Source: an optimization exercise on an open RTL-to-GDS flow (aim: small area and a short achievable clock period). Production flows keep margins and buffers that such runs may drop.
At most, simulation tests tie the RTL to the original design; equivalence was not proved.
Some runs may be left out. An edit can pass the tests and still lose a function that they never use.
Function not checked in runs 2 to 5: the RTL went through the layout flow alone.
Power and IR drop assume default switching activity.

**Run 1: where the registers sit**

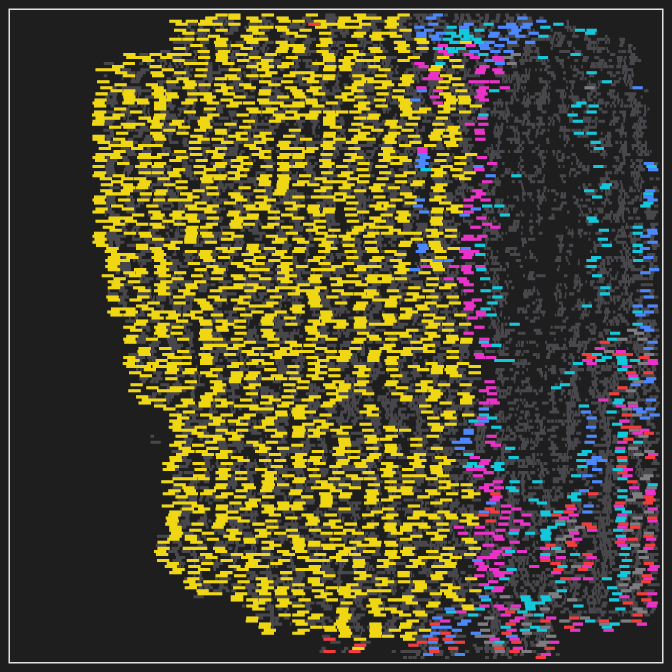
**Run 1: worst path highlighted**

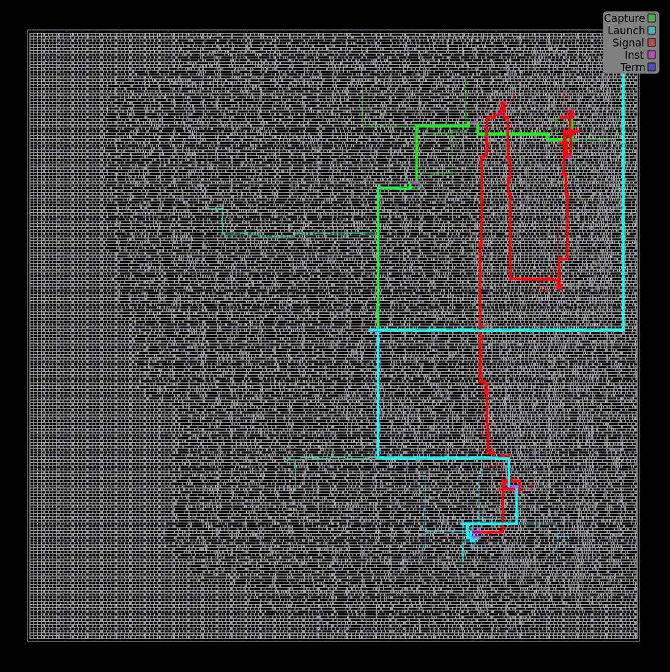
**Run 1: clock wiring as the flow saved it**

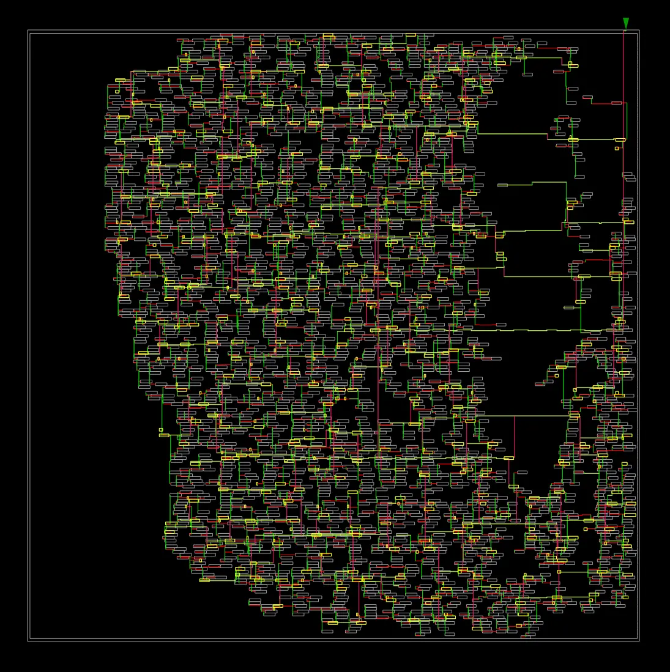
[flow/design.v]
module flopr #(parameter int unsigned N = 64)
    (input logic clk,
     input logic reset,
     input logic [N-1:0] d,
     output logic [N-1:0] q );
    always_ff @(posedge clk, posedge reset)
        if (reset) q <= '0;
        else q <= d;
endmodule
module flopenr #(parameter int unsigned N = 64)
    (input logic clk,
     input logic reset,
     input logic enable,         
     input logic [N-1:0] d,
     output logic [N-1:0] q );
    always_ff @(posedge clk, posedge reset) begin
        if (reset)
            q <= '0;               
        else if (enable)
            q <= d;                
    end
endmodule
module mux2 #(parameter N = 64)
                (input logic [N-1:0] d0, d1,
                input logic s,
                output logic [N-1:0] y);
    assign y = s ? d1 : d0;
endmodule
module adder #(parameter N = 64)
                    (input logic [N-1:0] a, b,
                    output logic [N-1:0] y);
    assign y = a + b;
endmodule
module sl2 #(parameter N = 64)
				(input logic [N-1:0] a,
				output logic [N-1:0] y);
	assign y[0] = 1'b0;
	assign y[1] = 1'b0;
	assign y[63:2] = a[61:0];
endmodule
module signext (
    input logic [31:0] a,
    output logic [63:0] y );
    always_comb
        casez (a[31:21])
             11'b111_1100_0010: y = {{55{a[20]}}, a[20:12]};         
             11'b111_1100_0000: y = {{55{a[20]}}, a[20:12]};         
             11'b101_1010_0???: y = {{45{a[23]}}, a[23:5]};          
             11'b010_1010_0???: y = {{45{a[23]}}, a[23:5]};          
             11'b1001000100?: y = {{52'b0}, a[21:10]};               
             11'b1101000100?: y = {{52'b0}, a[21:10]};               
             11'b1011000100?: y = {{52'b0}, a[21:10]};               
             11'b1111000100?: y = {{52'b0}, a[21:10]};               
             default: y = '0;
        endcase
endmodule
module regfile(
    input logic clk,
    input logic we3,              
    input logic [4:0] ra1, ra2,   
    input logic [4:0] wa3,        
    input logic [63:0] wd3,       
    output logic [63:0] rd1, rd2  
    );
    logic [63:0] regs [0:30];
    always_comb begin
        rd1 = (we3 && wa3 !== 31 && wa3 === ra1 ? wd3 : (ra1 == 5'd31 ? 64'd0 : regs[ra1]));
        rd2 = (we3 && wa3 !== 31 && wa3 === ra2 ? wd3 : (ra2 == 5'd31 ? 64'd0 : regs[ra2]));
    end
    always_ff @(posedge clk) begin
        if (we3 === '1 & wa3 < 32'd31 & wa3 >= '0) begin
            regs[wa3] <= wd3;
        end
    end
endmodule
module alu
    #(parameter int unsigned N = 64)
    (input logic [N-1:0] a, b,
     input logic [3:0] ALUControl,
     output logic [N-1:0] result,
     output logic zero, zero_flag,
     output logic negative,
     output logic carry,
     output logic overflow,
     output logic write_flags);
    logic [N:0] aux_result;  
    always_comb begin
        aux_result = '0;
        write_flags = ALUControl[3];
        zero = 1'b0;
        zero_flag = 1'b0;
        negative = 1'b0;
        carry = 1'b0;
        overflow = 1'b0;
        casez (ALUControl)
            4'b0000: aux_result = a & b;   
            4'b0001: aux_result = a | b;   
            4'b0111: aux_result = b;       
            4'b?010: begin  
                aux_result = a + b;
                if (write_flags === '1) begin  
                    overflow = (((~a[N-1]) && (~b[N-1]) && (aux_result[N-1])) ||
                                ((a[N-1])  && (b[N-1]) && (~aux_result[N-1])));
                end
            end
            4'b?110: begin  
                logic [N-1:0] complemento_b;         
                complemento_b = ~b + 1'b1;           
                aux_result = a + complemento_b;      
                if (write_flags === '1) begin  
                    overflow = (((~a[N-1]) && (b[N-1]) && (aux_result[N-1])) ||
                                ((a[N-1]) && (~b[N-1]) && (~aux_result[N-1])));
                end
            end
            default: result = '0;
        endcase
        if (write_flags === 1) begin  
            carry = (aux_result[N] === '1);
            zero_flag = (aux_result[N-1:0] === '0) ? 1'b1 : 1'b0;
            negative = aux_result[N-1];
        end
        zero = (aux_result[N-1:0] === '0) ? 1'b1 : 1'b0;
        result = aux_result[N-1:0];
    end
endmodule
module aludec (input  logic [10:0] funct,
                    input  logic [1:0]  aluop,
                    output logic [3:0] alucontrol);
    always_comb
        if (aluop == 2'b00) alucontrol = 4'b0010;                                            
        else if (aluop == 2'b01) alucontrol = 4'b0111;                                       
        else if((aluop == 2'b10)  & (funct == 11'b10001011000)) alucontrol = 4'b0010;        
        else if((aluop == 2'b10)  & (funct == 11'b11001011000)) alucontrol = 4'b0110;        
        else if((aluop == 2'b10)  & (funct == 11'b10001010000)) alucontrol = 4'b0000;        
        else if((aluop == 2'b10)  & (funct == 11'b10101010000)) alucontrol = 4'b0001;        
        else if((aluop == 2'b11)  & (funct[10:1] == 10'b1001000100)) alucontrol = 4'b0010;   
        else if((aluop == 2'b11)  & (funct[10:1] == 10'b1101000100)) alucontrol = 4'b0110;   
        else if((aluop == 2'b11)  & (funct[10:1] == 10'b1011000100)) alucontrol = 4'b1010;   
        else if((aluop == 2'b11)  & (funct[10:1] == 10'b1111000100)) alucontrol = 4'b1110;   
        else if((aluop == 2'b10)  & (funct == 11'b10101011000)) alucontrol = 4'b1010;        
        else if((aluop == 2'b10)  & (funct == 11'b11101011000)) alucontrol = 4'b1110;        
        else alucontrol = 4'b0000;
endmodule
module maindec(
    input logic [10:0] Op,
    output logic Reg2Loc, ALUSrc, MemtoReg, RegWrite, MemRead, MemWrite, Branch, condBranch,
    output logic [1:0] ALUOp);
    localparam logic [9:0] OS_R    = 10'b0_0_0_1_0_0_0_0_10;  
    localparam logic [9:0] OS_LDUR = 10'b0_1_1_1_1_0_0_0_00;  
    localparam logic [9:0] OS_STUR = 10'b1_1_0_0_0_1_0_0_00;  
    localparam logic [9:0] OS_CBZ  = 10'b1_0_0_0_0_0_1_0_01;  
    localparam logic [9:0] OS_I    = 10'b0_1_0_1_0_0_0_0_11;  
    localparam logic [9:0] OS_BC   = 10'b0_0_0_0_0_0_1_1_01;  
    localparam logic [9:0] OS_DEF  = 10'b0_0_0_0_0_0_0_0_00;  
    logic [9:0] res;
    assign {Reg2Loc,
            ALUSrc,
            MemtoReg,
            RegWrite,
            MemRead,
            MemWrite,
            Branch,
            condBranch,
            ALUOp } = res;
    always_comb begin
        casez (Op)
            11'b101_0101_1000,  
            11'b111_0101_1000,  
            11'b100_0101_1000,
            11'b110_0101_1000,
            11'b100_0101_0000,
            11'b101_0101_0000: res = OS_R;
            11'b111_1100_0010: res = OS_LDUR;
            11'b111_1100_0000: res = OS_STUR;
            11'b101_1010_0???: res = OS_CBZ;
            11'b101_1000_100?,  
            11'b1111_000_100?,  
            11'b100_1000_100?,  
            11'b110_1000_100?:  
                    res = OS_I;
            11'b010_1010_0???: res = OS_BC;
            default: res = OS_DEF;
        endcase
    end
endmodule
module controller(input logic [10:0] instr,
                        output logic [3:0] AluControl,
                        output logic reg2loc, regWrite, AluSrc, Branch,
                                    memtoReg, memRead, memWrite, condBranch);
    logic [1:0] AluOp_s;
    maindec     decPpal     (.Op(instr),
                            .Reg2Loc(reg2loc),
                            .ALUSrc(AluSrc),
                            .MemtoReg(memtoReg),
                            .RegWrite(regWrite),
                            .MemRead(memRead),
                            .MemWrite(memWrite),
                            .Branch(Branch),
                            .condBranch(condBranch),
                            .ALUOp(AluOp_s));
    aludec     decAlu     (.funct(instr),
                            .aluop(AluOp_s),
                            .alucontrol(AluControl));
endmodule
module bCondCheck (
    input logic zero,
    input logic negative,
    input logic carry,
    input logic overflow,
    input logic bCondCheck,
    input logic [4:0] Rt_B_cond,
    output logic B_cond_is);
    always_comb begin
        B_cond_is = 0;
        if (bCondCheck) begin
            casez (Rt_B_cond)
                5'b00000: B_cond_is = zero;                                              
                5'b00001: B_cond_is = (zero === 0);                                      
                5'b00010: B_cond_is = carry;                                             
                5'b00011: B_cond_is = (carry === 0);                                     
                5'b00100: B_cond_is = negative;                                          
                5'b00101: B_cond_is = (negative === 0);                                  
                5'b00110: B_cond_is = overflow;                                          
                5'b00111: B_cond_is = (overflow === 0);                                  
                5'b01000: B_cond_is = ((zero === 0) && carry);                           
                5'b01001: B_cond_is = ~((zero === 0) && carry);                          
                5'b01010: B_cond_is = (negative === overflow);                           
                5'b01011: B_cond_is = (negative !== overflow);                           
                5'b01100: B_cond_is = ((zero === 0) && (negative === overflow));         
                5'b01101: B_cond_is = ~((zero === 0) && (negative === overflow));        
                default: B_cond_is = 0;
            endcase
        end
    end
endmodule
module fetch
    #(parameter int unsigned N = 64)
    (input logic PCSrc_F, clk, reset,
     input logic [N-1:0] PCBranch_F,
     output logic [N-1:0] imem_addr_F );
    logic [N-1:0] output_adder,output_mux, output_PC;
    mux2 #(N) MUX(.d0(output_adder),
                    .d1(PCBranch_F),
                    .s(PCSrc_F),
                    .y(output_mux));
    flopr #(N) PC(.clk(clk),
                    .reset(reset),
                    .d(output_mux),
                    .q(output_PC));
    adder #(N) Add(.a(output_PC),
                     .b(64'd4),
                     .y(output_adder));
    assign imem_addr_F = output_PC;
endmodule
module decode #(parameter N = 64)
					(input logic regWrite_D, reg2loc_D, clk,
					input logic [N-1:0] writeData3_D,
					input logic [31:0] instr_D,
					output logic [N-1:0] signImm_D, readData1_D, readData2_D, 
					input logic [4:0] wa3_D);  
	logic [4:0] ra2;
	mux2 	#(5) 	ra2mux	(.d0(instr_D[20:16]), .d1(instr_D[4:0]), .s(reg2loc_D), .y(ra2));
	regfile 		registers(.clk(clk), .we3(regWrite_D), .ra1(instr_D[9:5]), .ra2(ra2), .wa3(wa3_D),
								 .wd3(writeData3_D), .rd1(readData1_D), .rd2(readData2_D));
	signext 		ext		(.a(instr_D), .y(signImm_D));
endmodule
module execute
    #(parameter int unsigned N = 64)
    (
     input logic reset, clk,
     input logic AluSrc,
     input logic [3:0] AluControl,
     input logic [N-1:0] PC_E, signImm_E, readData1_E, readData2_E,
     output logic [N-1:0] PCBranch_E, aluResult_E, writeData_E,
     output logic zero_E, zero_flag_E, negative_E, carry_E, overflow_E);
    logic [N-1:0] output_sl2, output_mux;
    logic write_flags_ALU;
    logic zero_flag_ALU, negative_ALU, carry_ALU, overflow_ALU;
    adder #(N) Add(.a(PC_E),
                    .b(output_sl2),
                    .y(PCBranch_E));
    sl2  #(N) ShiftLeft2(.a(signImm_E),
                          .y(output_sl2));
    mux2 #(N) MUX(.d0(readData2_E),
                   .d1(signImm_E),
                   .s(AluSrc),
                   .y(output_mux));
    alu #(N) ALU(.a(readData1_E),
                   .b(output_mux),
                   .ALUControl(AluControl),
                   .result(aluResult_E),
                   .write_flags(write_flags_ALU),
                   .zero(zero_E),
                   .zero_flag(zero_flag_ALU),
                   .negative(negative_ALU),
                   .carry(carry_ALU),
                   .overflow(overflow_ALU));
    flopenr   #(4)      CPSR_flags (.clk(clk),
                                    .reset(reset),
                                    .enable(write_flags_ALU),
                                    .d({
                                        zero_flag_ALU,
                                        negative_ALU,
                                        carry_ALU,
                                        overflow_ALU
                                    }),
                                    .q({
                                        zero_flag_E,
                                        negative_E,
                                        carry_E,
                                        overflow_E
                                    }));
    assign writeData_E = readData2_E;
endmodule
module memory     (input logic Branch_M, zero_M, zero_flag, negative, overflow, carry, bCondCheck,
                    input logic [4:0] Rt_B_cond,
                    output logic PCSrc_M);
    logic B_cond_is;
    logic PCSrc_M_aux_;
    bCondCheck B_cond_check(
        .zero(zero_flag),
        .negative(negative),
        .carry(carry),
        .overflow(overflow),
        .bCondCheck(bCondCheck),
        .Rt_B_cond(Rt_B_cond),
        .B_cond_is(B_cond_is)
    );
    assign PCSrc_M_aux_ = Branch_M && zero_M;
    mux2 #(1) MUX2 (.d0(PCSrc_M_aux_), .d1(B_cond_is), .s(bCondCheck), .y(PCSrc_M));
endmodule
module writeback #(parameter N = 64)
                    (input logic [N-1:0] aluResult_W, DM_readData_W,
                    input logic memtoReg,
                    output logic [N-1:0] writeData3_W);
    mux2 #(64) MtoRmux (.d0(aluResult_W), .d1(DM_readData_W), .s(memtoReg), .y(writeData3_W));
endmodule
module datapath #(parameter N = 64)
                    (input logic reset, clk,
                    input logic reg2loc,
                    input logic AluSrc,
                    input logic [3:0] AluControl,
                    input logic    Branch,
                    input logic memRead,
                    input logic memWrite,
                    input logic regWrite,
                    input logic memtoReg,
                    input logic condBranch,
                    input logic [31:0] IM_readData,
                    input logic [N-1:0] DM_readData,
                    output logic [N-1:0] IM_addr, DM_addr, DM_writeData,
                    output logic DM_writeEnable, DM_readEnable );
    logic PCSrc;
    logic [N-1:0] PCBranch_E, aluResult_E, writeData_E, writeData3;
    logic [N-1:0] signImm_D, readData1_D, readData2_D;
    logic zero_E, zero_flag_E, negative_E, carry_E, overflow_E;
    logic [95:0] qIF_ID;
    logic [271:0] qID_EX;
    logic [207:0] qEX_MEM;
    logic [134:0] qMEM_WB;
    fetch     #(64)     FETCH     (.PCSrc_F(PCSrc),
                                        .clk(clk),
                                        .reset(reset),
                                        .PCBranch_F(qEX_MEM[197:134]),
                                        .imem_addr_F(IM_addr));
    flopr     #(96)        IF_ID     (.clk(clk),
                                        .reset(reset),
                                        .d({
                                            IM_addr,
                                            IM_readData
                                        }),
                                        .q(qIF_ID));
    decode     #(64)     DECODE     (.regWrite_D(qMEM_WB[134]),
                                        .reg2loc_D(reg2loc),
                                        .clk(clk),
                                        .writeData3_D(writeData3),
                                        .instr_D(qIF_ID[31:0]),
                                        .signImm_D(signImm_D),
                                        .readData1_D(readData1_D),
                                        .readData2_D(readData2_D),
                                        .wa3_D(qMEM_WB[4:0]));
    flopr     #(272)    ID_EX     (.clk(clk),
                                        .reset(reset),
                                        .d({condBranch,
                                            AluSrc,
                                            AluControl,
                                            Branch,
                                            memRead,
                                            memWrite,
                                            regWrite,
                                            memtoReg,
                                            qIF_ID[95:32],
                                            signImm_D,
                                            readData1_D,
                                            readData2_D,
                                            qIF_ID[4:0]
                                        }),
                                        .q(qID_EX));
    execute     #(64)     EXECUTE     ( .clk(clk),
                                        .reset(reset),
                                       .AluSrc(qID_EX[270]),
                                       .AluControl(qID_EX[269:266]),
                                       .PC_E(qID_EX[260:197]),
                                       .signImm_E(qID_EX[196:133]),
                                       .readData1_E(qID_EX[132:69]),
                                       .readData2_E(qID_EX[68:5]),
                                       .PCBranch_E(PCBranch_E),
                                       .aluResult_E(aluResult_E),
                                       .writeData_E(writeData_E),
                                       .zero_E(zero_E),
                                       .zero_flag_E(zero_flag_E),
                                       .negative_E(negative_E),
                                       .carry_E(carry_E),
                                       .overflow_E(overflow_E));
    flopr     #(208)    EX_MEM          (.clk(clk),
                                        .reset(reset),
                                        .d({qID_EX[271],  
                                            zero_flag_E,
                                            negative_E,
                                            carry_E,
                                            overflow_E,
                                            qID_EX[265:261],
                                            PCBranch_E,
                                            zero_E,
                                            aluResult_E,
                                            writeData_E,
                                            qID_EX[4:0]  
                                        }),
                                        .q(qEX_MEM));
    memory                MEMORY   (.Branch_M(qEX_MEM[202]),
                                    .zero_M(qEX_MEM[133]),
                                    .PCSrc_M(PCSrc),
                                    .overflow(qEX_MEM[203]),
                                    .carry(qEX_MEM[204]),
                                    .negative(qEX_MEM[205]),
                                    .zero_flag(qEX_MEM[206]),
                                    .bCondCheck(qEX_MEM[207]),
                                    .Rt_B_cond(qEX_MEM[4:0]));
    assign DM_writeData = qEX_MEM[68:5];
    assign DM_addr = qEX_MEM[132:69];
    assign DM_writeEnable = qEX_MEM[200];
    assign DM_readEnable = qEX_MEM[201];
    flopr     #(135)    MEM_WB     (.clk(clk),
                                        .reset(reset),
                                        .d({
                                            qEX_MEM[199:198],
                                            qEX_MEM[132:69],
                                            DM_readData,
                                            qEX_MEM[4:0]
                                        }),
                                        .q(qMEM_WB));
    writeback #(64)     WRITEBACK (.aluResult_W(qMEM_WB[132:69]),
                                        .DM_readData_W(qMEM_WB[68:5]),
                                        .memtoReg(qMEM_WB[133]),
                                        .writeData3_W(writeData3));
endmodule
module arm_core #(parameter N = 64)
                (input  logic clk, reset,
                 output logic [N-1:0] IM_addr,
                 input  logic [31:0] IM_readData,
                 output logic [N-1:0] DM_addr, DM_writeData,
                 output logic DM_writeEnable, DM_readEnable,
                 input  logic [N-1:0] DM_readData);
    logic [3:0] AluControl;
    logic reg2loc, regWrite, AluSrc, Branch, memtoReg, memRead, memWrite;
    logic [10:0] instr;
    logic condBranch;
    controller         c             (.instr(instr),
                                      .AluControl(AluControl),
                                      .reg2loc(reg2loc),
                                      .regWrite(regWrite),
                                      .AluSrc(AluSrc),
                                      .Branch(Branch),
                                      .memtoReg(memtoReg),
                                      .memRead(memRead),
                                      .memWrite(memWrite),
                                      .condBranch(condBranch));
    datapath #(64) dp         (.reset(reset),
                               .clk(clk),
                               .reg2loc(reg2loc),
                               .AluSrc(AluSrc),
                               .AluControl(AluControl),
                               .Branch(Branch),
                               .memRead(memRead),
                               .memWrite(memWrite),
                               .regWrite(regWrite),
                               .memtoReg(memtoReg),
                               .IM_readData(IM_readData),
                               .DM_readData(DM_readData),
                               .IM_addr(IM_addr),
                               .DM_addr(DM_addr),
                               .DM_writeData(DM_writeData),
                               .DM_writeEnable(DM_writeEnable),
                               .DM_readEnable(DM_readEnable),
                               .condBranch(condBranch));
    flopr #(11)        IF_ID_TOP(.clk(clk),
                                 .reset(reset),
                                 .d(IM_readData[31:21]),
                                 .q(instr));
endmodule
[flow/run.sh]
#!/bin/bash
# synth_recipe.tcl (not shown) runs the flow's synth.tcl, then flattens the netlist and writes it again
# the make line also repeats each setting of config.mk as NAME=value (left out here)
make -C /OpenROAD-flow-scripts/flow DESIGN_CONFIG=/design/flow/config.mk WORK_HOME=/design/flow/orfs CLKGATE_MAP_FILE= SYNTH_SCRIPT=/design/flow/synth_recipe.tcl finish
[flow/config.mk]
export PLATFORM = sky130hd
export DESIGN_NAME = arm_core
export DESIGN_NICKNAME = arm_core
export VERILOG_FILES = /design/flow/design.v
export SDC_FILE = /design/flow/constraint.sdc
export NUM_CORES = 4
export LEC_CHECK = 0
export CAP_MARGIN = 20
export CORE_MARGIN = 2
export CORE_UTILIZATION = 40
export SLEW_MARGIN = 20
[flow/constraint.sdc]
create_clock -name core_clock -period 10.0 [get_ports {clk}]
set_input_delay 2.0000 -clock core_clock [delete_from_list [all_inputs] [get_ports {clk}]]
set_output_delay 2.0000 -clock core_clock [all_outputs]
set_load 0.01 [all_outputs]
==> flow_metrics.env, run 1 <==
export IMPL_gr_usage_met3=0.0487
export IMPL_dieArea_um2=343000
export IMPL_r2r_cells=27
export IMPL_yosysWarnings=13
export IMPL_antenna_cells=14
export IMPL_synth_edf_count=1984
export IMPL_seq_area_frac=0.513
export IMPL_netlist_top_cells_count="edfxtp_1 (1984), nand2_1 (970), mux2i_1 (759)"
export IMPL_synthTopCellsByArea="edfxtp_1 (44%), dfrtp_1 (14%), mux4_2 (12%)"
export IMPL_fin_area_um2=152000
export IMPL_syn_inst=9957
export IMPL_synth_cell_types=95
export IMPL_fp_coreArea_um2=337000
export IMPL_min_from="dp.ID_EX.q[1]"
export IMPL_grt_max_degree=176
export IMPL_multiInputGateArea_um2=53000
export IMPL_p_sw_mw=9.30
export IMPL_area_growth_pct=12.4
export IMPL_postCtsHoldBufs=0
export IMPL_fin_tns_setup_ps=0
export IMPL_synth_top_area_frac=0.441
export IMPL_postPlaceCellArea_um2=142000
export IMPL_power_leakage_nw=54.4
export IMPL_skew_ps=57.1
export IMPL_nFillCells=29400
export IMPL_multi_input_area_share=0.349
export IMPL_holdWs_ps=346
export IMPL_use_met1=0.374
export IMPL_fp_dieW_um=585
export IMPL_grt_met2_usage=0.434
export IMPL_layout_drive_gt1_share=0.144
export IMPL_regMostFlops="dp.DECODE.registers.regs"
export IMPL_drt_iter0_markers=11400
export IMPL_period_share=0.906
export IMPL_top_layer="met5"
export IMPL_htreeDepth=5
export IMPL_die_h_um=585
export IMPL_dr_wl_met2_mm=221
export IMPL_path_max_fanout=40
export IMPL_synth_ff_type="edfxtp_1"
export IMPL_hold_viol=0
export IMPL_status="no timing/DRC/antenna violations"
export IMPL_hold_class="register to register"
export IMPL_pin_count=292
export IMPL_dp_slack_ps=1040
export IMPL_placed_cells=14100
export IMPL_layout_nonclk_buf_frac=0.0315
export IMPL_wl_met3_mm=44.1
export IMPL_combPwrFrac=0.189
export IMPL_cp_end_kind="register"
export IMPL_n_all_buffers=494
export IMPL_cts_tree="yes"
export IMPL_cts_clk_slew_worst_paths_ps=70
export IMPL_report_final_setup_viol=0
export IMPL_crit_path_end="dp.EX_MEM.q[133]"
export IMPL_synth_mux_area_frac=0.175
export IMPL_hold_end="dp.EX_MEM.q[1]"
export IMPL_tapcell_inserted=4515
export IMPL_reg_top3="dp.DECODE.registers.regs x1984, dp.ID_EX.q x226, dp.EX_MEM.q x207"
export IMPL_largest_register_ffs=1984
export IMPL_cp_data_arrival_time_ps=9840
export IMPL_syn_cell_area_um2=135000
export IMPL_synth_top_family_by_area="multiplexers"
export IMPL_max_slew_worst_pin_slew_ps=1190
export IMPL_initial_core_util=0.402
export IMPL_yosys_area_top_type="edfxtp_1"
export IMPL_synthAdderAreaFrac=0.0254
export IMPL_nets=10300
export IMPL_r2r_slack_ps=940
export IMPL_wl_met1_mm=192
export IMPL_drc=0
export IMPL_via_per_inst=6.29
export IMPL_yosysMostFrequentCell="edfxtp_1"
export IMPL_cp_required_ps=10780
export IMPL_swShare=0.300
export IMPL_gp_congestion=0.943
export IMPL_clkPwrFrac=0.350
export IMPL_synthXorXnorAreaFrac=0.0159
export IMPL_seqCellArea_um2=77900
export IMPL_synth_seq_cells=2716
export IMPL_dr_total_vias=92500
export IMPL_drv_slew=0
export IMPL_portBuffers=291
export IMPL_post_cts_resized=0
export IMPL_peakVddDrop_mv=0.127
export IMPL_powerDensity_nw_per_um2=204
export IMPL_hold_depth=0
export IMPL_dpl_hpwl_mm=306
About 'where the registers sit':
[dp.ID_EX.q] magenta | sequential cells: 226
[dp.IF_ID.q] red | sequential cells: 86 | where: south-east
[dp.DECODE.registers.regs] yellow | sequential cells: 1984
[dp.EX_MEM.q] cyan | sequential cells: 207 | where: a vertical strip on the right
[dp.MEM_WB.q] blue | sequential cells: 135
not coloured: 78

About 'worst path highlighted':
fin crit period: 9060 ps
Cell Count, Final, Fillers Out: 14700

About 'clock wiring as the flow saved it':
Sink Count: 2716
clkbuf count: 388
sequential cell count: 2716
P_clk: 10.8 mW

run 1: worst max-delay path: stages (launching register included):
cell	delay, ps
dfrtp_4	770
mux2i_1	550
ha_1	310
o211ai_1	210
nor4b_1	610
buf_4	280
nand4_1	240
nor2_1	270
and3_1	220
nand2_1	120
or4_1	500
o21ai_0	210
buf_4	210
o21ai_0	160
ha_1	480
nand2_1	130
o21ai_0	640
nor2_1	150
a21oi_1	190
o21ai_0	330
o31ai_1	750
xor2_1	150
a211oi_1	300
buf_4	160
o2111ai_1	140
nor4_2	400
nand4b_1	190
nor4_2	280
run 1: cell usage in the layout, fill, tap and decap left out, types with 40 or more instances in the layout:
cell and count:
nand3_1 95, nor2_1 335, nor3_1 90, clkbuf_1 54, a21oi_1 448, a31oi_1 159
o21ai_0 340, clkinv_1 57, nand4_1 96, o22ai_1 162, mux2i_1 750, o211ai_1 45
and3_1 40, inv_1 263, edfxtp_1 1984, dfrtp_1 722, clkdlybuf4s50_1 291, buf_4 176
nand2_1 968, xor2_1 107, ha_1 270, a311oi_1 136, a21o_1 77, and2_1 214
mux4_2 704, a211oi_1 418, xnor2_1 138, clkbuf_16 307
**Run 1: signal wires by layer**

Two of the layers only.
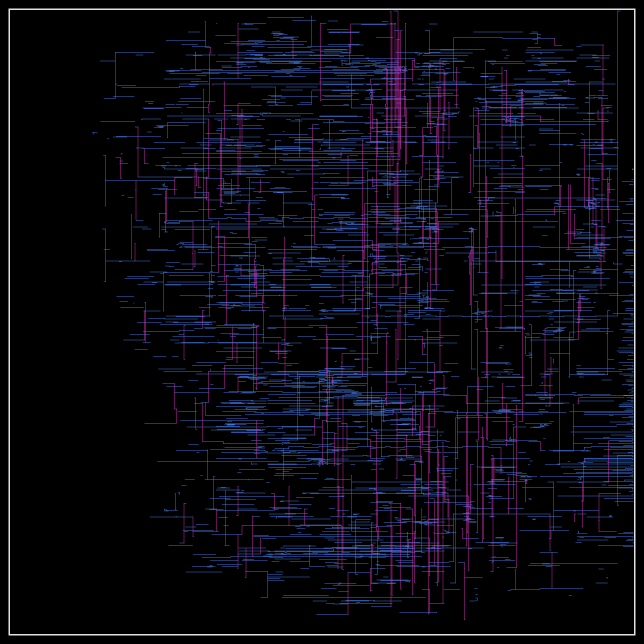

==> run 2: a larger rewrite; changed files in full <==
==> flow/design.v <==
module arm_core #(parameter N = 64)
                (input  logic clk, reset,
                 output logic [N-1:0] IM_addr,
                 input  logic [31:0] IM_readData,
                 output logic [N-1:0] DM_addr, DM_writeData,
                 output logic DM_writeEnable, DM_readEnable,
                 input  logic [N-1:0] DM_readData);
    logic [63:2] pc_f;
    assign IM_addr = {pc_f, 2'b00};
    logic [10:0] op;
    assign op = IM_readData[31:21];
    logic f_rar, f_rlog, f_ld, f_st, f_cbz, f_bc, f_i;
    assign f_rar  = op[10] & (op[7:0] == 8'b01011000);             
    assign f_rlog = op[10] & ~op[9] & (op[7:0] == 8'b01010000);    
    assign f_ld   = (op == 11'b11111000010);
    assign f_st   = (op == 11'b11111000000);
    assign f_cbz  = (op[10:3] == 8'b10110100);
    assign f_bc   = (op[10:3] == 8'b01010100);
    assign f_i    = op[10] & (op[7:1] == 7'b1000100);              
    logic [11:0] f_ctl;
    assign f_ctl = {f_rar | f_rlog | f_ld | f_i,       
                    f_ld,                             
                    f_st,                             
                    (f_rar | f_i) & op[9],            
                    (f_rar | f_i) & op[8],            
                    f_rlog & ~op[8],                  
                    f_rlog & op[8],                   
                    f_cbz,                            
                    f_bc,                             
                    f_ld | f_st,                      
                    f_i,                              
                    f_cbz | f_bc};                    
    logic [4:0] f_ra2;
    assign f_ra2 = (f_st | f_cbz) ? IM_readData[4:0] : IM_readData[20:16];
    logic [11:0] d_ctl;
    logic [63:2] pc_d;
    logic [23:0] ir_d;
    logic [4:0]  ra2_d;
    always_ff @(posedge clk, posedge reset)
        if (reset) d_ctl <= '0;
        else       d_ctl <= f_ctl;
    always_ff @(posedge clk) begin
        pc_d  <= pc_f;
        ir_d  <= IM_readData[23:0];
        ra2_d <= f_ra2;
    end
    logic        w_we;           
    logic [4:0]  w_wa;
    logic [63:0] w_wd;
    logic [64*31-1:0] rf;
    always_ff @(posedge clk)
        for (int j = 0; j < 31; j++)
            if (w_we && w_wa == 5'(j)) rf[64*j +: 64] <= w_wd;
    logic [4:0] ra1;
    assign ra1 = ir_d[9:5];
    logic byp1, byp2;
    assign byp1 = w_we && (w_wa == ra1);
    assign byp2 = w_we && (w_wa == ra2_d);
    logic [63:0] rd1, rd2;
    always_comb begin
        rd1 = byp1 ? w_wd : '0;
        rd2 = byp2 ? w_wd : '0;
        for (int j = 0; j < 31; j++) begin
            if (!byp1 && ra1 == 5'(j))   rd1 = rd1 | rf[64*j +: 64];
            if (!byp2 && ra2_d == 5'(j)) rd2 = rd2 | rf[64*j +: 64];
        end
    end
    logic [20:0] d_imm;
    logic        d_imms;
    always_comb begin
        d_imm  = '0;
        d_imms = 1'b0;
        if (d_ctl[2]) begin           
            d_imm  = {{12{ir_d[20]}}, ir_d[20:12]};
            d_imms = ir_d[20];
        end else if (d_ctl[1]) begin  
            d_imm  = {9'b0, ir_d[21:10]};
        end else begin                
            d_imm  = {ir_d[23:5], 2'b00};
            d_imms = ir_d[23];
        end
    end
    logic [63:0] d_b, d_bx;
    assign d_b  = (|d_ctl[2:0]) ? {{43{d_imms}}, d_imm} : rd2;
    assign d_bx = d_ctl[8] ? ~d_b : d_b;
    logic [9:0]  e_ctl;    
    logic [63:0] e_a, e_bx, e_rd2;
    logic [4:0]  e_rd;
    always_ff @(posedge clk, posedge reset)
        if (reset) e_ctl <= '0;
        else       e_ctl <= {d_ctl[11:3], |d_ctl[2:0]};
    always_ff @(posedge clk) begin
        e_a    <= d_ctl[0] ? {pc_d, 2'b00} : rd1;
        e_bx   <= d_bx;
        e_rd2  <= rd2;
        e_rd   <= ir_d[4:0];
    end
    logic e_sub, e_setf, e_and, e_orr, e_cbz, e_bc;
    assign e_sub    = e_ctl[6];
    assign e_setf   = e_ctl[5];
    assign e_and    = e_ctl[4];
    assign e_orr    = e_ctl[3];
    assign e_cbz    = e_ctl[2];
    assign e_bc     = e_ctl[1];
    logic        arith;
    logic [63:0] g, p, t, c;
    assign arith = ~(e_and | e_orr);
    assign g = e_a & e_bx & {64{arith}};
    assign p = e_a ^ e_bx;
    assign t = e_and ? (e_a & e_bx) : e_orr ? (e_a | e_bx) : p;
    logic [63:0] gg [0:6];
    logic [63:0] pp [0:6];
    always_comb begin
        gg[0] = g;
        pp[0] = p;
        gg[0][0] = g[0] | (p[0] & e_sub);
        for (int l = 0; l < 6; l++)
            for (int i = 0; i < 64; i++)
                if (i >= (1 << l)) begin
                    gg[l+1][i] = gg[l][i] | (pp[l][i] & gg[l][i - (1 << l)]);
                    pp[l+1][i] = pp[l][i] & pp[l][i - (1 << l)];
                end else begin
                    gg[l+1][i] = gg[l][i];
                    pp[l+1][i] = pp[l][i];
                end
    end
    assign c = {gg[6][62:0], e_sub};       
    logic [63:0] res;
    assign res = t ^ c;
    logic fz, fn, fc, fv;
    logic nz, nn, nc, nv;
    assign nz = ~|(p ^ {e_a[62:0] | e_bx[62:0], e_sub});
    assign nn = res[63];
    assign nc = gg[6][63] & ~(e_sub & (&e_bx));      
    assign nv = (e_a[63] == e_bx[63]) & (res[63] != e_a[63]);
    always_ff @(posedge clk, posedge reset)
        if (reset)       {fz, fn, fc, fv} <= '0;
        else if (e_setf) {fz, fn, fc, fv} <= {nz, nn, nc, nv};
    logic bcond;
    always_comb
        case (e_rd)
            5'd0:  bcond = fz;
            5'd1:  bcond = ~fz;
            5'd2:  bcond = fc;
            5'd3:  bcond = ~fc;
            5'd4:  bcond = fn;
            5'd5:  bcond = ~fn;
            5'd6:  bcond = fv;
            5'd7:  bcond = ~fv;
            5'd8:  bcond = ~fz & fc;
            5'd9:  bcond = ~(~fz & fc);
            5'd10: bcond = (fn == fv);
            5'd11: bcond = (fn != fv);
            5'd12: bcond = ~fz & (fn == fv);
            5'd13: bcond = ~(~fz & (fn == fv));
            default: bcond = 1'b0;
        endcase
    logic taken_e;
    assign taken_e = (e_cbz & (e_rd2 == 64'd0)) | (e_bc & bcond);
    logic        m_regw, m_rd, m_wr, m_taken;
    logic [63:0] m_res, m_wd;
    logic [4:0]  m_rdn;
    always_ff @(posedge clk, posedge reset)
        if (reset) {m_regw, m_rd, m_wr, m_taken} <= '0;
        else       {m_regw, m_rd, m_wr, m_taken} <= {e_ctl[9:7], taken_e};
    always_ff @(posedge clk) begin
        m_res <= res;
        m_wd  <= e_rd2;
        m_rdn <= e_rd;
    end
    assign DM_addr        = m_res;
    assign DM_writeData   = m_wd;
    assign DM_writeEnable = m_wr;
    assign DM_readEnable  = m_rd;
    always_ff @(posedge clk, posedge reset)
        if (reset) pc_f <= '0;
        else       pc_f <= m_taken ? m_res[63:2] : pc_f + 62'd1;
    always_ff @(posedge clk, posedge reset)
        if (reset) w_we <= 1'b0;
        else       w_we <= m_regw & (m_rdn != 5'd31);
    always_ff @(posedge clk) begin
        w_wa <= m_rdn;
        w_wd <= m_rd ? DM_readData : m_res;
    end
endmodule
**Run 2: signal wires by layer**

Two of the layers only.
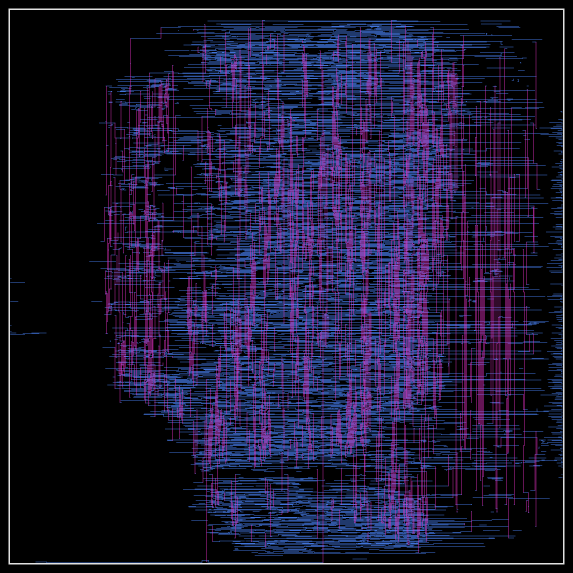
[met4] magenta | wire length: 47.5 mm
[met3] blue | wire length: 112 mm

**Run 2: where the registers sit**

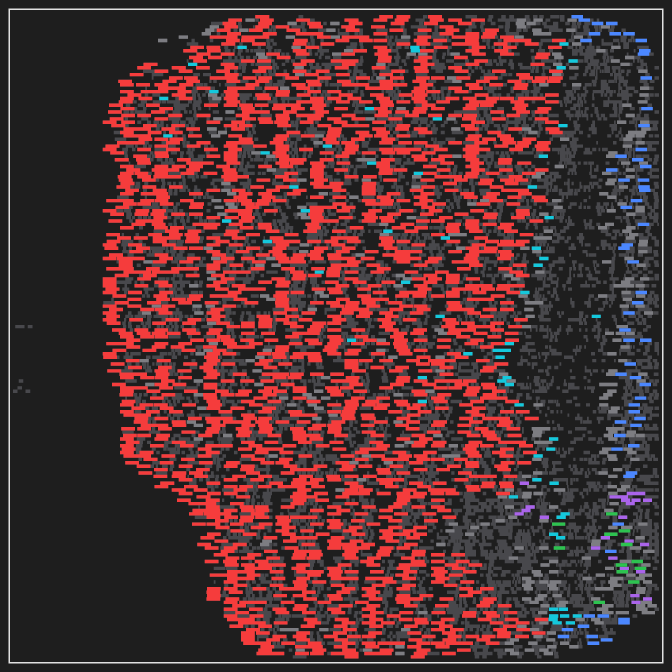
[e_a] cyan | sequential cells: 64
[pc_f] blue | sequential cells: 62 | where: a vertical strip on the right
[d_ctl] green | sequential cells: 12 | where: south-east
[rf] red | sequential cells: 1984
[ir_d] purple | sequential cells: 24 | where: south-east
not coloured: 420

==> flow_metrics.env, run 2 <==
export IMPL_status="finished with violations"
export IMPL_so_faults="antenna rules"
export IMPL_largest_register_ffs=1984
export IMPL_synth_top_family_by_area="compound AO/OA/AOI/OAI gates"
export IMPL_swShare=0.298
export IMPL_postCtsHoldBufs=0
export IMPL_syn_inst=7605
export IMPL_report_final_setup_viol=0
export IMPL_dieArea_um2=271000
export IMPL_portBuffers=289
export IMPL_clock_sinks=2566
export IMPL_use_met1=0.464
export IMPL_yosysWarnings=3
export IMPL_gp_congestion=1.02
export IMPL_synth_seq_cells=2566
export IMPL_layout_drive_gt1_share=0.123
export IMPL_die_h_um=521
export IMPL_cp_common_cell="buf_4"
export IMPL_fp_coreArea_um2=265000
export IMPL_yosys_area_top_type="edfxtp_1"
export IMPL_synth_mux_area_frac=0.00830
export IMPL_peakVddDrop_mv=0.118
export IMPL_cts_clk_slew_worst_paths_ps=60
export IMPL_dr_total_vias=89700
export IMPL_dr_wl_met2_mm=222
export IMPL_powerDensity_nw_per_um2=237
export IMPL_syn_cell_area_um2=107000
export IMPL_worst_path_buf_inv=3
export IMPL_period_share=0.633
export IMPL_combPwrFrac=0.144
export IMPL_synthXorXnorAreaFrac=0.0198
export IMPL_fin_cells=11700
export IMPL_yosysMostFrequentCell="edfxtp_1"
export IMPL_ant_nets=1
export IMPL_cp_data_arrival_time_ps=7140
export IMPL_nFillCells=23000
export IMPL_hold_class="register to register"
export IMPL_min_period_ps=6330
export IMPL_final_cell_mix="edfxtp_1 (1984), a22oi_1 (1147), dfxtp_1 (485), a221oi_1 (426), nand4_1 (379)"
export IMPL_drc=0
export IMPL_drv_slew=0
export IMPL_p_sw_mw=8.75
export IMPL_cp_end_kind="register"
export IMPL_crit_chain="xnor2_1 > and4_1 > and2_4 > buf_4 > nor3_4 > buf_4 > buf_4 > a22oi_1 > nand3_1 > nor3_1 > nand4_1 > a221oi_2 > xnor2_1"
export IMPL_crit_slowest_cell="dfxtp_1"
export IMPL_pin_count=292
export IMPL_powerClk_mw=10.5
export IMPL_synth_top_area_frac=0.558
export IMPL_top_layer="met5"
export IMPL_final_common_cell="edfxtp_1"
export IMPL_initial_core_util=0.403
export IMPL_synthAdderAreaFrac=0.0152
export IMPL_dp_slack_ps=4120
export IMPL_wl_met3_mm=112
export IMPL_synth_edf_count=1984
export IMPL_max_stage_delay_ps=900
export IMPL_nets=8077
export IMPL_regMostFlops="rf"
export IMPL_grt_met2_usage=0.544
export IMPL_grt_max_degree=84
export IMPL_post_cts_resized=0
export IMPL_path_max_fanout=35
export IMPL_drt_iter0_markers=21400
**Run 2: routed clock nets over the placement**

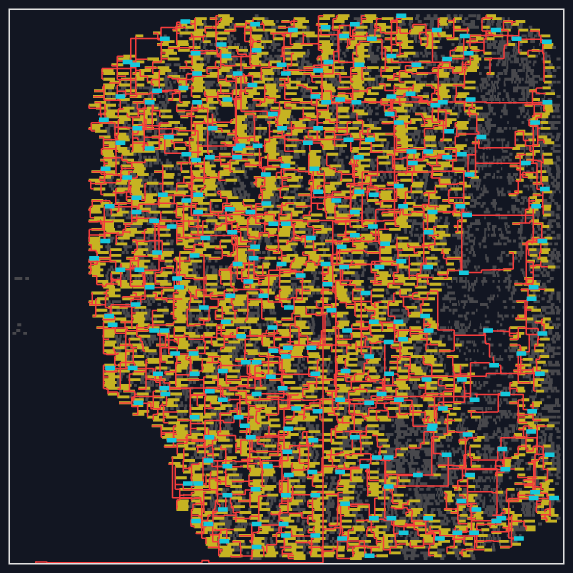
[clock wires] red | length: 31.8 mm
[flip-flops] yellow | count: 2566
[cells driving clock nets] cyan | count: 270
routed clock nets: 271

[run 2: worst paths after layout]
kind                          start  cells past startpoint        to  slack (ps)
hold reg to reg             ir_d[4]                      0   e_rd[4]         330
setup / recovery           ra2_d[2]                     13   e_bx[1]        3670
setup reg to reg           ra2_d[2]                     13   e_bx[1]        3670
min in group asynchronous     reset                      2  pc_f[41]        1510
hold / removal              ir_d[4]                      0   e_rd[4]         330
max in group asynchronous     reset                      3      m_rd        7080
[run 2: area by class of cell]
type	instances	area, µm²	share of cell area
clock buffers	356	7570	0.0610
well taps	3533	4420	0.0357
clock inverters	127	1450	0.0117
repair buffers	535	4960	0.0400
diodes	109	273	0.00220
flip-flops and latches	2566	71700	0.578
inverters	149	564	0.00455
multi-input cells	4327	33000	0.266
[run 2: worst reg2reg max path: cells and delay by family, from the launching register on]
family                 cells  cell delay, ps
flip-flops                 1             900
buffers and inverters      3            1960
AO/OA/AOI/OAI              2             740
XOR/XNOR                   2             340
AND/OR/NAND/NOR            6            2330
[run 2: through the flow]
stage	area (µm²)	power (mW)	hold slack (ps)
global placement	115000	18.7	314
global route	124000	29.9	341
floorplan	107000	16.0	310
CTS	124000	29.0	330
finish	124000	29.4	327
detailed placement	115000	18.7	316
**Run 2: clock wiring as the flow saved it**

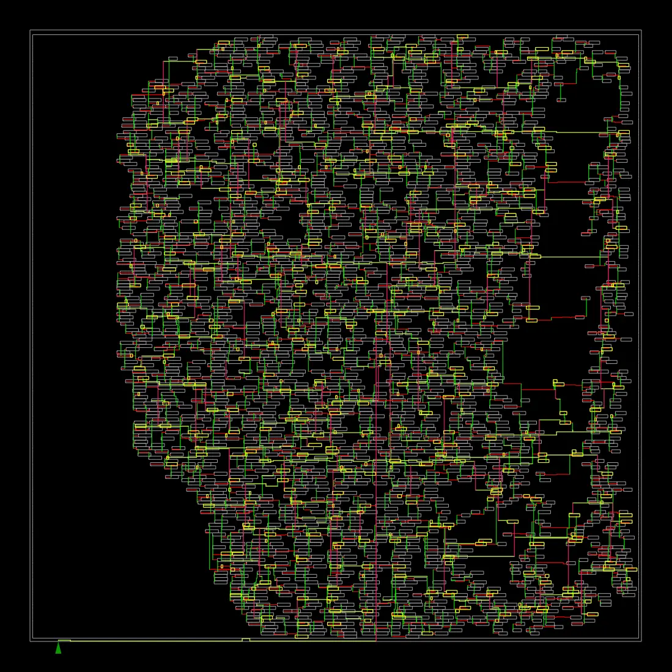

==> run 3, diff against run 2 <==
--- a/flow/config.mk
+++ b/flow/config.mk
@@ -9,3 +9,4 @@
 export CORE_MARGIN = 2
 export CORE_UTILIZATION = 40
+export SETUP_SLACK_MARGIN = 5
 export SLEW_MARGIN = 20
**Run 3: clock wiring as the flow saved it**

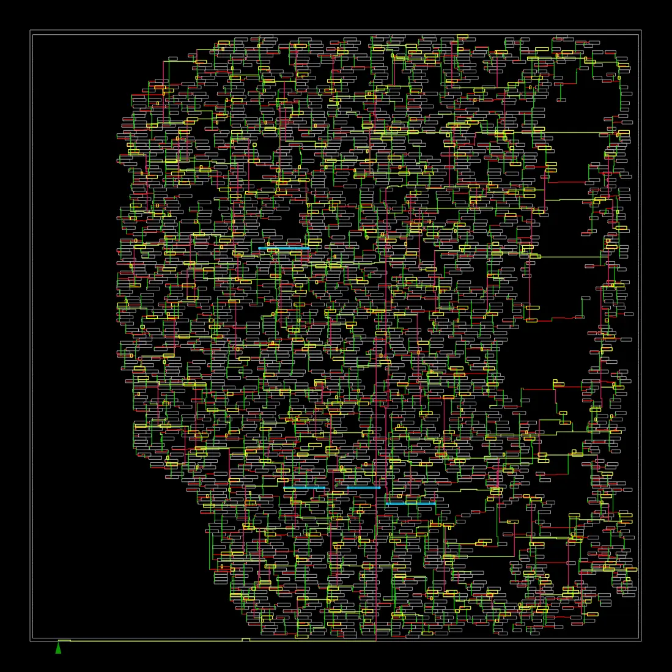
P_clk: 10.6 mW
Max Clock Skew: 55.5 ps
clkbuf count: 356
worst skew pair latency: 920 ps
Num CTS Buffers: 270

**Run 3: routed clock nets over the placement**

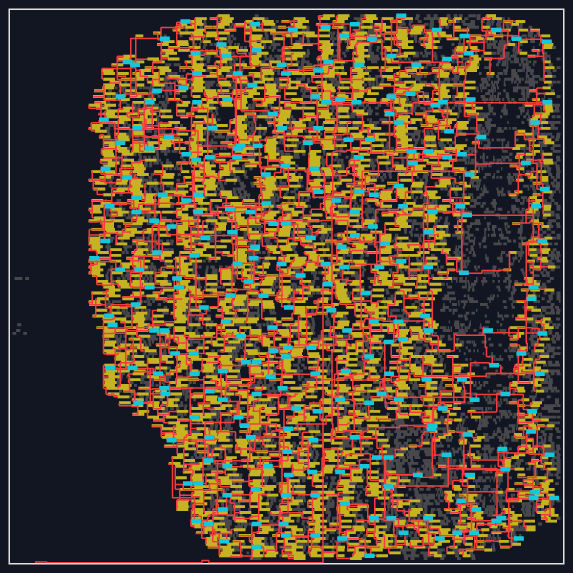
[cells driving clock nets] cyan | count: 270
[clock wires] red | length: 31.9 mm
[flip-flops] yellow | count: 2566
routed clock nets: 271

==> flow_metrics.env, run 3 <==
export IMPL_status="no timing/DRC/antenna violations"
export IMPL_crit_slowest_cell="a31oi_1"
export IMPL_hold_class="register to register"
export IMPL_fp_dieW_um=521
export IMPL_seqCellArea_um2=71700
export IMPL_powerDensity_nw_per_um2=237
export IMPL_yosysMostFrequentCell="edfxtp_1"
export IMPL_portBuffers=289
export IMPL_seq_area_frac=0.578
export IMPL_antenna_cells=85
export IMPL_max_slew_worst_pin_slew_ps=1330
export IMPL_die_h_um=521
export IMPL_nets=8079
export IMPL_drt_iter0_markers=21900
export IMPL_syn_cell_area_um2=107000
export IMPL_crit_chain="inv_1 > ha_1 > or4bb_1 > o22ai_1 > o2111ai_1 > a31oi_1 > or2_2 > nand4bb_1 > o21ai_0 > o21ai_0 > o31ai_1 > xnor2_1"
export IMPL_cts_tree="yes"
export IMPL_drv_slew=0
export IMPL_tapcell_inserted=3533
export IMPL_clkPwrFrac=0.359
export IMPL_area_dominant_class="flip-flops and latches"
export IMPL_initial_core_util=0.403
export IMPL_synth_edf_count=1984
export IMPL_hold_viol=0
export IMPL_cp_data_arrival_time_ps=5970
export IMPL_top_layer="met5"
export IMPL_synth_ff_type="edfxtp_1"
export IMPL_dr_wl_met2_mm=222
export IMPL_dp_slack_ps=4120
export IMPL_nFillCells=23000
export IMPL_synth_seq_cells=2566
export IMPL_yosysWarnings=3
export IMPL_netlist_top_cells_count="edfxtp_1 (1984), a22oi_1 (1147), clkbuf_1 (496)"
export IMPL_yosys_area_top_type="edfxtp_1"
export IMPL_postCtsHoldBufs=0
export IMPL_report_final_setup_viol=0
export IMPL_use_met1=0.464
export IMPL_pin_count=292
export IMPL_fin_tns_setup_ps=0
export IMPL_grt_met2_usage=0.544
export IMPL_ant_nets=0
export IMPL_largest_register_ffs=1984
export IMPL_multi_input_area_share=0.267
export IMPL_final_cell_mix="edfxtp_1 (1984), a22oi_1 (1147), dfxtp_1 (482), a221oi_1 (426), nand4_1 (379)"
export IMPL_inv_count=149
export IMPL_synthTopCellsByArea="edfxtp_1 (56%), dfxtp_1 (9.2%), a22oi_1 (8.1%)"
export IMPL_power_leakage_nw=40.5
export IMPL_dr_total_vias=89400
export IMPL_clock_sinks=2566
export IMPL_area_growth_pct=16.1
export IMPL_wl_met3_mm=111
export IMPL_layout_drive_gt1_share=0.124
export IMPL_final_common_cell="edfxtp_1"
export IMPL_clk_share=0.0727
**Run 3: worst path highlighted**

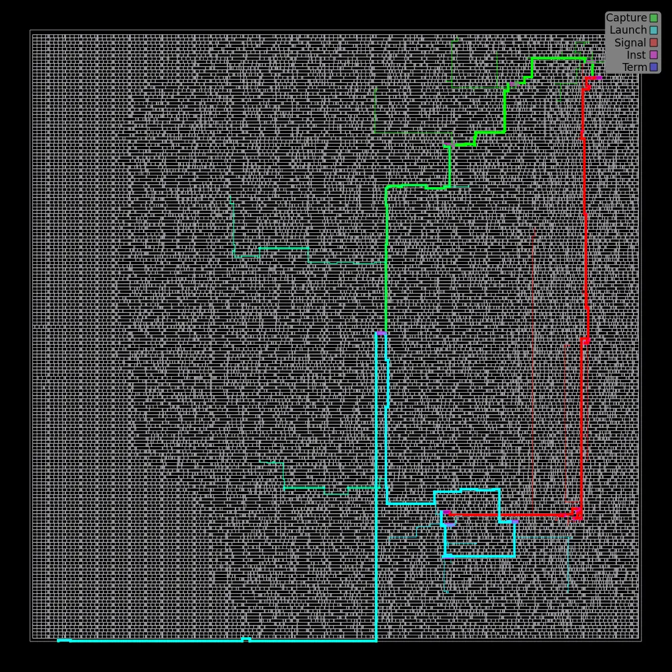
Final Core Density: 0.467
fin crit period: 5130 ps
Final WS setup: 4870 ps

-- run 3: worst paths after layout --
kind / start / to / slack, ps / cells after the start
max in group asynchronous: reset / m_rd / 7100 / 3
worst max-delay path: e_bx[4] / m_res[55] / 4870 / 12
worst max register to register: e_bx[4] / m_res[55] / 4870 / 12
min in group asynchronous: reset / pc_f[59] / 1480 / 2
worst min-delay path: ir_d[4] / e_rd[4] / 330 / 0
worst min register to register: ir_d[4] / e_rd[4] / 330 / 0
-- run 3: logic make-up (layout without fill, tap and decap cells) --
| logic type | Yosys count | in the layout | synth area share |
|---|---|---|---|
| mux | 80 | 80 | 0.00830 |
| fa+ha+maj | 130 | 130 | 0.0152 |
| xor+xnor | 241 | 241 | 0.0198 |
| compound gates | 2596 | 2596 | 0.192 |
| simple gates | 1278 | 1279 | 0.0671 |
| buf+inv | 713 | 1168 | 0.0266 |
| flops | 2566 | 2566 | 0.671 |
| other cells | 1 | 87 | 0.0000351 |
-- run 3: metrics by stage --
step / instances / utilization
floorplan: 7606 / -
detailed placement: 11100 / 0.432
global route: 11600 / 0.467
CTS: 11600 / 0.466
global placement: 11100 / 0.432
finish: 11700 / 0.467
**Run 3: where the registers sit**

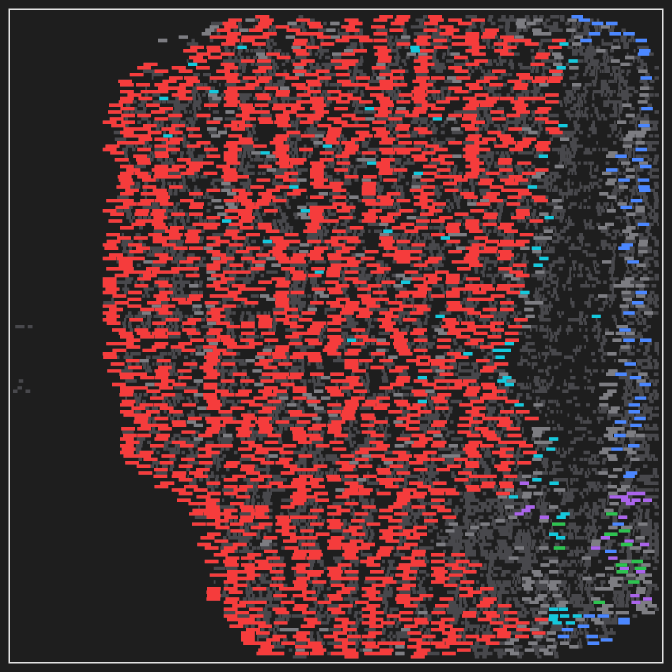

==> run 4, diff against run 3 <==
--- a/flow/design.v
+++ b/flow/design.v
@@ -57,13 +57,15 @@
     assign byp1 = w_we && (w_wa == ra1);
     assign byp2 = w_we && (w_wa == ra2_d);
-    logic [63:0] rd1, rd2;
+    logic [63:0] q1, q2, rd1, rd2;
     always_comb begin
-        rd1 = byp1 ? w_wd : '0;
-        rd2 = byp2 ? w_wd : '0;
+        q1 = '0;
+        q2 = '0;
         for (int j = 0; j < 31; j++) begin
-            if (!byp1 && ra1 == 5'(j))   rd1 = rd1 | rf[64*j +: 64];
-            if (!byp2 && ra2_d == 5'(j)) rd2 = rd2 | rf[64*j +: 64];
+            if (ra1 == 5'(j))   q1 = q1 | rf[64*j +: 64];
+            if (ra2_d == 5'(j)) q2 = q2 | rf[64*j +: 64];
         end
     end
+    assign rd1 = byp1 ? w_wd : q1;
+    assign rd2 = byp2 ? w_wd : q2;
     logic [20:0] d_imm;
     logic        d_imms;
==> flow/flow/run.sh (new file) <==
#!/bin/bash
set -euo pipefail
bash standard.sh SETUP_SLACK_MARGIN=6.4 finish > make_finish.log 2>&1
==> flow/standard.sh (new file) <==
#!/bin/bash
# synth_recipe.tcl (not shown) runs the flow's synth.tcl, then flattens the netlist and writes it again
# the make line also repeats each setting of config.mk as NAME=value (left out here)
make -C /OpenROAD-flow-scripts/flow DESIGN_CONFIG=/design/flow/config.mk WORK_HOME=/design/flow/orfs CLKGATE_MAP_FILE= SYNTH_SCRIPT=/design/flow/synth_recipe.tcl "${@:-finish}"
--- a/flow/config.mk
+++ b/flow/config.mk
@@ -9,4 +9,3 @@
 export CORE_MARGIN = 2
 export CORE_UTILIZATION = 40
-export SETUP_SLACK_MARGIN = 5
 export SLEW_MARGIN = 20
removed: flow/run.sh
**Run 4: where the registers sit**

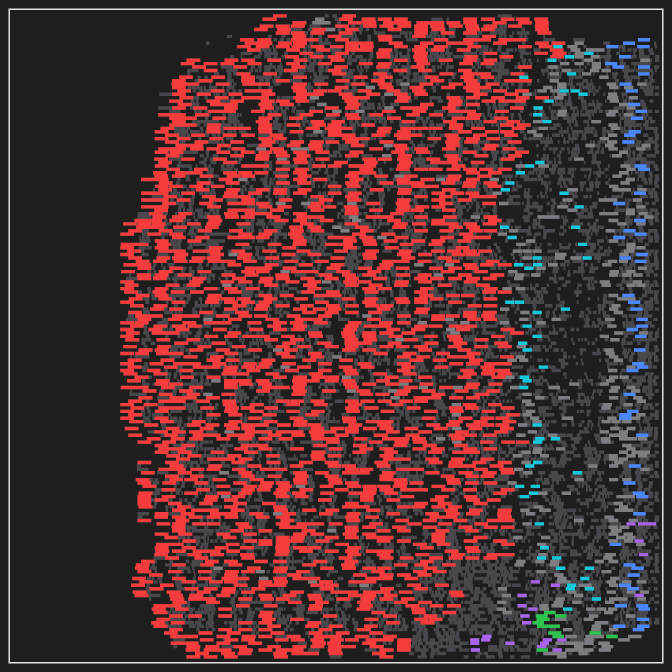
[pc_f] blue | sequential cells: 62 | where: a vertical strip on the right
[rf] red | sequential cells: 1984
[d_ctl] green | sequential cells: 12 | where: south-east
[e_a] cyan | sequential cells: 64 | where: a vertical strip on the right
[ir_d] purple | sequential cells: 24 | where: south-east

**Run 4: worst path highlighted**

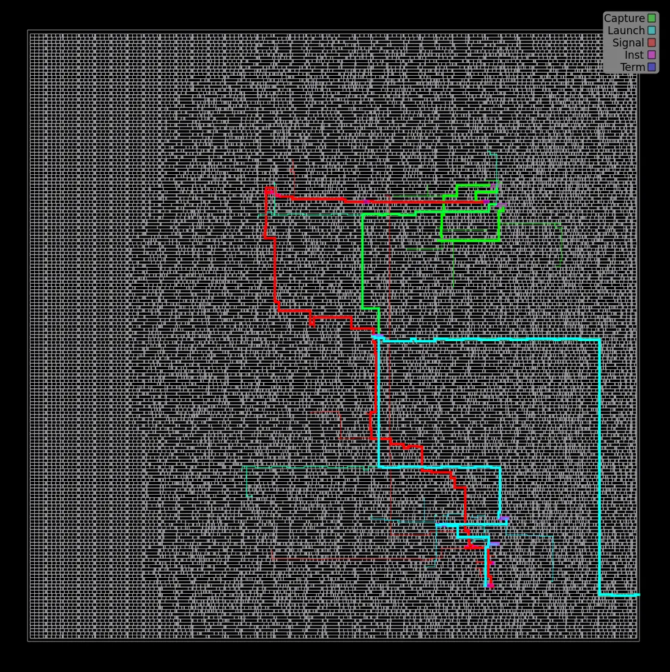
Final Core Density: 0.474
Cell Count, Final, Fillers Out: 12200
fin crit period: 3870 ps
Final WS setup: 6130 ps

**Run 4: signal wires by layer**

Two of the layers only.
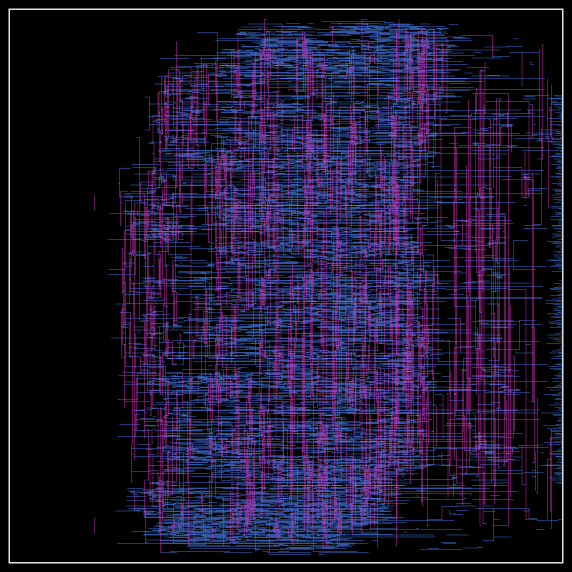
[met3] blue | wire length: 99.3 mm
[met4] magenta | wire length: 52.1 mm

==> flow_metrics.env, run 4 <==
export IMPL_dieArea_um2=271000
export IMPL_peakVddDrop_mv=0.133
export IMPL_synth_simple_area_share=0.0740
export IMPL_max_slew_worst_pin_slew_ps=1200
export IMPL_cp_data_arrival_time_ps=4610
export IMPL_yosysMostFrequentCell="edfxtp_1"
export IMPL_layout_drive_gt1_share=0.135
export IMPL_fin_area_um2=126000
export IMPL_fin_tns_setup_ps=0
export IMPL_cts_clk_slew_worst_paths_ps=60
export IMPL_largest_register_ffs=1984
export IMPL_synth_top_family_by_area="compound AO/OA/AOI/OAI gates"
export IMPL_dp_slack_ps=5270
export IMPL_nets=8597
export IMPL_drc=0
export IMPL_startpoint="ra2_d[2]"
export IMPL_path_max_fanout=12
export IMPL_skew_ps=51.0
export IMPL_synth_mux_area_frac=0.00842
export IMPL_pin_count=292
export IMPL_ant_nets=0
export IMPL_drv_slew=0
export IMPL_area_growth_pct=17.9
export IMPL_combPwrFrac=0.137
export IMPL_numCtsBuffers=267
export IMPL_regMostFlops="rf"
export IMPL_finalPower_mw=29.1
export IMPL_grt_max_degree=89
export IMPL_hold_depth=0
export IMPL_powerClk_mw=10.3
export IMPL_netlist_top_cells_count="edfxtp_1 (1984), a22oi_1 (1405), clkbuf_1 (502)"
export IMPL_cp_required_ps=10740
export IMPL_swShare=0.302
export IMPL_hold_end="e_rd[2]"
export IMPL_clk_latency_ps=890
export IMPL_syn_inst=8045
export IMPL_synth_cell_types=84
export IMPL_synth_edf_count=1984
export IMPL_htreeDepth=5
export IMPL_placed_cells=11500
export IMPL_holdWs_ps=332
export IMPL_period_share=0.387
export IMPL_yosys_area_top_type="edfxtp_1"
export IMPL_report_final_setup_viol=0
export IMPL_portBuffers=289
export IMPL_synthXorXnorAreaFrac=0.0205
export IMPL_min_from="ir_d[2]"
export IMPL_synth_compound_area_frac=0.184
export IMPL_crit_path_end="e_bx[39]"
export IMPL_dpl_hpwl_mm=309
export IMPL_hold_viol=0
export IMPL_r2r_end="e_bx[39]"
export IMPL_drt_iter0_markers=22100
export IMPL_synthTopCellsByArea="edfxtp_1 (56%), a22oi_1 (9.9%), dfxtp_1 (9.2%)"
export IMPL_reg2reg_from="ra2_d[2]"
export IMPL_cp_end_kind="register"
export IMPL_status="no timing/DRC/antenna violations"
export IMPL_gp_congestion=1.05
-- run 4: repair_timing --
action | CTS | global route
pin swaps | 17 | 7
resized for setup | 513 | 95
cloned | 1 | 0
endpoints found under the setup margin | 670 | 239
hold buffers | 0 | 0
buffers inserted | 88 | 7
-- run 4: critical path, cell delays in order, from the launching register on --
cell	delay [ps]
dfxtp_1	500
or3b_2	620
nor2_4	320
buf_4	330
buf_4	430
a222oi_1	190
nand3_1	140
nor3_1	50
a31oi_1	480
a21oi_1	240
xnor2_2	400
-- run 4: cell type report --
cell class,count,area [µm²],share of cell area
clock buffer,348,7470,0.0595
sequential,2566,71900,0.572
multi-input combinational,4775,33700,0.268
timing repair buffer,616,6070,0.0484
inverter,143,541,0.00430
antenna,81,203,0.00161
clock inverter,134,1370,0.0109
tap,3533,4420,0.0352
-- run 4: routing by layer --
layer,wire length (µm),track usage,part of all wire,vias to the layer above
li1,-,-,-,33100
met3,99300,0.193,0.18,2977
met5,653,0.0167,0.0012,-
met4,52100,0.289,0.094,60
met1,177000,0.455,0.32,43500
met2,226000,0.565,0.41,10400
**Run 4: clock wiring as the flow saved it**

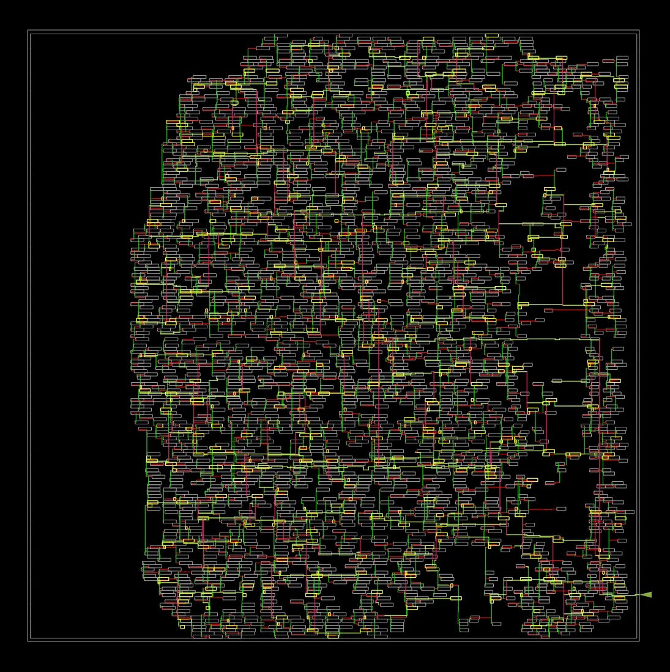

==> run 5, diff against run 4 <==
--- a/flow/config.mk
+++ b/flow/config.mk
@@ -8,4 +8,4 @@
 export CAP_MARGIN = 20
 export CORE_MARGIN = 2
-export CORE_UTILIZATION = 40
+export CORE_UTILIZATION = 50
 export SLEW_MARGIN = 20
**Run 5: clock wiring as the flow saved it**

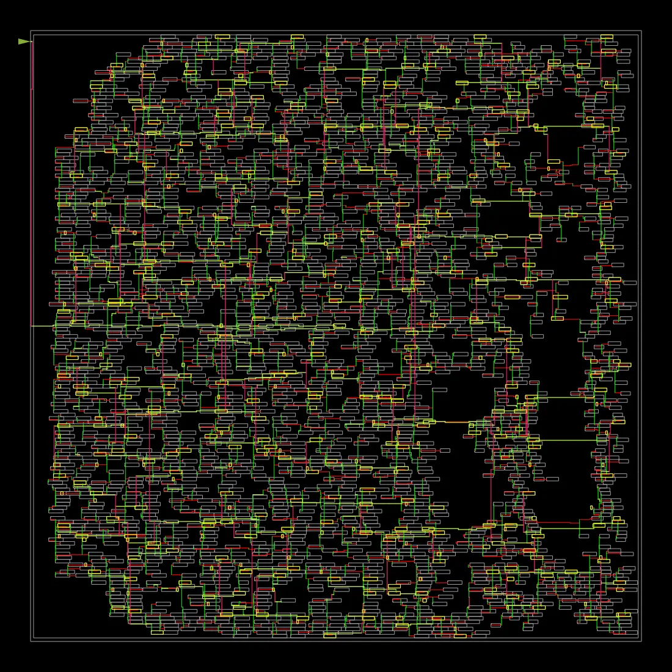
Sink Count: 2566
Max Clock Skew: 51.3 ps
sequential cell count: 2566

**Run 5: routed clock nets over the placement**

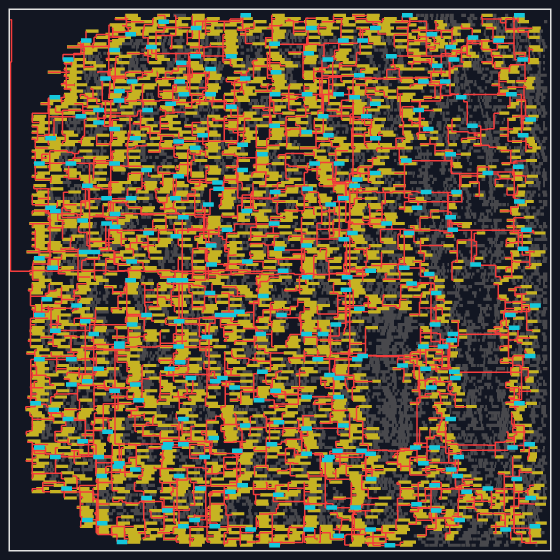
[flip-flops] yellow | count: 2566
[cells driving clock nets] cyan | count: 283
[clock wires] red | length: 30.2 mm
flops lie: widely spread
routed clock nets: 284

**Run 5: signal wires by layer**

Two of the layers only.
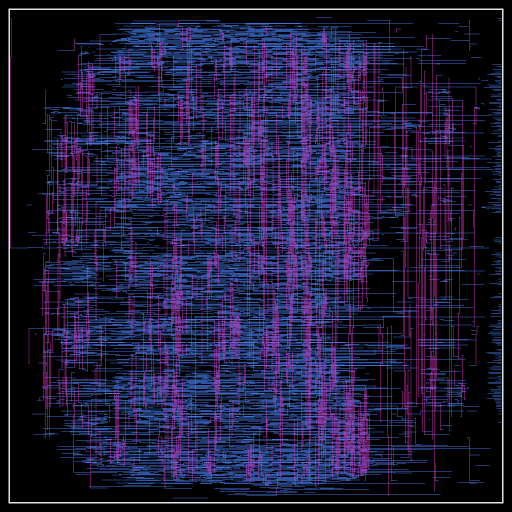
[met4] magenta | wire length: 41.6 mm
[met3] blue | wire length: 108 mm

==> flow_metrics.env, run 5 <==
export IMPL_cts_clk_slew_worst_paths_ps=60
export IMPL_synth_mux_area_frac=0.00842
export IMPL_cp_end_kind="register"
export IMPL_layout_drive_gt1_share=0.146
export IMPL_synth_cell_types=84
export IMPL_dr_total_vias=90000
export IMPL_fp_dieW_um=466
export IMPL_largest_register_ffs=1984
export IMPL_setup_ws_ps=6090
export IMPL_max_stage_delay_ps=930
export IMPL_syn_cell_area_um2=107000
export IMPL_status="no timing/DRC/antenna violations"
export IMPL_fin_tns_setup_ps=0
export IMPL_period_share=0.391
export IMPL_gp_congestion=1.05
export IMPL_hold_class="register to register"
export IMPL_die_h_um=466
export IMPL_seqCellArea_um2=71900
export IMPL_nFillCells=16600
export IMPL_multiInputGateArea_um2=33700
export IMPL_nets=8655
export IMPL_power_leakage_nw=42.2
export IMPL_clk_latency_ps=970
export IMPL_finalPower_mw=29.3
export IMPL_r2r_slack_ps=6090
export IMPL_final_cell_mix="edfxtp_1 (1984), a22oi_1 (1405), nand2_1 (499), dfxtp_1 (431), nor2_1 (305)"
export IMPL_yosys_area_top_type="edfxtp_1"
export IMPL_report_final_setup_viol=0
export IMPL_synthTopCellsByArea="edfxtp_1 (56%), a22oi_1 (9.9%), dfxtp_1 (9.2%)"
export IMPL_numCtsBuffers=283
export IMPL_fp_coreArea_um2=212000
export IMPL_htreeDepth=5
export IMPL_reg2reg_from="ir_d[5]"
export IMPL_yosysWarnings=3
export IMPL_postCtsHoldBufs=0
export IMPL_grt_max_degree=81
export IMPL_cp_depth=10
export IMPL_min_period_ps=3910
export IMPL_synthXorXnorAreaFrac=0.0205
export IMPL_cp_required_ps=10770
export IMPL_synth_ff_type="edfxtp_1"
export IMPL_wl_met3_mm=108
export IMPL_peakVddDrop_mv=0.206
export IMPL_dpl_hpwl_mm=289
export IMPL_drv_slew=0
export IMPL_synth_simple_area_share=0.0740
export IMPL_grt_setup_unrepaired="yes"
export IMPL_syn_inst=8045
export IMPL_synthAdderAreaFrac=0.0153
export IMPL_startpoint="ir_d[5]"
export IMPL_synth_top_family_by_area="compound AO/OA/AOI/OAI gates"
export IMPL_drt_iter0_markers=21500
export IMPL_crit_chain="nand2b_2 > nor2_4 > buf_12 > a22o_1 > a221oi_1 > nand3_1 > nor2_1 > nand4_1 > o22ai_1 > o21ai_0"
export IMPL_synth_top_area_frac=0.559
export IMPL_placed_cells=10800
export IMPL_fin_cells=11500
export IMPL_r2r_end="e_a[59]"
export IMPL_top_layer="met5"
export IMPL_max_slew_worst_pin_slew_ps=1220
export IMPL_area_growth_pct=17.4
export IMPL_synth_edf_count=1984
export IMPL_path_max_fanout=57
export IMPL_r2r_cells=10
export IMPL_cts_tree="yes"
export IMPL_portBuffers=289
export IMPL_busiest_layer="met2"
export IMPL_crit_slowest_cell="o22ai_1"
export IMPL_ant_nets=0
export IMPL_worst_path_buf_inv=1
export IMPL_final_common_cell="edfxtp_1"
export IMPL_gr_usage_met3=0.284
export IMPL_grt_met2_usage=0.658
export IMPL_dieArea_um2=217000
export IMPL_initial_core_util=0.503
export IMPL_drc=0
export IMPL_dr_wl_met2_mm=214
export IMPL_synth_seq_cells=2566
export IMPL_yosysMostFrequentCell="edfxtp_1"
export IMPL_wl_met1_mm=174
export IMPL_min_from="ir_d[4]"
export IMPL_dp_slack_ps=5260
[run 5: cell counts after synthesis]
Identical to the previous run, type by type.
[run 5: what timing repair did]
action,in CTS,in global routing
hold endpoints to repair,0,0
pin swaps,19,10
cloned,2,2
buffers inserted,107,23
resized for setup,658,122
endpoints found under the setup margin,524,468
[run 5: per-stage QoR]
step / util / cell area, µm²
3_5_place_dp: 0.537 / 114000
2_1_floorplan: - / 107000
6_report: 0.591 / 125000
3_3_place_gp: 0.537 / 114000
4_1_cts: 0.587 / 124000
5_1_grt: 0.590 / 125000
[run 5: final cells by class]
class,count,share of cell area
diodes,65,0.00130
clock buffers,392,0.0638
clock inverters,99,0.00827
inverters,143,0.00432
multi-input cells,4775,0.269
flip-flops and latches,2566,0.574
well taps,2821,0.0282
repair buffers,658,0.0506
[run 5: power breakdown]
part / total [mW] / switching, mW / leakage [nW] / internal (mW)
combinational: 4.31 / 3.03 / 14.7 / 1.29
clock: 10.4 / 4.33 / 4.44 / 6.11
sequential: 14.6 / 1.28 / 23.1 / 13.3
**Run 5: worst path highlighted**

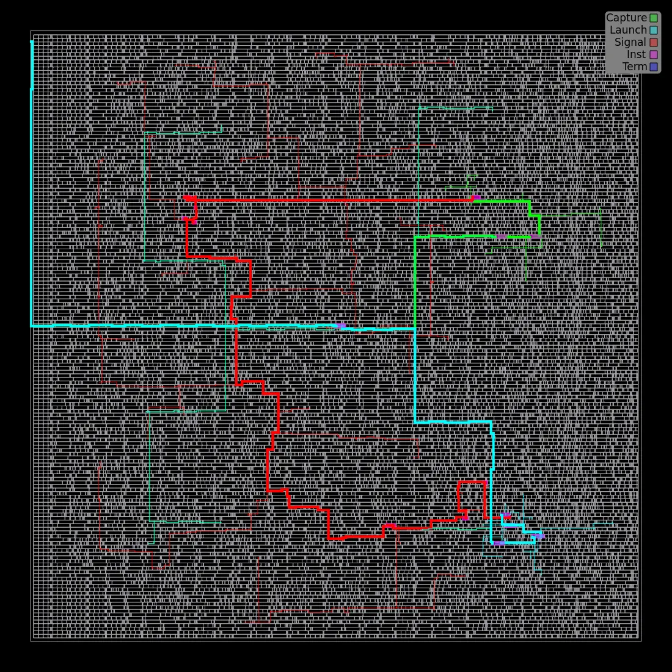

==> run 6, diff against run 5 <==
--- a/flow/design.v
+++ b/flow/design.v
@@ -31,41 +31,51 @@
                     f_i,                              
                     f_cbz | f_bc};                    
-    logic [4:0] f_ra2;
+    logic [4:0] f_ra1, f_ra2;
+    assign f_ra1 = IM_readData[9:5];
     assign f_ra2 = (f_st | f_cbz) ? IM_readData[4:0] : IM_readData[20:16];
+    logic        m_regw;
+    logic [4:0]  m_rdn;
+    logic        f_wen, f_br, f_byp1, f_byp2;
+    logic [30:0] f_s1, f_s2;
+    assign f_wen  = m_regw & (m_rdn != 5'd31);
+    assign f_br   = f_cbz | f_bc;                   
+    assign f_byp1 = ~f_br & f_wen & (m_rdn == f_ra1);
+    assign f_byp2 = f_wen & (m_rdn == f_ra2);
+    always_comb
+        for (int j = 0; j < 31; j++) begin
+            f_s1[j] = ~f_br & ~f_byp1 & (f_ra1 == 5'(j));
+            f_s2[j] = ~f_byp2 & (f_ra2 == 5'(j));
+        end
     logic [11:0] d_ctl;
     logic [63:2] pc_d;
     logic [23:0] ir_d;
-    logic [4:0]  ra2_d;
+    logic [30:0] d_s1, d_s2;
+    logic        d_byp1, d_byp2;
     always_ff @(posedge clk, posedge reset)
         if (reset) d_ctl <= '0;
         else       d_ctl <= f_ctl;
     always_ff @(posedge clk) begin
-        pc_d  <= pc_f;
-        ir_d  <= IM_readData[23:0];
-        ra2_d <= f_ra2;
+        pc_d   <= pc_f;
+        ir_d   <= IM_readData[23:0];
+        d_s1   <= f_s1;
+        d_s2   <= f_s2;
+        d_byp1 <= f_byp1;
+        d_byp2 <= f_byp2;
     end
-    logic        w_we;           
-    logic [4:0]  w_wa;
+    logic [30:0] w_sel;          
     logic [63:0] w_wd;
     logic [64*31-1:0] rf;
     always_ff @(posedge clk)
         for (int j = 0; j < 31; j++)
-            if (w_we && w_wa == 5'(j)) rf[64*j +: 64] <= w_wd;
-    logic [4:0] ra1;
-    assign ra1 = ir_d[9:5];
-    logic byp1, byp2;
-    assign byp1 = w_we && (w_wa == ra1);
-    assign byp2 = w_we && (w_wa == ra2_d);
-    logic [63:0] q1, q2, rd1, rd2;
+            if (w_sel[j]) rf[64*j +: 64] <= w_wd;
+    logic [63:0] rd1, rd2;
     always_comb begin
-        q1 = '0;
-        q2 = '0;
+        rd1 = ({64{d_byp1}} & w_wd) | ({64{d_ctl[0]}} & {pc_d, 2'b00});
+        rd2 = {64{d_byp2}} & w_wd;
         for (int j = 0; j < 31; j++) begin
-            if (ra1 == 5'(j))   q1 = q1 | rf[64*j +: 64];
-            if (ra2_d == 5'(j)) q2 = q2 | rf[64*j +: 64];
+            rd1 = rd1 | ({64{d_s1[j]}} & rf[64*j +: 64]);
+            rd2 = rd2 | ({64{d_s2[j]}} & rf[64*j +: 64]);
         end
     end
-    assign rd1 = byp1 ? w_wd : q1;
-    assign rd2 = byp2 ? w_wd : q2;
     logic [20:0] d_imm;
     logic        d_imms;
@@ -93,5 +103,5 @@
         else       e_ctl <= {d_ctl[11:3], |d_ctl[2:0]};
     always_ff @(posedge clk) begin
-        e_a    <= d_ctl[0] ? {pc_d, 2'b00} : rd1;
+        e_a    <= rd1;
         e_bx   <= d_bx;
         e_rd2  <= rd2;
@@ -160,7 +170,6 @@
     logic taken_e;
     assign taken_e = (e_cbz & (e_rd2 == 64'd0)) | (e_bc & bcond);
-    logic        m_regw, m_rd, m_wr, m_taken;
+    logic        m_rd, m_wr, m_taken;
     logic [63:0] m_res, m_wd;
-    logic [4:0]  m_rdn;
     always_ff @(posedge clk, posedge reset)
         if (reset) {m_regw, m_rd, m_wr, m_taken} <= '0;
@@ -179,9 +188,9 @@
         else       pc_f <= m_taken ? m_res[63:2] : pc_f + 62'd1;
     always_ff @(posedge clk, posedge reset)
-        if (reset) w_we <= 1'b0;
-        else       w_we <= m_regw & (m_rdn != 5'd31);
-    always_ff @(posedge clk) begin
-        w_wa <= m_rdn;
+        if (reset) w_sel <= '0;
+        else
+            for (int j = 0; j < 31; j++)
+                w_sel[j] <= m_regw & (m_rdn == 5'(j));
+    always_ff @(posedge clk)
         w_wd <= m_rd ? DM_readData : m_res;
-    end
 endmodule
==> flow/flow/run.sh (replaced) <==
#!/bin/bash
# Standard ORFS layout (standard.sh, standard synthesis) with:
#  - larger CTS sink clusters and no dummy loads (fewer clock buffers,
#    fewer tree levels).
set -euo pipefail
bash standard.sh SETUP_SLACK_MARGIN=6.6 \
  'CTS_ARGS=-sink_clustering_enable -repair_clock_nets -dont_use_dummy_load -sink_clustering_size 30 -sink_clustering_max_diameter 80' \
  finish > make_finish.log 2>&1
--- a/flow/config.mk
+++ b/flow/config.mk
@@ -8,4 +8,4 @@
 export CAP_MARGIN = 20
 export CORE_MARGIN = 2
-export CORE_UTILIZATION = 50
+export CORE_UTILIZATION = 40
 export SLEW_MARGIN = 20
**Run 6: worst path highlighted**

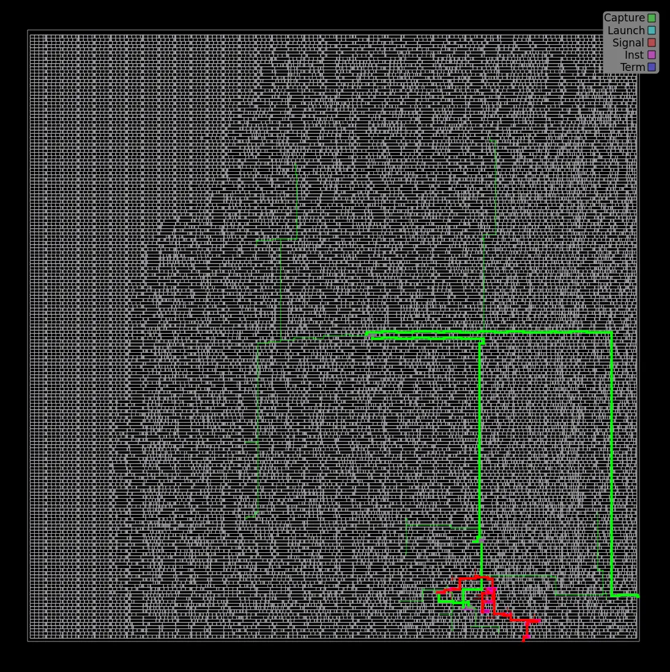
Final Core Density: 0.447
fin crit period: 3770 ps
setup_tns: 0 ps
Final WS setup: 6230 ps

**Run 6: where the registers sit**

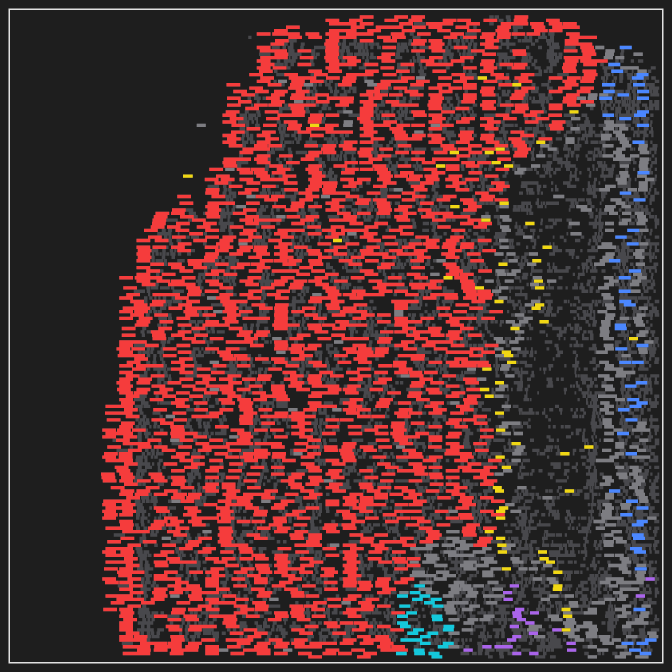
[d_s1] cyan | sequential cells: 31
[rf] red | sequential cells: 1984
[e_a] yellow | sequential cells: 64 | where: a vertical strip on the right
[ir_d] purple | sequential cells: 24 | where: south-east
[pc_f] blue | sequential cells: 62 | where: a vertical strip on the right
not coloured: 485

**Run 6: clock wiring as the flow saved it**

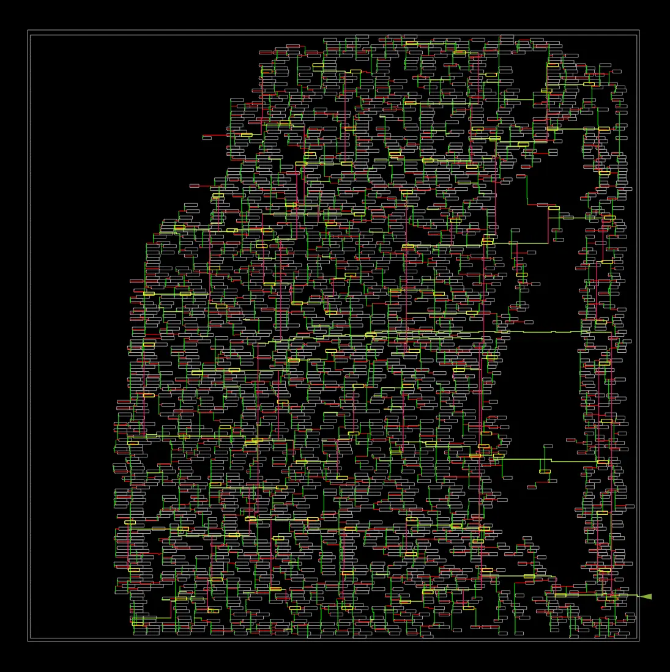
sequential cell count: 2650
worst skew pair latency: 910 ps
Sink Count: 2650
Num CTS Buffers: 117

==> flow_metrics.env, run 6 <==
export IMPL_cp_data_arrival_time_ps=4450
export IMPL_top_layer="met5"
export IMPL_cp_common_cell="nor2_4"
export IMPL_ant_nets=0
export IMPL_path_max_fanout=8
export IMPL_grt_setup_unrepaired="yes"
export IMPL_gr_usage_met3=0.242
export IMPL_postPlaceCellArea_um2=115000
export IMPL_max_slew_worst_pin_slew_ps=1320
export IMPL_inv_count=167
export IMPL_hold_viol=0
export IMPL_synthTopCellsByArea="edfxtp_1 (55%), dfxtp_1 (10%), a22oi_1 (8.6%)"
export IMPL_final_common_cell="edfxtp_1"
export IMPL_dp_slack_ps=4830
export IMPL_nets=8249
export IMPL_antenna_cells=104
export IMPL_r2r_cells=7
export IMPL_synthAdderAreaFrac=0.0150
export IMPL_dpl_hpwl_mm=328
export IMPL_area_dominant_class="flip-flops and latches"
export IMPL_num_clock_buffers=117
export IMPL_drt_iter0_markers=22600
export IMPL_powerDensity_nw_per_um2=206
export IMPL_seq_area_frac=0.618
export IMPL_pin_count=292
export IMPL_netlist_top_cells_count="edfxtp_1 (1984), a22oi_1 (1235), dfxtp_1 (544)"
export IMPL_die_h_um=524
export IMPL_layout_nonclk_buf_frac=0.0447
export IMPL_drc=0
export IMPL_status="no timing/DRC/antenna violations"
export IMPL_r2r_end="e_a[35]"
export IMPL_multiInputGateArea_um2=32100
export IMPL_cp_end_kind="register"
export IMPL_syn_cell_area_um2=108000
export IMPL_cts_tree="yes"
export IMPL_gp_congestion=0.993
export IMPL_max_stage_delay_ps=590
export IMPL_area_growth_pct=10.9
export IMPL_postCtsHoldBufs=0
export IMPL_placed_cells=11300
export IMPL_regMostFlops="rf"
export IMPL_via_per_inst=7.74
export IMPL_synth_cell_types=87
export IMPL_htreeDepth=3
export IMPL_synth_compound_area_frac=0.184
export IMPL_syn_inst=7868
export IMPL_peakVddDrop_mv=0.217
export IMPL_skew_ps=153
export IMPL_dr_wl_met2_mm=223
export IMPL_period_share=0.377
-- run 6: changes by cell type after synthesis, moves of 54 or more --
cell	previous run	this run
a22o_1	208	381
a221oi_1	204	387
a22oi_1	1405	1235
a31oi_1	76	12
or4_1	2	70
nand2_1	501	251
dfxtp_1	490	544
nand4_1	260	328
clkbuf_1	502	411
nor2_1	398	263
buf_1	14	185
a222oi_1	128	63
-- run 6: repair_timing --
item / in CTS / in global routing
endpoints found under the hold margin: 0 / 0
setup endpoints to repair: 263 / 216
buffers inserted: 121 / 15
resized for setup: 1035 / 64
gates cloned: 0 / 2
pin swaps: 40 / 14
-- run 6: worst max-delay path by stage --
stage / from / to / slack, ps
6_report: IM_readData[27] / d_s2[8] / 6230
5_1_grt: IM_readData[27] / d_s2[0] / 6200
4_1_cts: IM_readData[27] / d_s2[11] / 6300
3_5_place_dp: IM_readData[26] / d_s2[13] / 4830
3_3_place_gp: IM_readData[28] / d_s2[29] / 4830
2_1_floorplan: IM_readData[25] / d_s2[13] / 5740
-- run 6: report_power, final --
part	switching, mW	internal [mW]
registers	1.45	13.6
logic	2.86	1.24
clock network	3.40	2.08
total	7.71	17.0
**Run 6: routed clock nets over the placement**

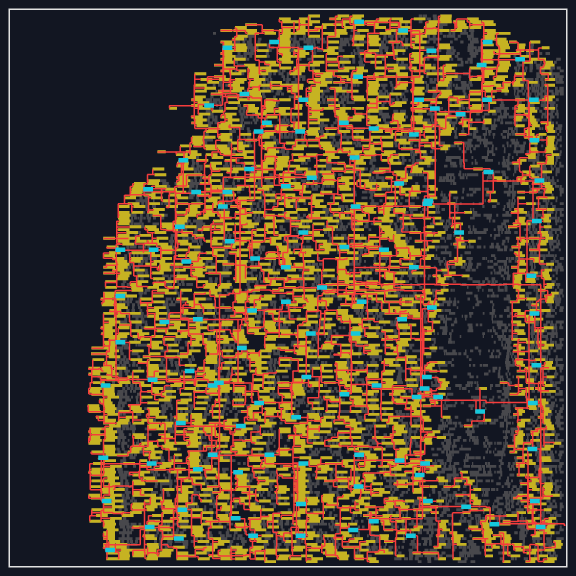

==> run 7, diff against run 6 <==
==> flow/flow/run.sh (replaced) <==
#!/bin/bash
# Standard ORFS layout (standard.sh, standard synthesis) with:
#  - larger CTS sink clusters and no dummy loads (fewer clock buffers,
#    fewer tree levels),
#  - port buffers of a plain buffer cell.
set -euo pipefail
bash standard.sh SETUP_SLACK_MARGIN=6.8 \
  'CTS_ARGS=-sink_clustering_enable -repair_clock_nets -dont_use_dummy_load -sink_clustering_size 30 -sink_clustering_max_diameter 80' \
  'BUFFER_PORTS_ARGS=-buffer_cell sky130_fd_sc_hd__buf_4' \
  finish > make_finish.log 2>&1
--- a/flow/config.mk
+++ b/flow/config.mk
@@ -8,4 +8,4 @@
 export CAP_MARGIN = 20
 export CORE_MARGIN = 2
-export CORE_UTILIZATION = 40
+export CORE_UTILIZATION = 45
 export SLEW_MARGIN = 20
**Run 7: routed clock nets over the placement**

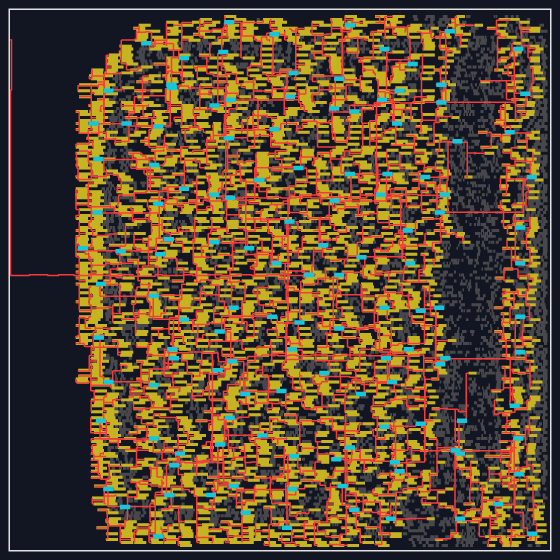
[flip-flops] yellow | count: 2650
[clock wires] red | length: 27.2 mm
[cells driving clock nets] cyan | count: 131
routed clock nets: 132

**Run 7: worst path highlighted**

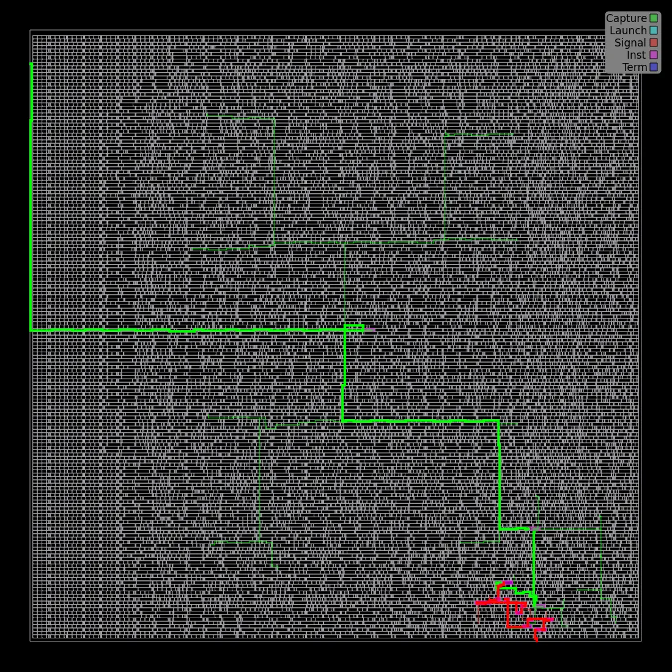
Final WS setup: 6260 ps
Cell Count, Final, Fillers Out: 11400
Final Core Density: 0.508
fin crit period: 3740 ps

==> flow_metrics.env, run 7 <==
export IMPL_layout_nonclk_buf_frac=0.0510
export IMPL_multi_input_area_share=0.268
export IMPL_final_cell_mix="edfxtp_1 (1984), a22oi_1 (1235), buf_4 (434), a221oi_1 (387), a22o_1 (381)"
export IMPL_regMostFlops="rf"
export IMPL_status="no timing/DRC/antenna violations"
export IMPL_wl_met1_mm=181
export IMPL_pin_count=292
export IMPL_nets=8306
export IMPL_wl_met3_mm=110
export IMPL_internal_power_mw=17.5
export IMPL_largest_register_ffs=1984
export IMPL_top_layer="met5"
export IMPL_area_dominant_class="flip-flops and latches"
export IMPL_report_final_setup_viol=0
export IMPL_powerDensity_nw_per_um2=209
export IMPL_p_sw_mw=7.82
export IMPL_grt_setup_unrepaired="yes"
export IMPL_max_slew_worst_pin_slew_ps=1310
export IMPL_dr_total_vias=90800
export IMPL_dieArea_um2=244000
export IMPL_fp_dieW_um=494
export IMPL_hold_viol=0
export IMPL_syn_cell_area_um2=108000
export IMPL_synth_edf_count=1984
export IMPL_multiInputGateArea_um2=32400
export IMPL_seq_area_frac=0.614
export IMPL_via_per_inst=7.99
export IMPL_placed_cells=10900
export IMPL_area_growth_pct=11.9
export IMPL_startpoint="IM_readData[25]"
export IMPL_finalPower_mw=25.3
export IMPL_power_leakage_nw=39.8
export IMPL_p_seq_frac=0.593
export IMPL_clkPwrFrac=0.230
export IMPL_yosysMostFrequentCell="edfxtp_1"
export IMPL_r2r_end="e_a[46]"
export IMPL_r2r_cells=7
export IMPL_gp_congestion=1.03
export IMPL_antenna_cells=125
export IMPL_path_max_fanout=4
export IMPL_seq_cell_count=2650
export IMPL_min_from="e_rd2[14]"
export IMPL_nFillCells=20100
export IMPL_drc=0
export IMPL_dpl_hpwl_mm=326
export IMPL_numCtsBuffers=131
export IMPL_drt_iter0_markers=23000
export IMPL_syn_inst=7868
**Run 7: clock wiring as the flow saved it**

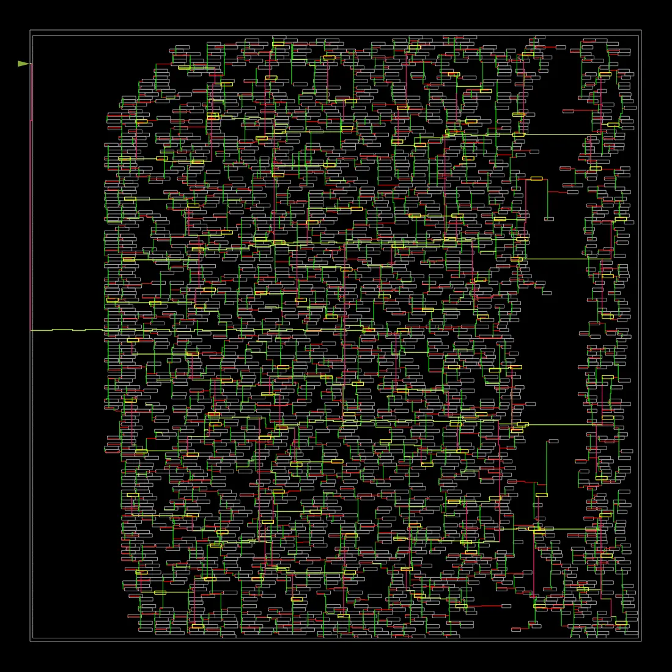
Max Clock Skew: 93.2 ps
clkbuf count: 131
worst skew pair latency: 880 ps

[run 7: worst max-delay path, stage by stage]
cell and delay [ps]:
buf_6 90, or3b_4 390, or4b_4 530, buf_6 150, a21boi_4 150, buf_6 120, nor3_2 30, o221ai_2 280
nor4_4 100, nand2b_4 160, or3_4 390, nor2_1 110
[run 7: logic make-up after synthesis]
logic type / Yosys count / synth area share
DFF: 2650 / 0.680
muxes: 83 / 0.00857
xor gates and xnor gates: 232 / 0.0188
AOI/OAI and AO/OA: 2611 / 0.184
other: 1 / 0.0000347
adders and majority gates: 130 / 0.0150
and+or+nand+nor: 1390 / 0.0665
buffers and inverters: 771 / 0.0270
[run 7: through the flow]
step / hold slack [ps] / worst slack [ps] / instance area (µm²)
6_report: 319 / 6260 / 121000
3_5_place_dp: 318 / 5250 / 114000
5_1_grt: 322 / 6220 / 121000
2_1_floorplan: 310 / 5740 / 108000
3_3_place_gp: 315 / 5190 / 114000
4_1_cts: 324 / 6360 / 120000
[run 7: what timing repair did]
action                                  CTS  global route
endpoints found under the setup margin  382           286
buffers inserted                        130            49
hold buffers                              0             0
resized for setup                       494           107
pin swaps                                45            33
cloned                                    2             0
**Run 7: where the registers sit**

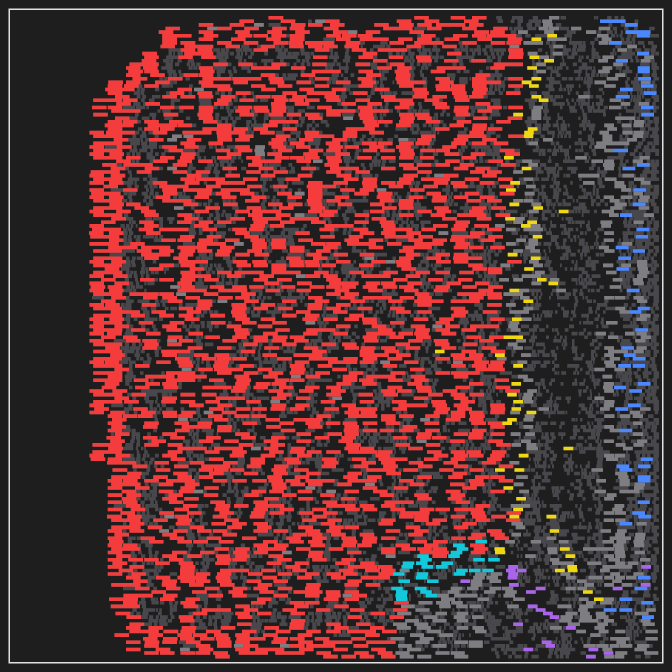

==> run 8, diff against run 7 <==
--- a/flow/design.v
+++ b/flow/design.v
@@ -31,19 +31,23 @@
                     f_i,                              
                     f_cbz | f_bc};                    
-    logic [4:0] f_ra1, f_ra2;
-    assign f_ra1 = IM_readData[9:5];
-    assign f_ra2 = (f_st | f_cbz) ? IM_readData[4:0] : IM_readData[20:16];
     logic        m_regw;
     logic [4:0]  m_rdn;
-    logic        f_wen, f_br, f_byp1, f_byp2;
+    logic [4:0]  f_ra1, f_rn, f_rm;
+    logic        f_wen, f_br, f_r2l, f_byp1, f_bypn, f_bypm, f_byp2;
     logic [30:0] f_s1, f_s2;
+    assign f_ra1  = IM_readData[9:5];
+    assign f_rn   = IM_readData[4:0];                 
+    assign f_rm   = IM_readData[20:16];               
     assign f_wen  = m_regw & (m_rdn != 5'd31);
-    assign f_br   = f_cbz | f_bc;                   
+    assign f_br   = f_cbz | f_bc;                     
+    assign f_r2l  = f_st | f_cbz;                     
     assign f_byp1 = ~f_br & f_wen & (m_rdn == f_ra1);
-    assign f_byp2 = f_wen & (m_rdn == f_ra2);
+    assign f_bypn = f_wen & (m_rdn == f_rn);
+    assign f_bypm = f_wen & (m_rdn == f_rm);
+    assign f_byp2 = f_r2l ? f_bypn : f_bypm;
     always_comb
         for (int j = 0; j < 31; j++) begin
             f_s1[j] = ~f_br & ~f_byp1 & (f_ra1 == 5'(j));
-            f_s2[j] = ~f_byp2 & (f_ra2 == 5'(j));
+            f_s2[j] = f_r2l ? (~f_bypn & (f_rn == 5'(j))) : (~f_bypm & (f_rm == 5'(j)));
         end
     logic [11:0] d_ctl;
--- a/flow/flow/run.sh
+++ b/flow/flow/run.sh
@@ -6,5 +6,5 @@
 set -euo pipefail
 bash standard.sh SETUP_SLACK_MARGIN=6.8 \
-  'CTS_ARGS=-sink_clustering_enable -repair_clock_nets -dont_use_dummy_load -sink_clustering_size 30 -sink_clustering_max_diameter 80' \
+  'CTS_ARGS=-sink_clustering_enable -repair_clock_nets -dont_use_dummy_load -sink_clustering_size 20 -sink_clustering_max_diameter 60' \
   'BUFFER_PORTS_ARGS=-buffer_cell sky130_fd_sc_hd__buf_4' \
   finish > make_finish.log 2>&1
**Run 8: where the registers sit**

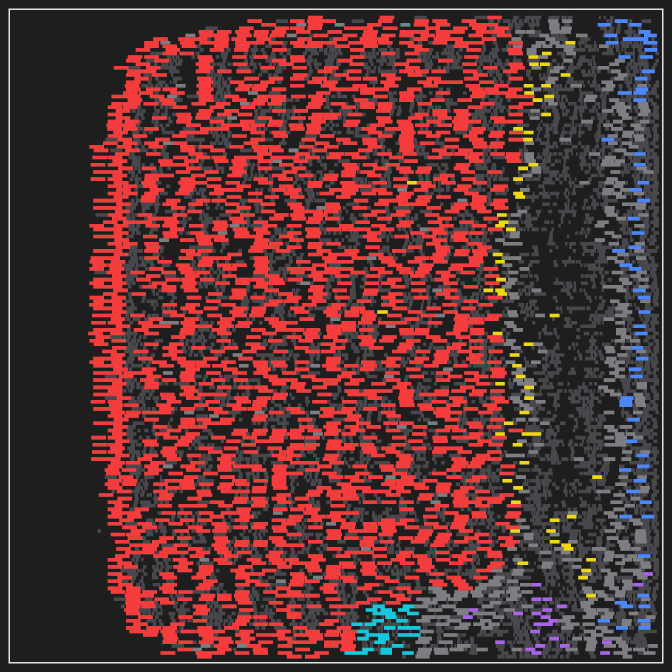
[ir_d] purple | sequential cells: 24 | where: south-east
[e_a] yellow | sequential cells: 64 | where: a vertical strip on the right
[rf] red | sequential cells: 1984
[d_s1] cyan | sequential cells: 31 | where: south
[pc_f] blue | sequential cells: 62 | where: a vertical strip on the right
not coloured: 485

**Run 8: clock wiring as the flow saved it**

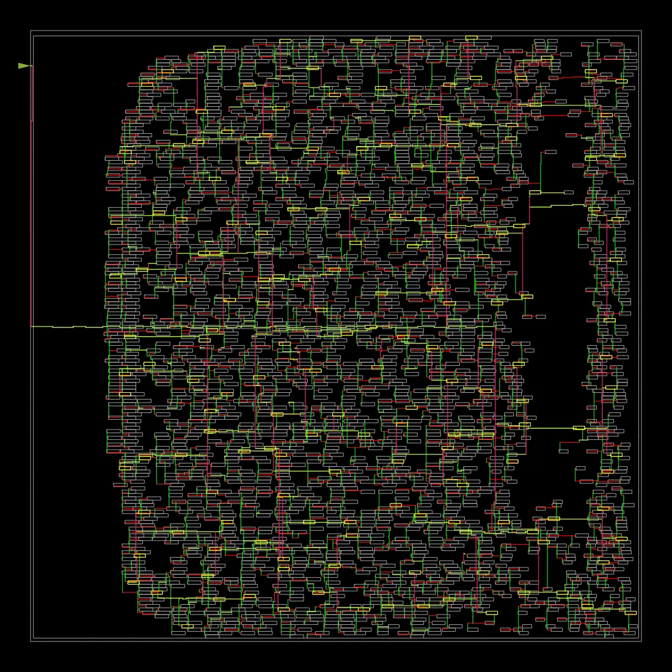
Num CTS Buffers: 175
clkbuf count: 175
P_clk: 6.75 mW
Max Clock Skew: 120 ps
worst skew pair latency: 950 ps

**Run 8: routed clock nets over the placement**

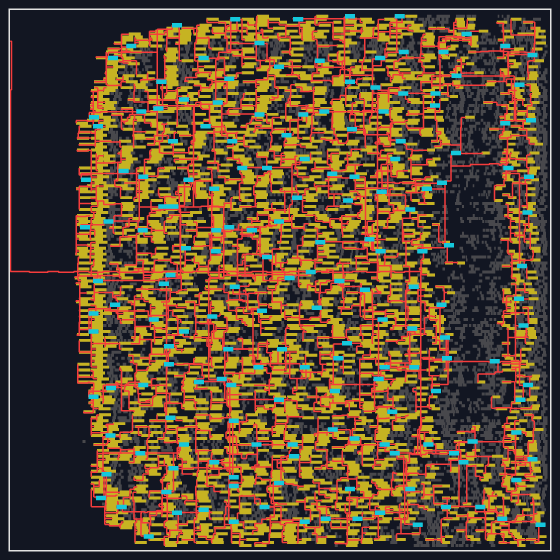
[cells driving clock nets] cyan | count: 175
[clock wires] red | length: 28.1 mm
[flip-flops] yellow | count: 2650
flops lie: widely spread

==> flow_metrics.env, run 8 <==
export IMPL_die_h_um=494
export IMPL_layout_drive_gt1_share=0.170
export IMPL_grt_met2_usage=0.618
export IMPL_fin_tns_setup_ps=0
export IMPL_cp_end_kind="output port"
export IMPL_dr_total_vias=91000
export IMPL_tapcell_inserted=3167
export IMPL_synth_ff_type="edfxtp_1"
export IMPL_power_leakage_nw=40.4
export IMPL_p_sw_mw=8.05
export IMPL_gr_usage_met3=0.261
export IMPL_netlist_top_cells_count="edfxtp_1 (1984), a22oi_1 (1234), dfxtp_1 (544)"
export IMPL_multi_input_area_share=0.265
export IMPL_nMultiInputCombCells=4410
export IMPL_cp_data_arrival_time_ps=1540
export IMPL_min_period_ps=3540
export IMPL_report_final_setup_viol=0
export IMPL_postLayoutCoreUtil=0.514
export IMPL_post_cts_resized=507
export IMPL_use_met1=0.517
export IMPL_fp_coreArea_um2=238000
export IMPL_dieArea_um2=244000
export IMPL_final_common_cell="edfxtp_1"
export IMPL_synth_compound_area_frac=0.183
export IMPL_status="no timing/DRC/antenna violations"
export IMPL_via_per_inst=7.99
export IMPL_fp_dieW_um=494
export IMPL_clock_sinks=2650
export IMPL_combinationalPower_mw=4.52
export IMPL_ant_nets=0
export IMPL_post_cts_buffers=148
export IMPL_powerDensity_nw_per_um2=215
export IMPL_synth_mux_area_frac=0.00818
export IMPL_pg_seq_mw=15.1
export IMPL_p_seq_frac=0.572
export IMPL_n_all_buffers=689
export IMPL_dp_slack_ps=5740
export IMPL_gp_congestion=1.01
export IMPL_worst_path_buf_inv=1
export IMPL_layout_nonclk_buf_frac=0.0523
export IMPL_dpl_hpwl_mm=329
export IMPL_yosysWarnings=3
export IMPL_area_growth_pct=13.3
export IMPL_synth_top_area_frac=0.552
export IMPL_drc=0
export IMPL_antenna_cells=142
export IMPL_synth_edf_count=1984
export IMPL_max_slew_worst_pin_slew_ps=1350
export IMPL_setup_ws_ps=6460
export IMPL_synthAdderAreaFrac=0.0151
export IMPL_period_share=0.354
export IMPL_syn_cell_area_um2=108000
export IMPL_initial_core_util=0.453
export IMPL_synth_seq_cells=2650
export IMPL_grt_max_degree=74
export IMPL_synth_simple_area_share=0.0649
export IMPL_seqCellArea_um2=74200
export IMPL_combPwrFrac=0.172
export IMPL_path_max_fanout=2
==> run 8: changes by cell type after synthesis, moves of 10 or more <==
cell / before / now
nor2_1: 263 / 230
o22ai_1: 21 / 49
nand4_1: 328 / 308
a21oi_1: 174 / 157
buf_1: 185 / 168
o21ai_0: 174 / 158
clkbuf_1: 411 / 426
nor3_1: 100 / 85
xor2_1: 84 / 97
nand3b_1: 4 / 16
xnor2_1: 148 / 160
nand3_1: 240 / 250
==> run 8: through the flow <==
| stage | power (mW) | hold slack (ps) | cell area, µm² | instances |
|---|---|---|---|---|
| after floorplan | 16.3 | 310 | 108000 | 7832 |
| after global placement | 18.8 | 313 | 114000 | 10900 |
| after detailed placement | 18.8 | 317 | 114000 | 10900 |
| after CTS | 25.8 | 329 | 121000 | 11200 |
| after global routing | 26.7 | 337 | 122000 | 11300 |
| final | 26.3 | 324 | 122000 | 11400 |
==> run 8: worst paths after layout <==
kind,startpoint,end,slack (ps),depth (start not counted)
max in group asynchronous,reset,pc_f[53],7240,4
min reg2reg,ir_d[2],e_rd[2],320,0
min,ir_d[2],e_rd[2],320,0
min in group asynchronous,reset,e_ctl[7],1340,3
max reg2reg,d_s1[3],e_a[58],6500,6
max,pc_f[60],IM_addr[60],6460,1
**Run 8: signal wires by layer**

Two of the layers only.
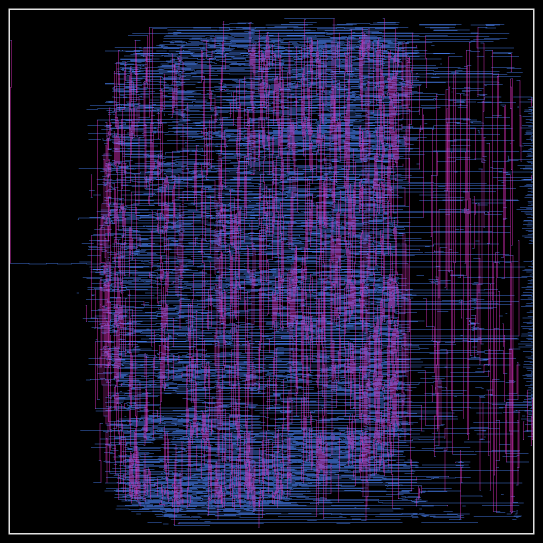

==> run 9, diff against run 8 <==
--- a/flow/flow/run.sh
+++ b/flow/flow/run.sh
@@ -5,5 +5,5 @@
 #  - port buffers of a plain buffer cell.
 set -euo pipefail
-bash standard.sh SETUP_SLACK_MARGIN=6.8 \
+bash standard.sh SETUP_SLACK_MARGIN=7.0 \
   'CTS_ARGS=-sink_clustering_enable -repair_clock_nets -dont_use_dummy_load -sink_clustering_size 20 -sink_clustering_max_diameter 60' \
   'BUFFER_PORTS_ARGS=-buffer_cell sky130_fd_sc_hd__buf_4' \
**Run 9: signal wires by layer**

Two of the layers only.
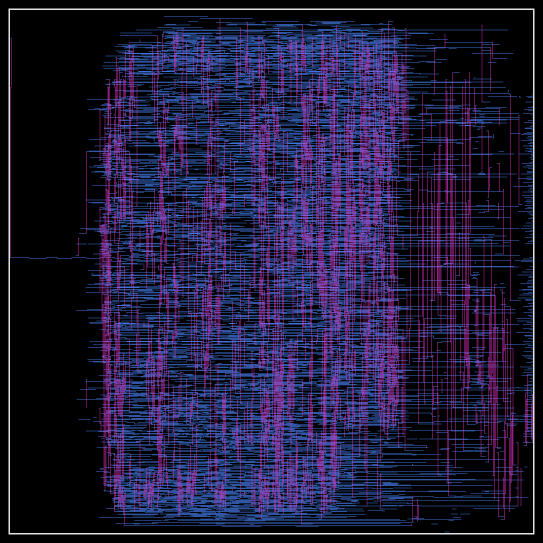
[met4] magenta | wire length: 50.3 mm
[met3] blue | wire length: 116 mm

**Run 9: routed clock nets over the placement**

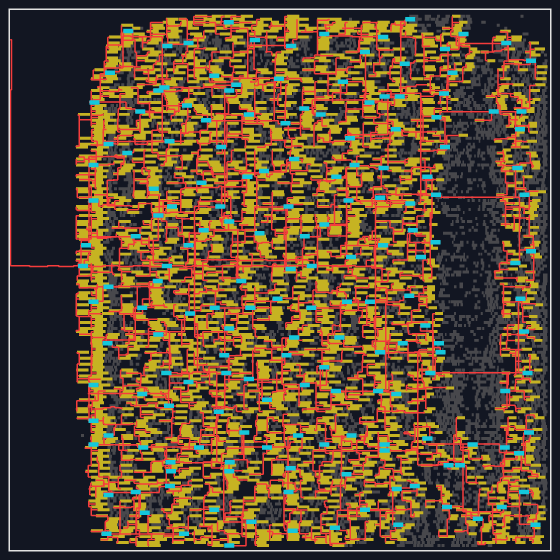
[clock wires] red | length: 28.3 mm
[flip-flops] yellow | count: 2650
[cells driving clock nets] cyan | count: 177
flops lie: widely spread
routed clock nets: 178

**Run 9: worst path highlighted**

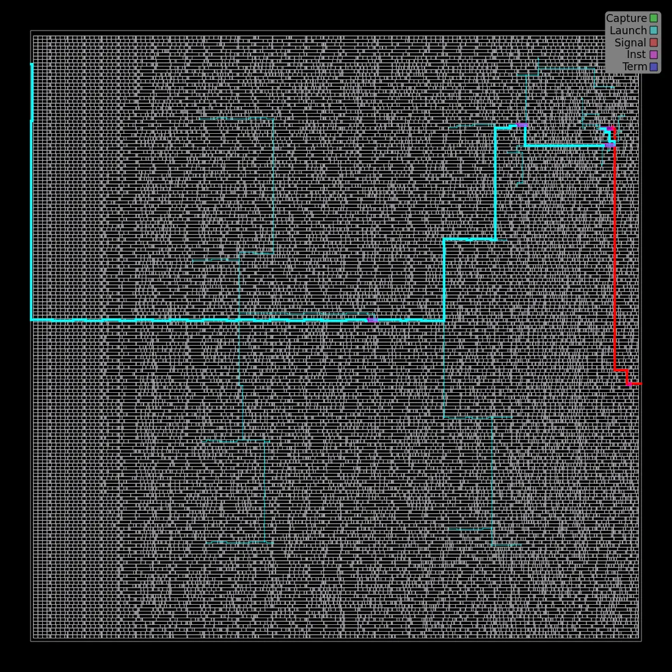
Final WS setup: 6430 ps
fin crit period: 3570 ps
Cell Count, Final, Fillers Out: 11400
Final Core Density: 0.519

==> flow_metrics.env, run 9 <==
export IMPL_powerClk_mw=6.79
export IMPL_layout_drive_gt1_share=0.185
export IMPL_post_cts_resized=634
export IMPL_path_max_fanout=2
export IMPL_drv_cap=0
export IMPL_combPwrFrac=0.182
export IMPL_synthTopCellsByArea="edfxtp_1 (55%), dfxtp_1 (10%), a22oi_1 (8.6%)"
export IMPL_period_share=0.357
export IMPL_holdWs_ps=332
export IMPL_clock_sinks=2650
export IMPL_pg_seq_mw=15.0
export IMPL_max_slew_worst_pin_slew_ps=1390
export IMPL_fin_tns_setup_ps=0
export IMPL_regMostFlops="rf"
export IMPL_max_stage_delay_ps=550
export IMPL_fp_dieW_um=494
export IMPL_swShare=0.305
export IMPL_powerDensity_nw_per_um2=215
export IMPL_grt_setup_unrepaired="yes"
export IMPL_power_leader="registers"
export IMPL_portBuffers=289
export IMPL_synth_ff_type="edfxtp_1"
export IMPL_nFillCells=19800
export IMPL_crit_chain="buf_6"
export IMPL_grt_max_degree=72
export IMPL_post_cts_buffers=193
export IMPL_skew_ps=115
export IMPL_startpoint="pc_f[63]"
export IMPL_synth_seq_cells=2650
export IMPL_hold_class="register to register"
export IMPL_dp_slack_ps=5690
export IMPL_reg2reg_from="e_ctl[4]"
export IMPL_busiest_layer="met2"
export IMPL_cts_tree="yes"
export IMPL_wl_met1_mm=182
export IMPL_yosysSeqAreaShare=0.681
export IMPL_die_h_um=494
export IMPL_drt_iter0_markers=23600
export IMPL_seqCellArea_um2=74200
export IMPL_clk_latency_ps=910
export IMPL_grt_pass1_wl_mm=738
export IMPL_yosysWarnings=3
export IMPL_wl_met3_mm=116
export IMPL_final_common_cell="edfxtp_1"
export IMPL_drv_slew=0
export IMPL_multiInputGateArea_um2=32900
export IMPL_crit_slowest_cell="dfrtp_4"
export IMPL_report_final_setup_viol=0
export IMPL_hold_viol=0
export IMPL_use_met1=0.524
export IMPL_grt_met2_usage=0.609
export IMPL_area_growth_pct=14.4
export IMPL_htreeDepth=4
export IMPL_yosysMostFrequentCell="edfxtp_1"
export IMPL_dieArea_um2=244000
export IMPL_cp_required_ps=8000
export IMPL_initial_core_util=0.453
export IMPL_crit_path_end="IM_addr[63]"
export IMPL_yosys_area_top_type="edfxtp_1"
export IMPL_nets=8385
export IMPL_internal_power_mw=18.5
export IMPL_dr_pass1_iters=22
export IMPL_critPathKind="register to output port"
export IMPL_syn_inst=7831
export IMPL_final_cell_mix="edfxtp_1 (1984), a22oi_1 (1233), buf_4 (461), a221oi_1 (384), a22o_1 (382)"
export IMPL_cp_end_kind="output port"
export IMPL_top_layer="met5"
export IMPL_grt_overflow=0
export IMPL_synth_top_area_frac=0.552
export IMPL_synth_cell_types=86
export IMPL_cts_root_buf="clkbuf_16"
export IMPL_fin_area_um2=124000
export IMPL_dr_total_vias=91400
export IMPL_cts_clk_slew_worst_paths_ps=80
export IMPL_r2r_cells=11
export IMPL_cp_top_family="flip-flops"
export IMPL_syn_cell_area_um2=108000
export IMPL_critPathLaunchType="register"
export IMPL_p_seq_frac=0.563
export IMPL_grt_antenna_before_repair=89
export IMPL_numCtsBuffers=177
export IMPL_largest_register_ffs=1984
export IMPL_cp_data_arrival_time_ps=1570
export IMPL_combinationalPower_mw=4.83
export IMPL_max_clock_freq_mhz=280
export IMPL_r2r_slack_ps=6700
export IMPL_fp_coreArea_um2=238000
export IMPL_first_global_vias=82800
export IMPL_via_per_inst=8.01
export IMPL_netlist_top_cells_count="edfxtp_1 (1984), a22oi_1 (1234), dfxtp_1 (544)"
export IMPL_drc=0
export IMPL_clkPwrFrac=0.256
export IMPL_power_leakage_nw=41.0
export IMPL_ant_nets=0
export IMPL_postPlaceCellArea_um2=114000
export IMPL_gr_usage_met3=0.277
export IMPL_dpl_hpwl_mm=323
export IMPL_worst_path_buf_inv=1
export IMPL_postCtsHoldBufs=0
export IMPL_cp_depth=1
export IMPL_dr_wl_met2_mm=221
export IMPL_pin_count=292
export IMPL_post_drt_wl_per_cell_um=49.9
export IMPL_r2r_end="m_res[56]"
export IMPL_peakVddDrop_mv=0.151
export IMPL_slew_headroom=0.0730
export IMPL_p_sw_mw=8.10
export IMPL_status="no timing/DRC/antenna violations"
export IMPL_synth_edf_count=1984
export IMPL_gp_congestion=1.01
## run 9: worst min-delay path by stage
stage | startpoint | end | slack [ps] | cells past startpoint
floorplan | ir_d[0] | e_rd[0] | 310 | 0
global placement | ir_d[2] | e_rd[2] | 310 | 0
detailed placement | ir_d[3] | e_rd[3] | 310 | 0
CTS | ir_d[3] | e_rd[3] | 330 | 0
global route | ir_d[2] | e_rd[2] | 340 | 0
finish | ir_d[3] | e_rd[3] | 330 | 0
## run 9: cells by family after synthesis
family | synth area share
muxes | 0.00818
buffers and inverters | 0.0272
AOI/OAI and AO/OA | 0.183
adders and majority gates | 0.0151
DFF | 0.681
and+or+nand+nor | 0.0649
other | 0.0000347
xor gates and xnor gates | 0.0208
## run 9: area by class of cell
cell class                 instances  area share
tap                             3167      0.0321
timing repair buffer             759      0.0584
clock buffer                     177      0.0358
multi-input combinational       4411       0.266
inverter                         158     0.00483
sequential                      2650       0.601
antenna                           94     0.00190
## run 9: through the flow
stage	power (mW)	instances
after floorplan	16.3	7832
after detailed placement	18.8	10900
after global placement	18.8	10900
after CTS	25.9	11300
after global routing	27.0	11300
final	26.6	11400
**Run 9: where the registers sit**

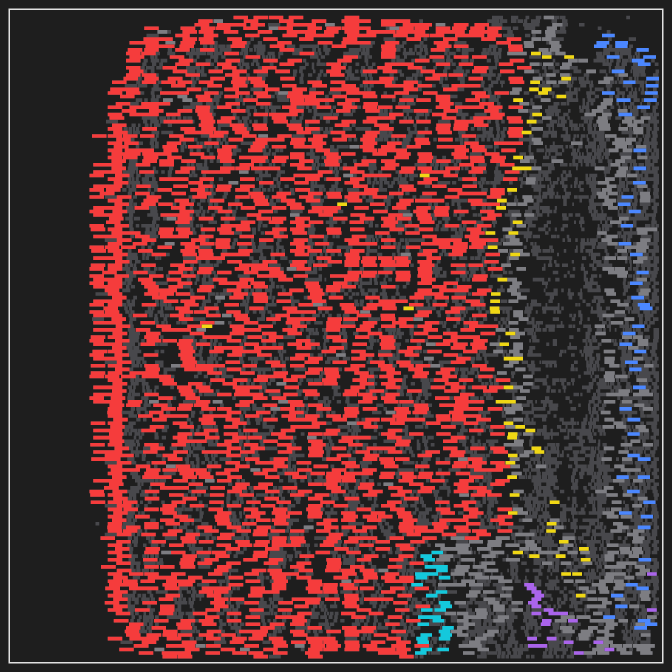

==> run 10, diff against run 9 <==
--- a/flow/config.mk
+++ b/flow/config.mk
@@ -8,4 +8,4 @@
 export CAP_MARGIN = 20
 export CORE_MARGIN = 2
-export CORE_UTILIZATION = 45
+export CORE_UTILIZATION = 55
 export SLEW_MARGIN = 20
**Run 10: where the registers sit**

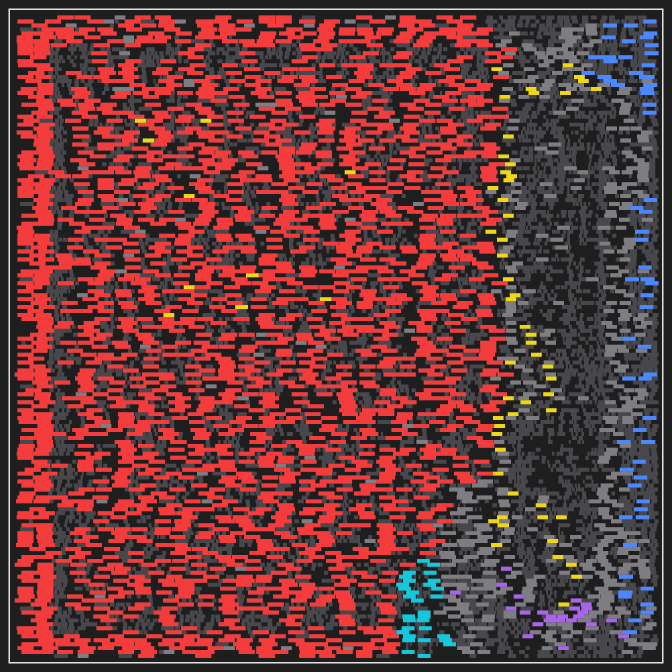
[pc_f] blue | sequential cells: 62 | where: a vertical strip on the right
[ir_d] purple | sequential cells: 24 | where: south-east
[e_a] yellow | sequential cells: 64
[rf] red | sequential cells: 1984
[d_s1] cyan | sequential cells: 31
not coloured: 485

**Run 10: signal wires by layer**

Two of the layers only.
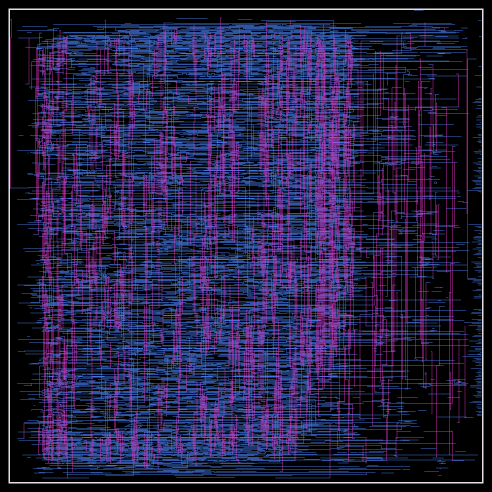
[met3] blue | wire length: 117 mm
[met4] magenta | wire length: 47.7 mm

**Run 10: worst path highlighted**

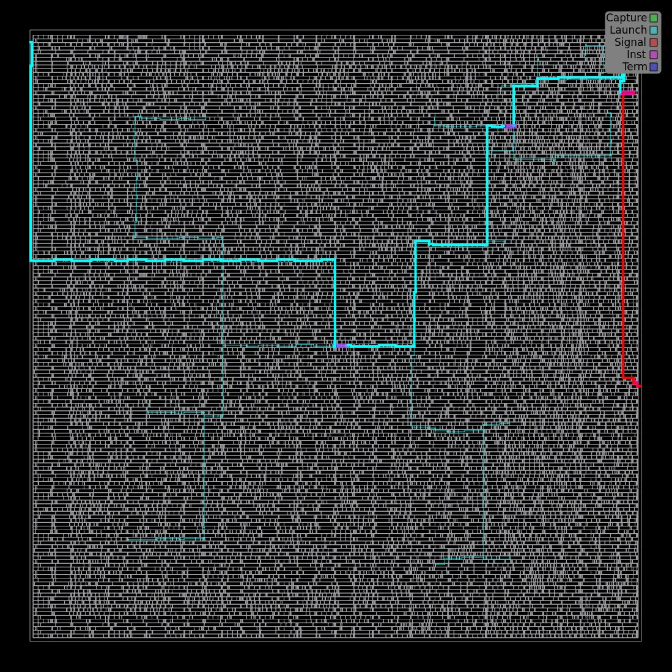
Cell Count, Final, Fillers Out: 10900
Final WS setup: 6460 ps
fin crit period: 3540 ps
Final Core Density: 0.630

==> flow_metrics.env, run 10 <==
export IMPL_status="no timing/DRC/antenna violations"
export IMPL_max_stage_delay_ps=550
export IMPL_cp_end_kind="output port"
export IMPL_drc=0
export IMPL_holdWs_ps=296
export IMPL_syn_cell_area_um2=108000
export IMPL_synth_seq_cells=2650
export IMPL_via_per_inst=8.44
export IMPL_cts_root_buf="clkbuf_16"
export IMPL_yosysWarnings=3
export IMPL_period_share=0.354
export IMPL_area_growth_pct=13.7
export IMPL_crit_chain="buf_6"
export IMPL_final_common_cell="edfxtp_1"
export IMPL_nFillCells=14500
export IMPL_seqCellArea_um2=74200
export IMPL_drv_slew=0
export IMPL_cp_required_ps=8000
export IMPL_max_slew_worst_pin_slew_ps=1290
export IMPL_cp_data_arrival_time_ps=1540
export IMPL_clock_sinks=2650
export IMPL_netlist_top_cells_count="edfxtp_1 (1984), a22oi_1 (1234), dfxtp_1 (544)"
export IMPL_grt_overflow=0
export IMPL_dr_pass1_iters=13
export IMPL_finalPower_mw=26.6
export IMPL_drv_cap=0
export IMPL_syn_inst=7831
export IMPL_htreeDepth=4
export IMPL_slew_headroom=0.140
export IMPL_grt_max_degree=76
export IMPL_hold_depth=0
export IMPL_postCtsHoldBufs=0
export IMPL_hold_class="register to register"
export IMPL_post_cts_resized=621
export IMPL_critPathKind="register to output port"
export IMPL_synthXorXnorAreaFrac=0.0208
export IMPL_cts_clk_slew_worst_paths_ps=70
export IMPL_postPlaceCellArea_um2=113000
export IMPL_grt_antenna_before_repair=81
export IMPL_multiInputGateArea_um2=32900
export IMPL_fin_area_um2=123000
export IMPL_dieArea_um2=200000
export IMPL_critPathLaunchType="register"
export IMPL_die_h_um=447
export IMPL_post_drt_wl_per_cell_um=51.6
export IMPL_cts_tree="yes"
export IMPL_placed_cells=10300
export IMPL_hold_viol=0
export IMPL_skew_ps=93.8
export IMPL_fp_dieW_um=447
export IMPL_portBuffers=289
export IMPL_yosysSeqAreaShare=0.681
export IMPL_largest_register_ffs=1984
export IMPL_synth_cell_types=86
export IMPL_grt_pass1_wl_mm=723
export IMPL_synth_compound_area_frac=0.183
export IMPL_cp_depth=1
export IMPL_report_final_setup_viol=0
export IMPL_final_cell_mix="edfxtp_1 (1984), a22oi_1 (1234), buf_4 (419), a221oi_1 (384), a22o_1 (382)"
export IMPL_initial_core_util=0.554
export IMPL_first_global_vias=82200
export IMPL_peakVddDrop_mv=0.208
export IMPL_cp_top_family="flip-flops"
export IMPL_yosysMostFrequentCell="edfxtp_1"
export IMPL_r2r_end="e_bx[56]"
export IMPL_dr_total_vias=91800
export IMPL_pin_count=292
export IMPL_r2r_slack_ps=6640
export IMPL_max_clock_freq_mhz=282
export IMPL_synthAdderAreaFrac=0.0151
run 10: cell counts after synthesis:
No cell type changed its count.
run 10: routing by layer:
metal  wire (µm)  global-route usage
met1      178000               0.646
met2      216000               0.719
met3      117000               0.348
met4       47700               0.334
met5        2210              0.0828
run 10: where the power goes:
| part | internal, mW | switching, mW | leakage, nW | total (mW) |
|---|---|---|---|---|
| clock network | 3.22 | 3.70 | 2.26 | 6.92 |
| logic | 1.64 | 3.01 | 14.5 | 4.65 |
| registers | 13.7 | 1.41 | 24.0 | 15.1 |
run 10: area by class of cell:
| class | instances | share of cell area |
|---|---|---|
| flip-flops and latches | 2650 | 0.604 |
| repair buffers | 710 | 0.0558 |
| multi-input cells | 4411 | 0.268 |
| well taps | 2624 | 0.0267 |
| inverters | 158 | 0.00490 |
| diodes | 138 | 0.00281 |
| clock buffers | 183 | 0.0373 |
run 10: worst max-delay path by stage:
stage                         start          end  slack [ps]
finish                     pc_f[63]  IM_addr[63]        6460
global route               pc_f[63]  IM_addr[63]        6450
CTS                        pc_f[63]  IM_addr[63]        6430
detailed placement  IM_readData[23]     d_s2[28]        5650
global placement    IM_readData[23]     d_s2[30]        5670
floorplan           IM_readData[23]     d_s2[28]        6080
**Run 10: routed clock nets over the placement**

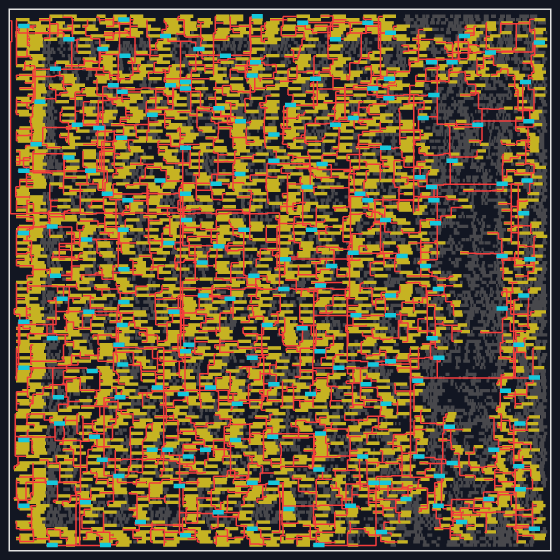

==> run 11, diff against run 10 <==
--- a/flow/config.mk
+++ b/flow/config.mk
@@ -8,4 +8,5 @@
 export CAP_MARGIN = 20
 export CORE_MARGIN = 2
-export CORE_UTILIZATION = 55
+export CORE_UTILIZATION = 45
+export PLACE_DENSITY = 0.75
 export SLEW_MARGIN = 20
**Run 11: routed clock nets over the placement**

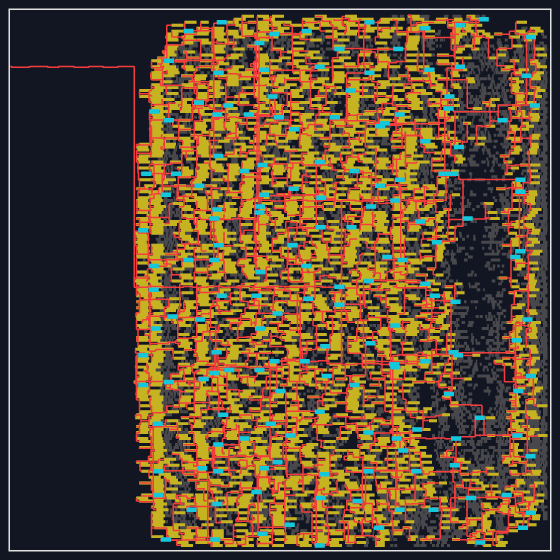
[flip-flops] yellow | count: 2650
[clock wires] red | length: 27.0 mm
[cells driving clock nets] cyan | count: 165
routed clock nets: 166

**Run 11: where the registers sit**

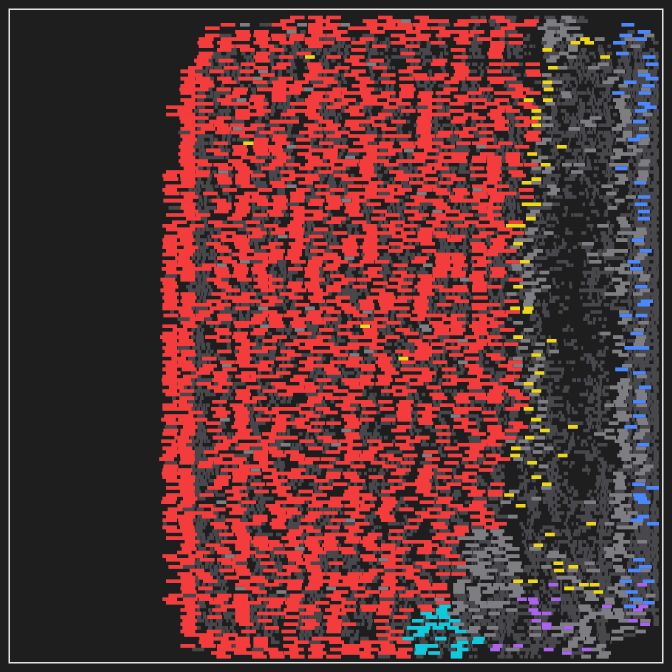
[d_s1] cyan | sequential cells: 31
[pc_f] blue | sequential cells: 62 | where: a vertical strip on the right
[rf] red | sequential cells: 1984
[e_a] yellow | sequential cells: 64 | where: a vertical strip on the right
[ir_d] purple | sequential cells: 24 | where: south-east
not coloured: 485

**Run 11: signal wires by layer**

Two of the layers only.
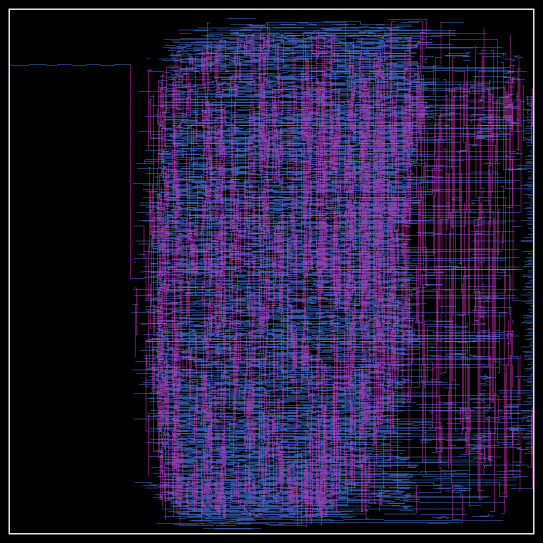
[met3] blue | wire length: 117 mm
[met4] magenta | wire length: 63.1 mm

==> flow_metrics.env, run 11 <==
export IMPL_synth_top_area_frac=0.552
export IMPL_pin_count=292
export IMPL_dp_slack_ps=5730
export IMPL_status="no timing/DRC/antenna violations"
export IMPL_post_cts_buffers=164
export IMPL_critPathLaunchType="register"
export IMPL_crit_path_end="IM_addr[54]"
export IMPL_wl_met3_mm=117
export IMPL_fp_coreArea_um2=238000
export IMPL_setup_ws_ps=6440
export IMPL_cts_tree="yes"
export IMPL_cp_data_arrival_time_ps=1560
export IMPL_gp_congestion=1.03
export IMPL_synthTopCellsByArea="edfxtp_1 (55%), dfxtp_1 (10%), a22oi_1 (8.6%)"
export IMPL_hold_class="register to register"
export IMPL_p_seq_frac=0.583
export IMPL_top_layer="met5"
export IMPL_finalPower_mw=26.2
export IMPL_area_growth_pct=13.5
export IMPL_postCtsHoldBufs=0
export IMPL_syn_inst=7831
export IMPL_wl_met1_mm=159
export IMPL_cp_top_family="flip-flops"
export IMPL_hold_depth=0
export IMPL_grt_antenna_before_repair=84
export IMPL_hold_viol=0
export IMPL_cp_depth=1
export IMPL_yosysWarnings=3
export IMPL_fp_dieW_um=494
export IMPL_initial_core_util=0.453
export IMPL_grt_met2_usage=0.570
export IMPL_cp_end_kind="output port"
export IMPL_yosys_area_top_type="edfxtp_1"
export IMPL_critPathKind="register to output port"
export IMPL_syn_cell_area_um2=108000
export IMPL_dr_total_vias=92800
export IMPL_nets=8298
export IMPL_netlist_top_cells_count="edfxtp_1 (1984), a22oi_1 (1234), dfxtp_1 (544)"
export IMPL_drv_cap=0
export IMPL_layout_drive_gt1_share=0.175
export IMPL_cp_required_ps=8000
export IMPL_use_met1=0.469
export IMPL_synth_cell_types=86
export IMPL_die_h_um=494
export IMPL_period_share=0.356
export IMPL_min_period_ps=3560
export IMPL_path_max_fanout=2
export IMPL_slew_headroom=0.0805
export IMPL_fin_tns_setup_ps=0
export IMPL_synth_seq_cells=2650
export IMPL_internal_power_mw=18.2
export IMPL_crit_chain="buf_6"
export IMPL_gr_usage_met3=0.286
export IMPL_postLayoutCoreUtil=0.515
export IMPL_swShare=0.307
export IMPL_drv_slew=0
export IMPL_crit_slowest_cell="dfrtp_2"
export IMPL_peakVddDrop_mv=0.130
export IMPL_r2r_end="e_a[36]"
export IMPL_ant_nets=0
export IMPL_clock_sinks=2650
export IMPL_final_common_cell="edfxtp_1"
export IMPL_powerDensity_nw_per_um2=214
export IMPL_min_from="ir_d[2]"
export IMPL_yosysMostFrequentCell="edfxtp_1"
export IMPL_cts_clk_slew_worst_paths_ps=80
export IMPL_reg2reg_from="d_s1[15]"
-- run 11: cell counts after synthesis --
No cell type changed its count.
-- run 11: layout make-up --
class | instances | area (µm²)
Antenna cell | 143 | 358
Tap cell | 3167 | 3960
Timing Repair Buffer | 684 | 6540
Fill cell | 19500 | 116000
Sequential cell | 2650 | 74200
Multi-Input combinational cell | 4411 | 32800
Inverter | 158 | 597
Clock buffer | 165 | 4130
-- run 11: power by group through the flow --
stage | Combinational (mW) | Clock (mW) | Sequential (mW)
final | 4.42 | 6.51 | 15.3
after detailed placement | 3.38 | 0 | 15.3
after CTS | 3.95 | 6.38 | 15.1
after global routing | 4.43 | 6.73 | 15.3
after floorplan | 1.50 | 0 | 14.8
after global placement | 3.39 | 0 | 15.3
-- run 11: cells by family after synthesis --
| family | Yosys count | share of synthesized area |
|---|---|---|
| AO/OA/AOI/OAI | 2590 | 0.183 |
| XOR/XNOR | 257 | 0.0208 |
| adder cells (fa/ha/maj) | 130 | 0.0151 |
| buffers and inverters | 772 | 0.0272 |
| flip-flops | 2650 | 0.681 |
| multiplexers | 80 | 0.00818 |
| other | 1 | 0.0000347 |
| AND/OR/NAND/NOR | 1351 | 0.0649 |

Re-timed with assumed drivers on the ports (clkbuf_16 on the clock, buf_2 on other inputs), run 11 has 6.328 ns of setup slack against 6.436 ns with ideal ports, and 5.727 ns once port delays also move by the mid clock arrival of 0.949 ns.
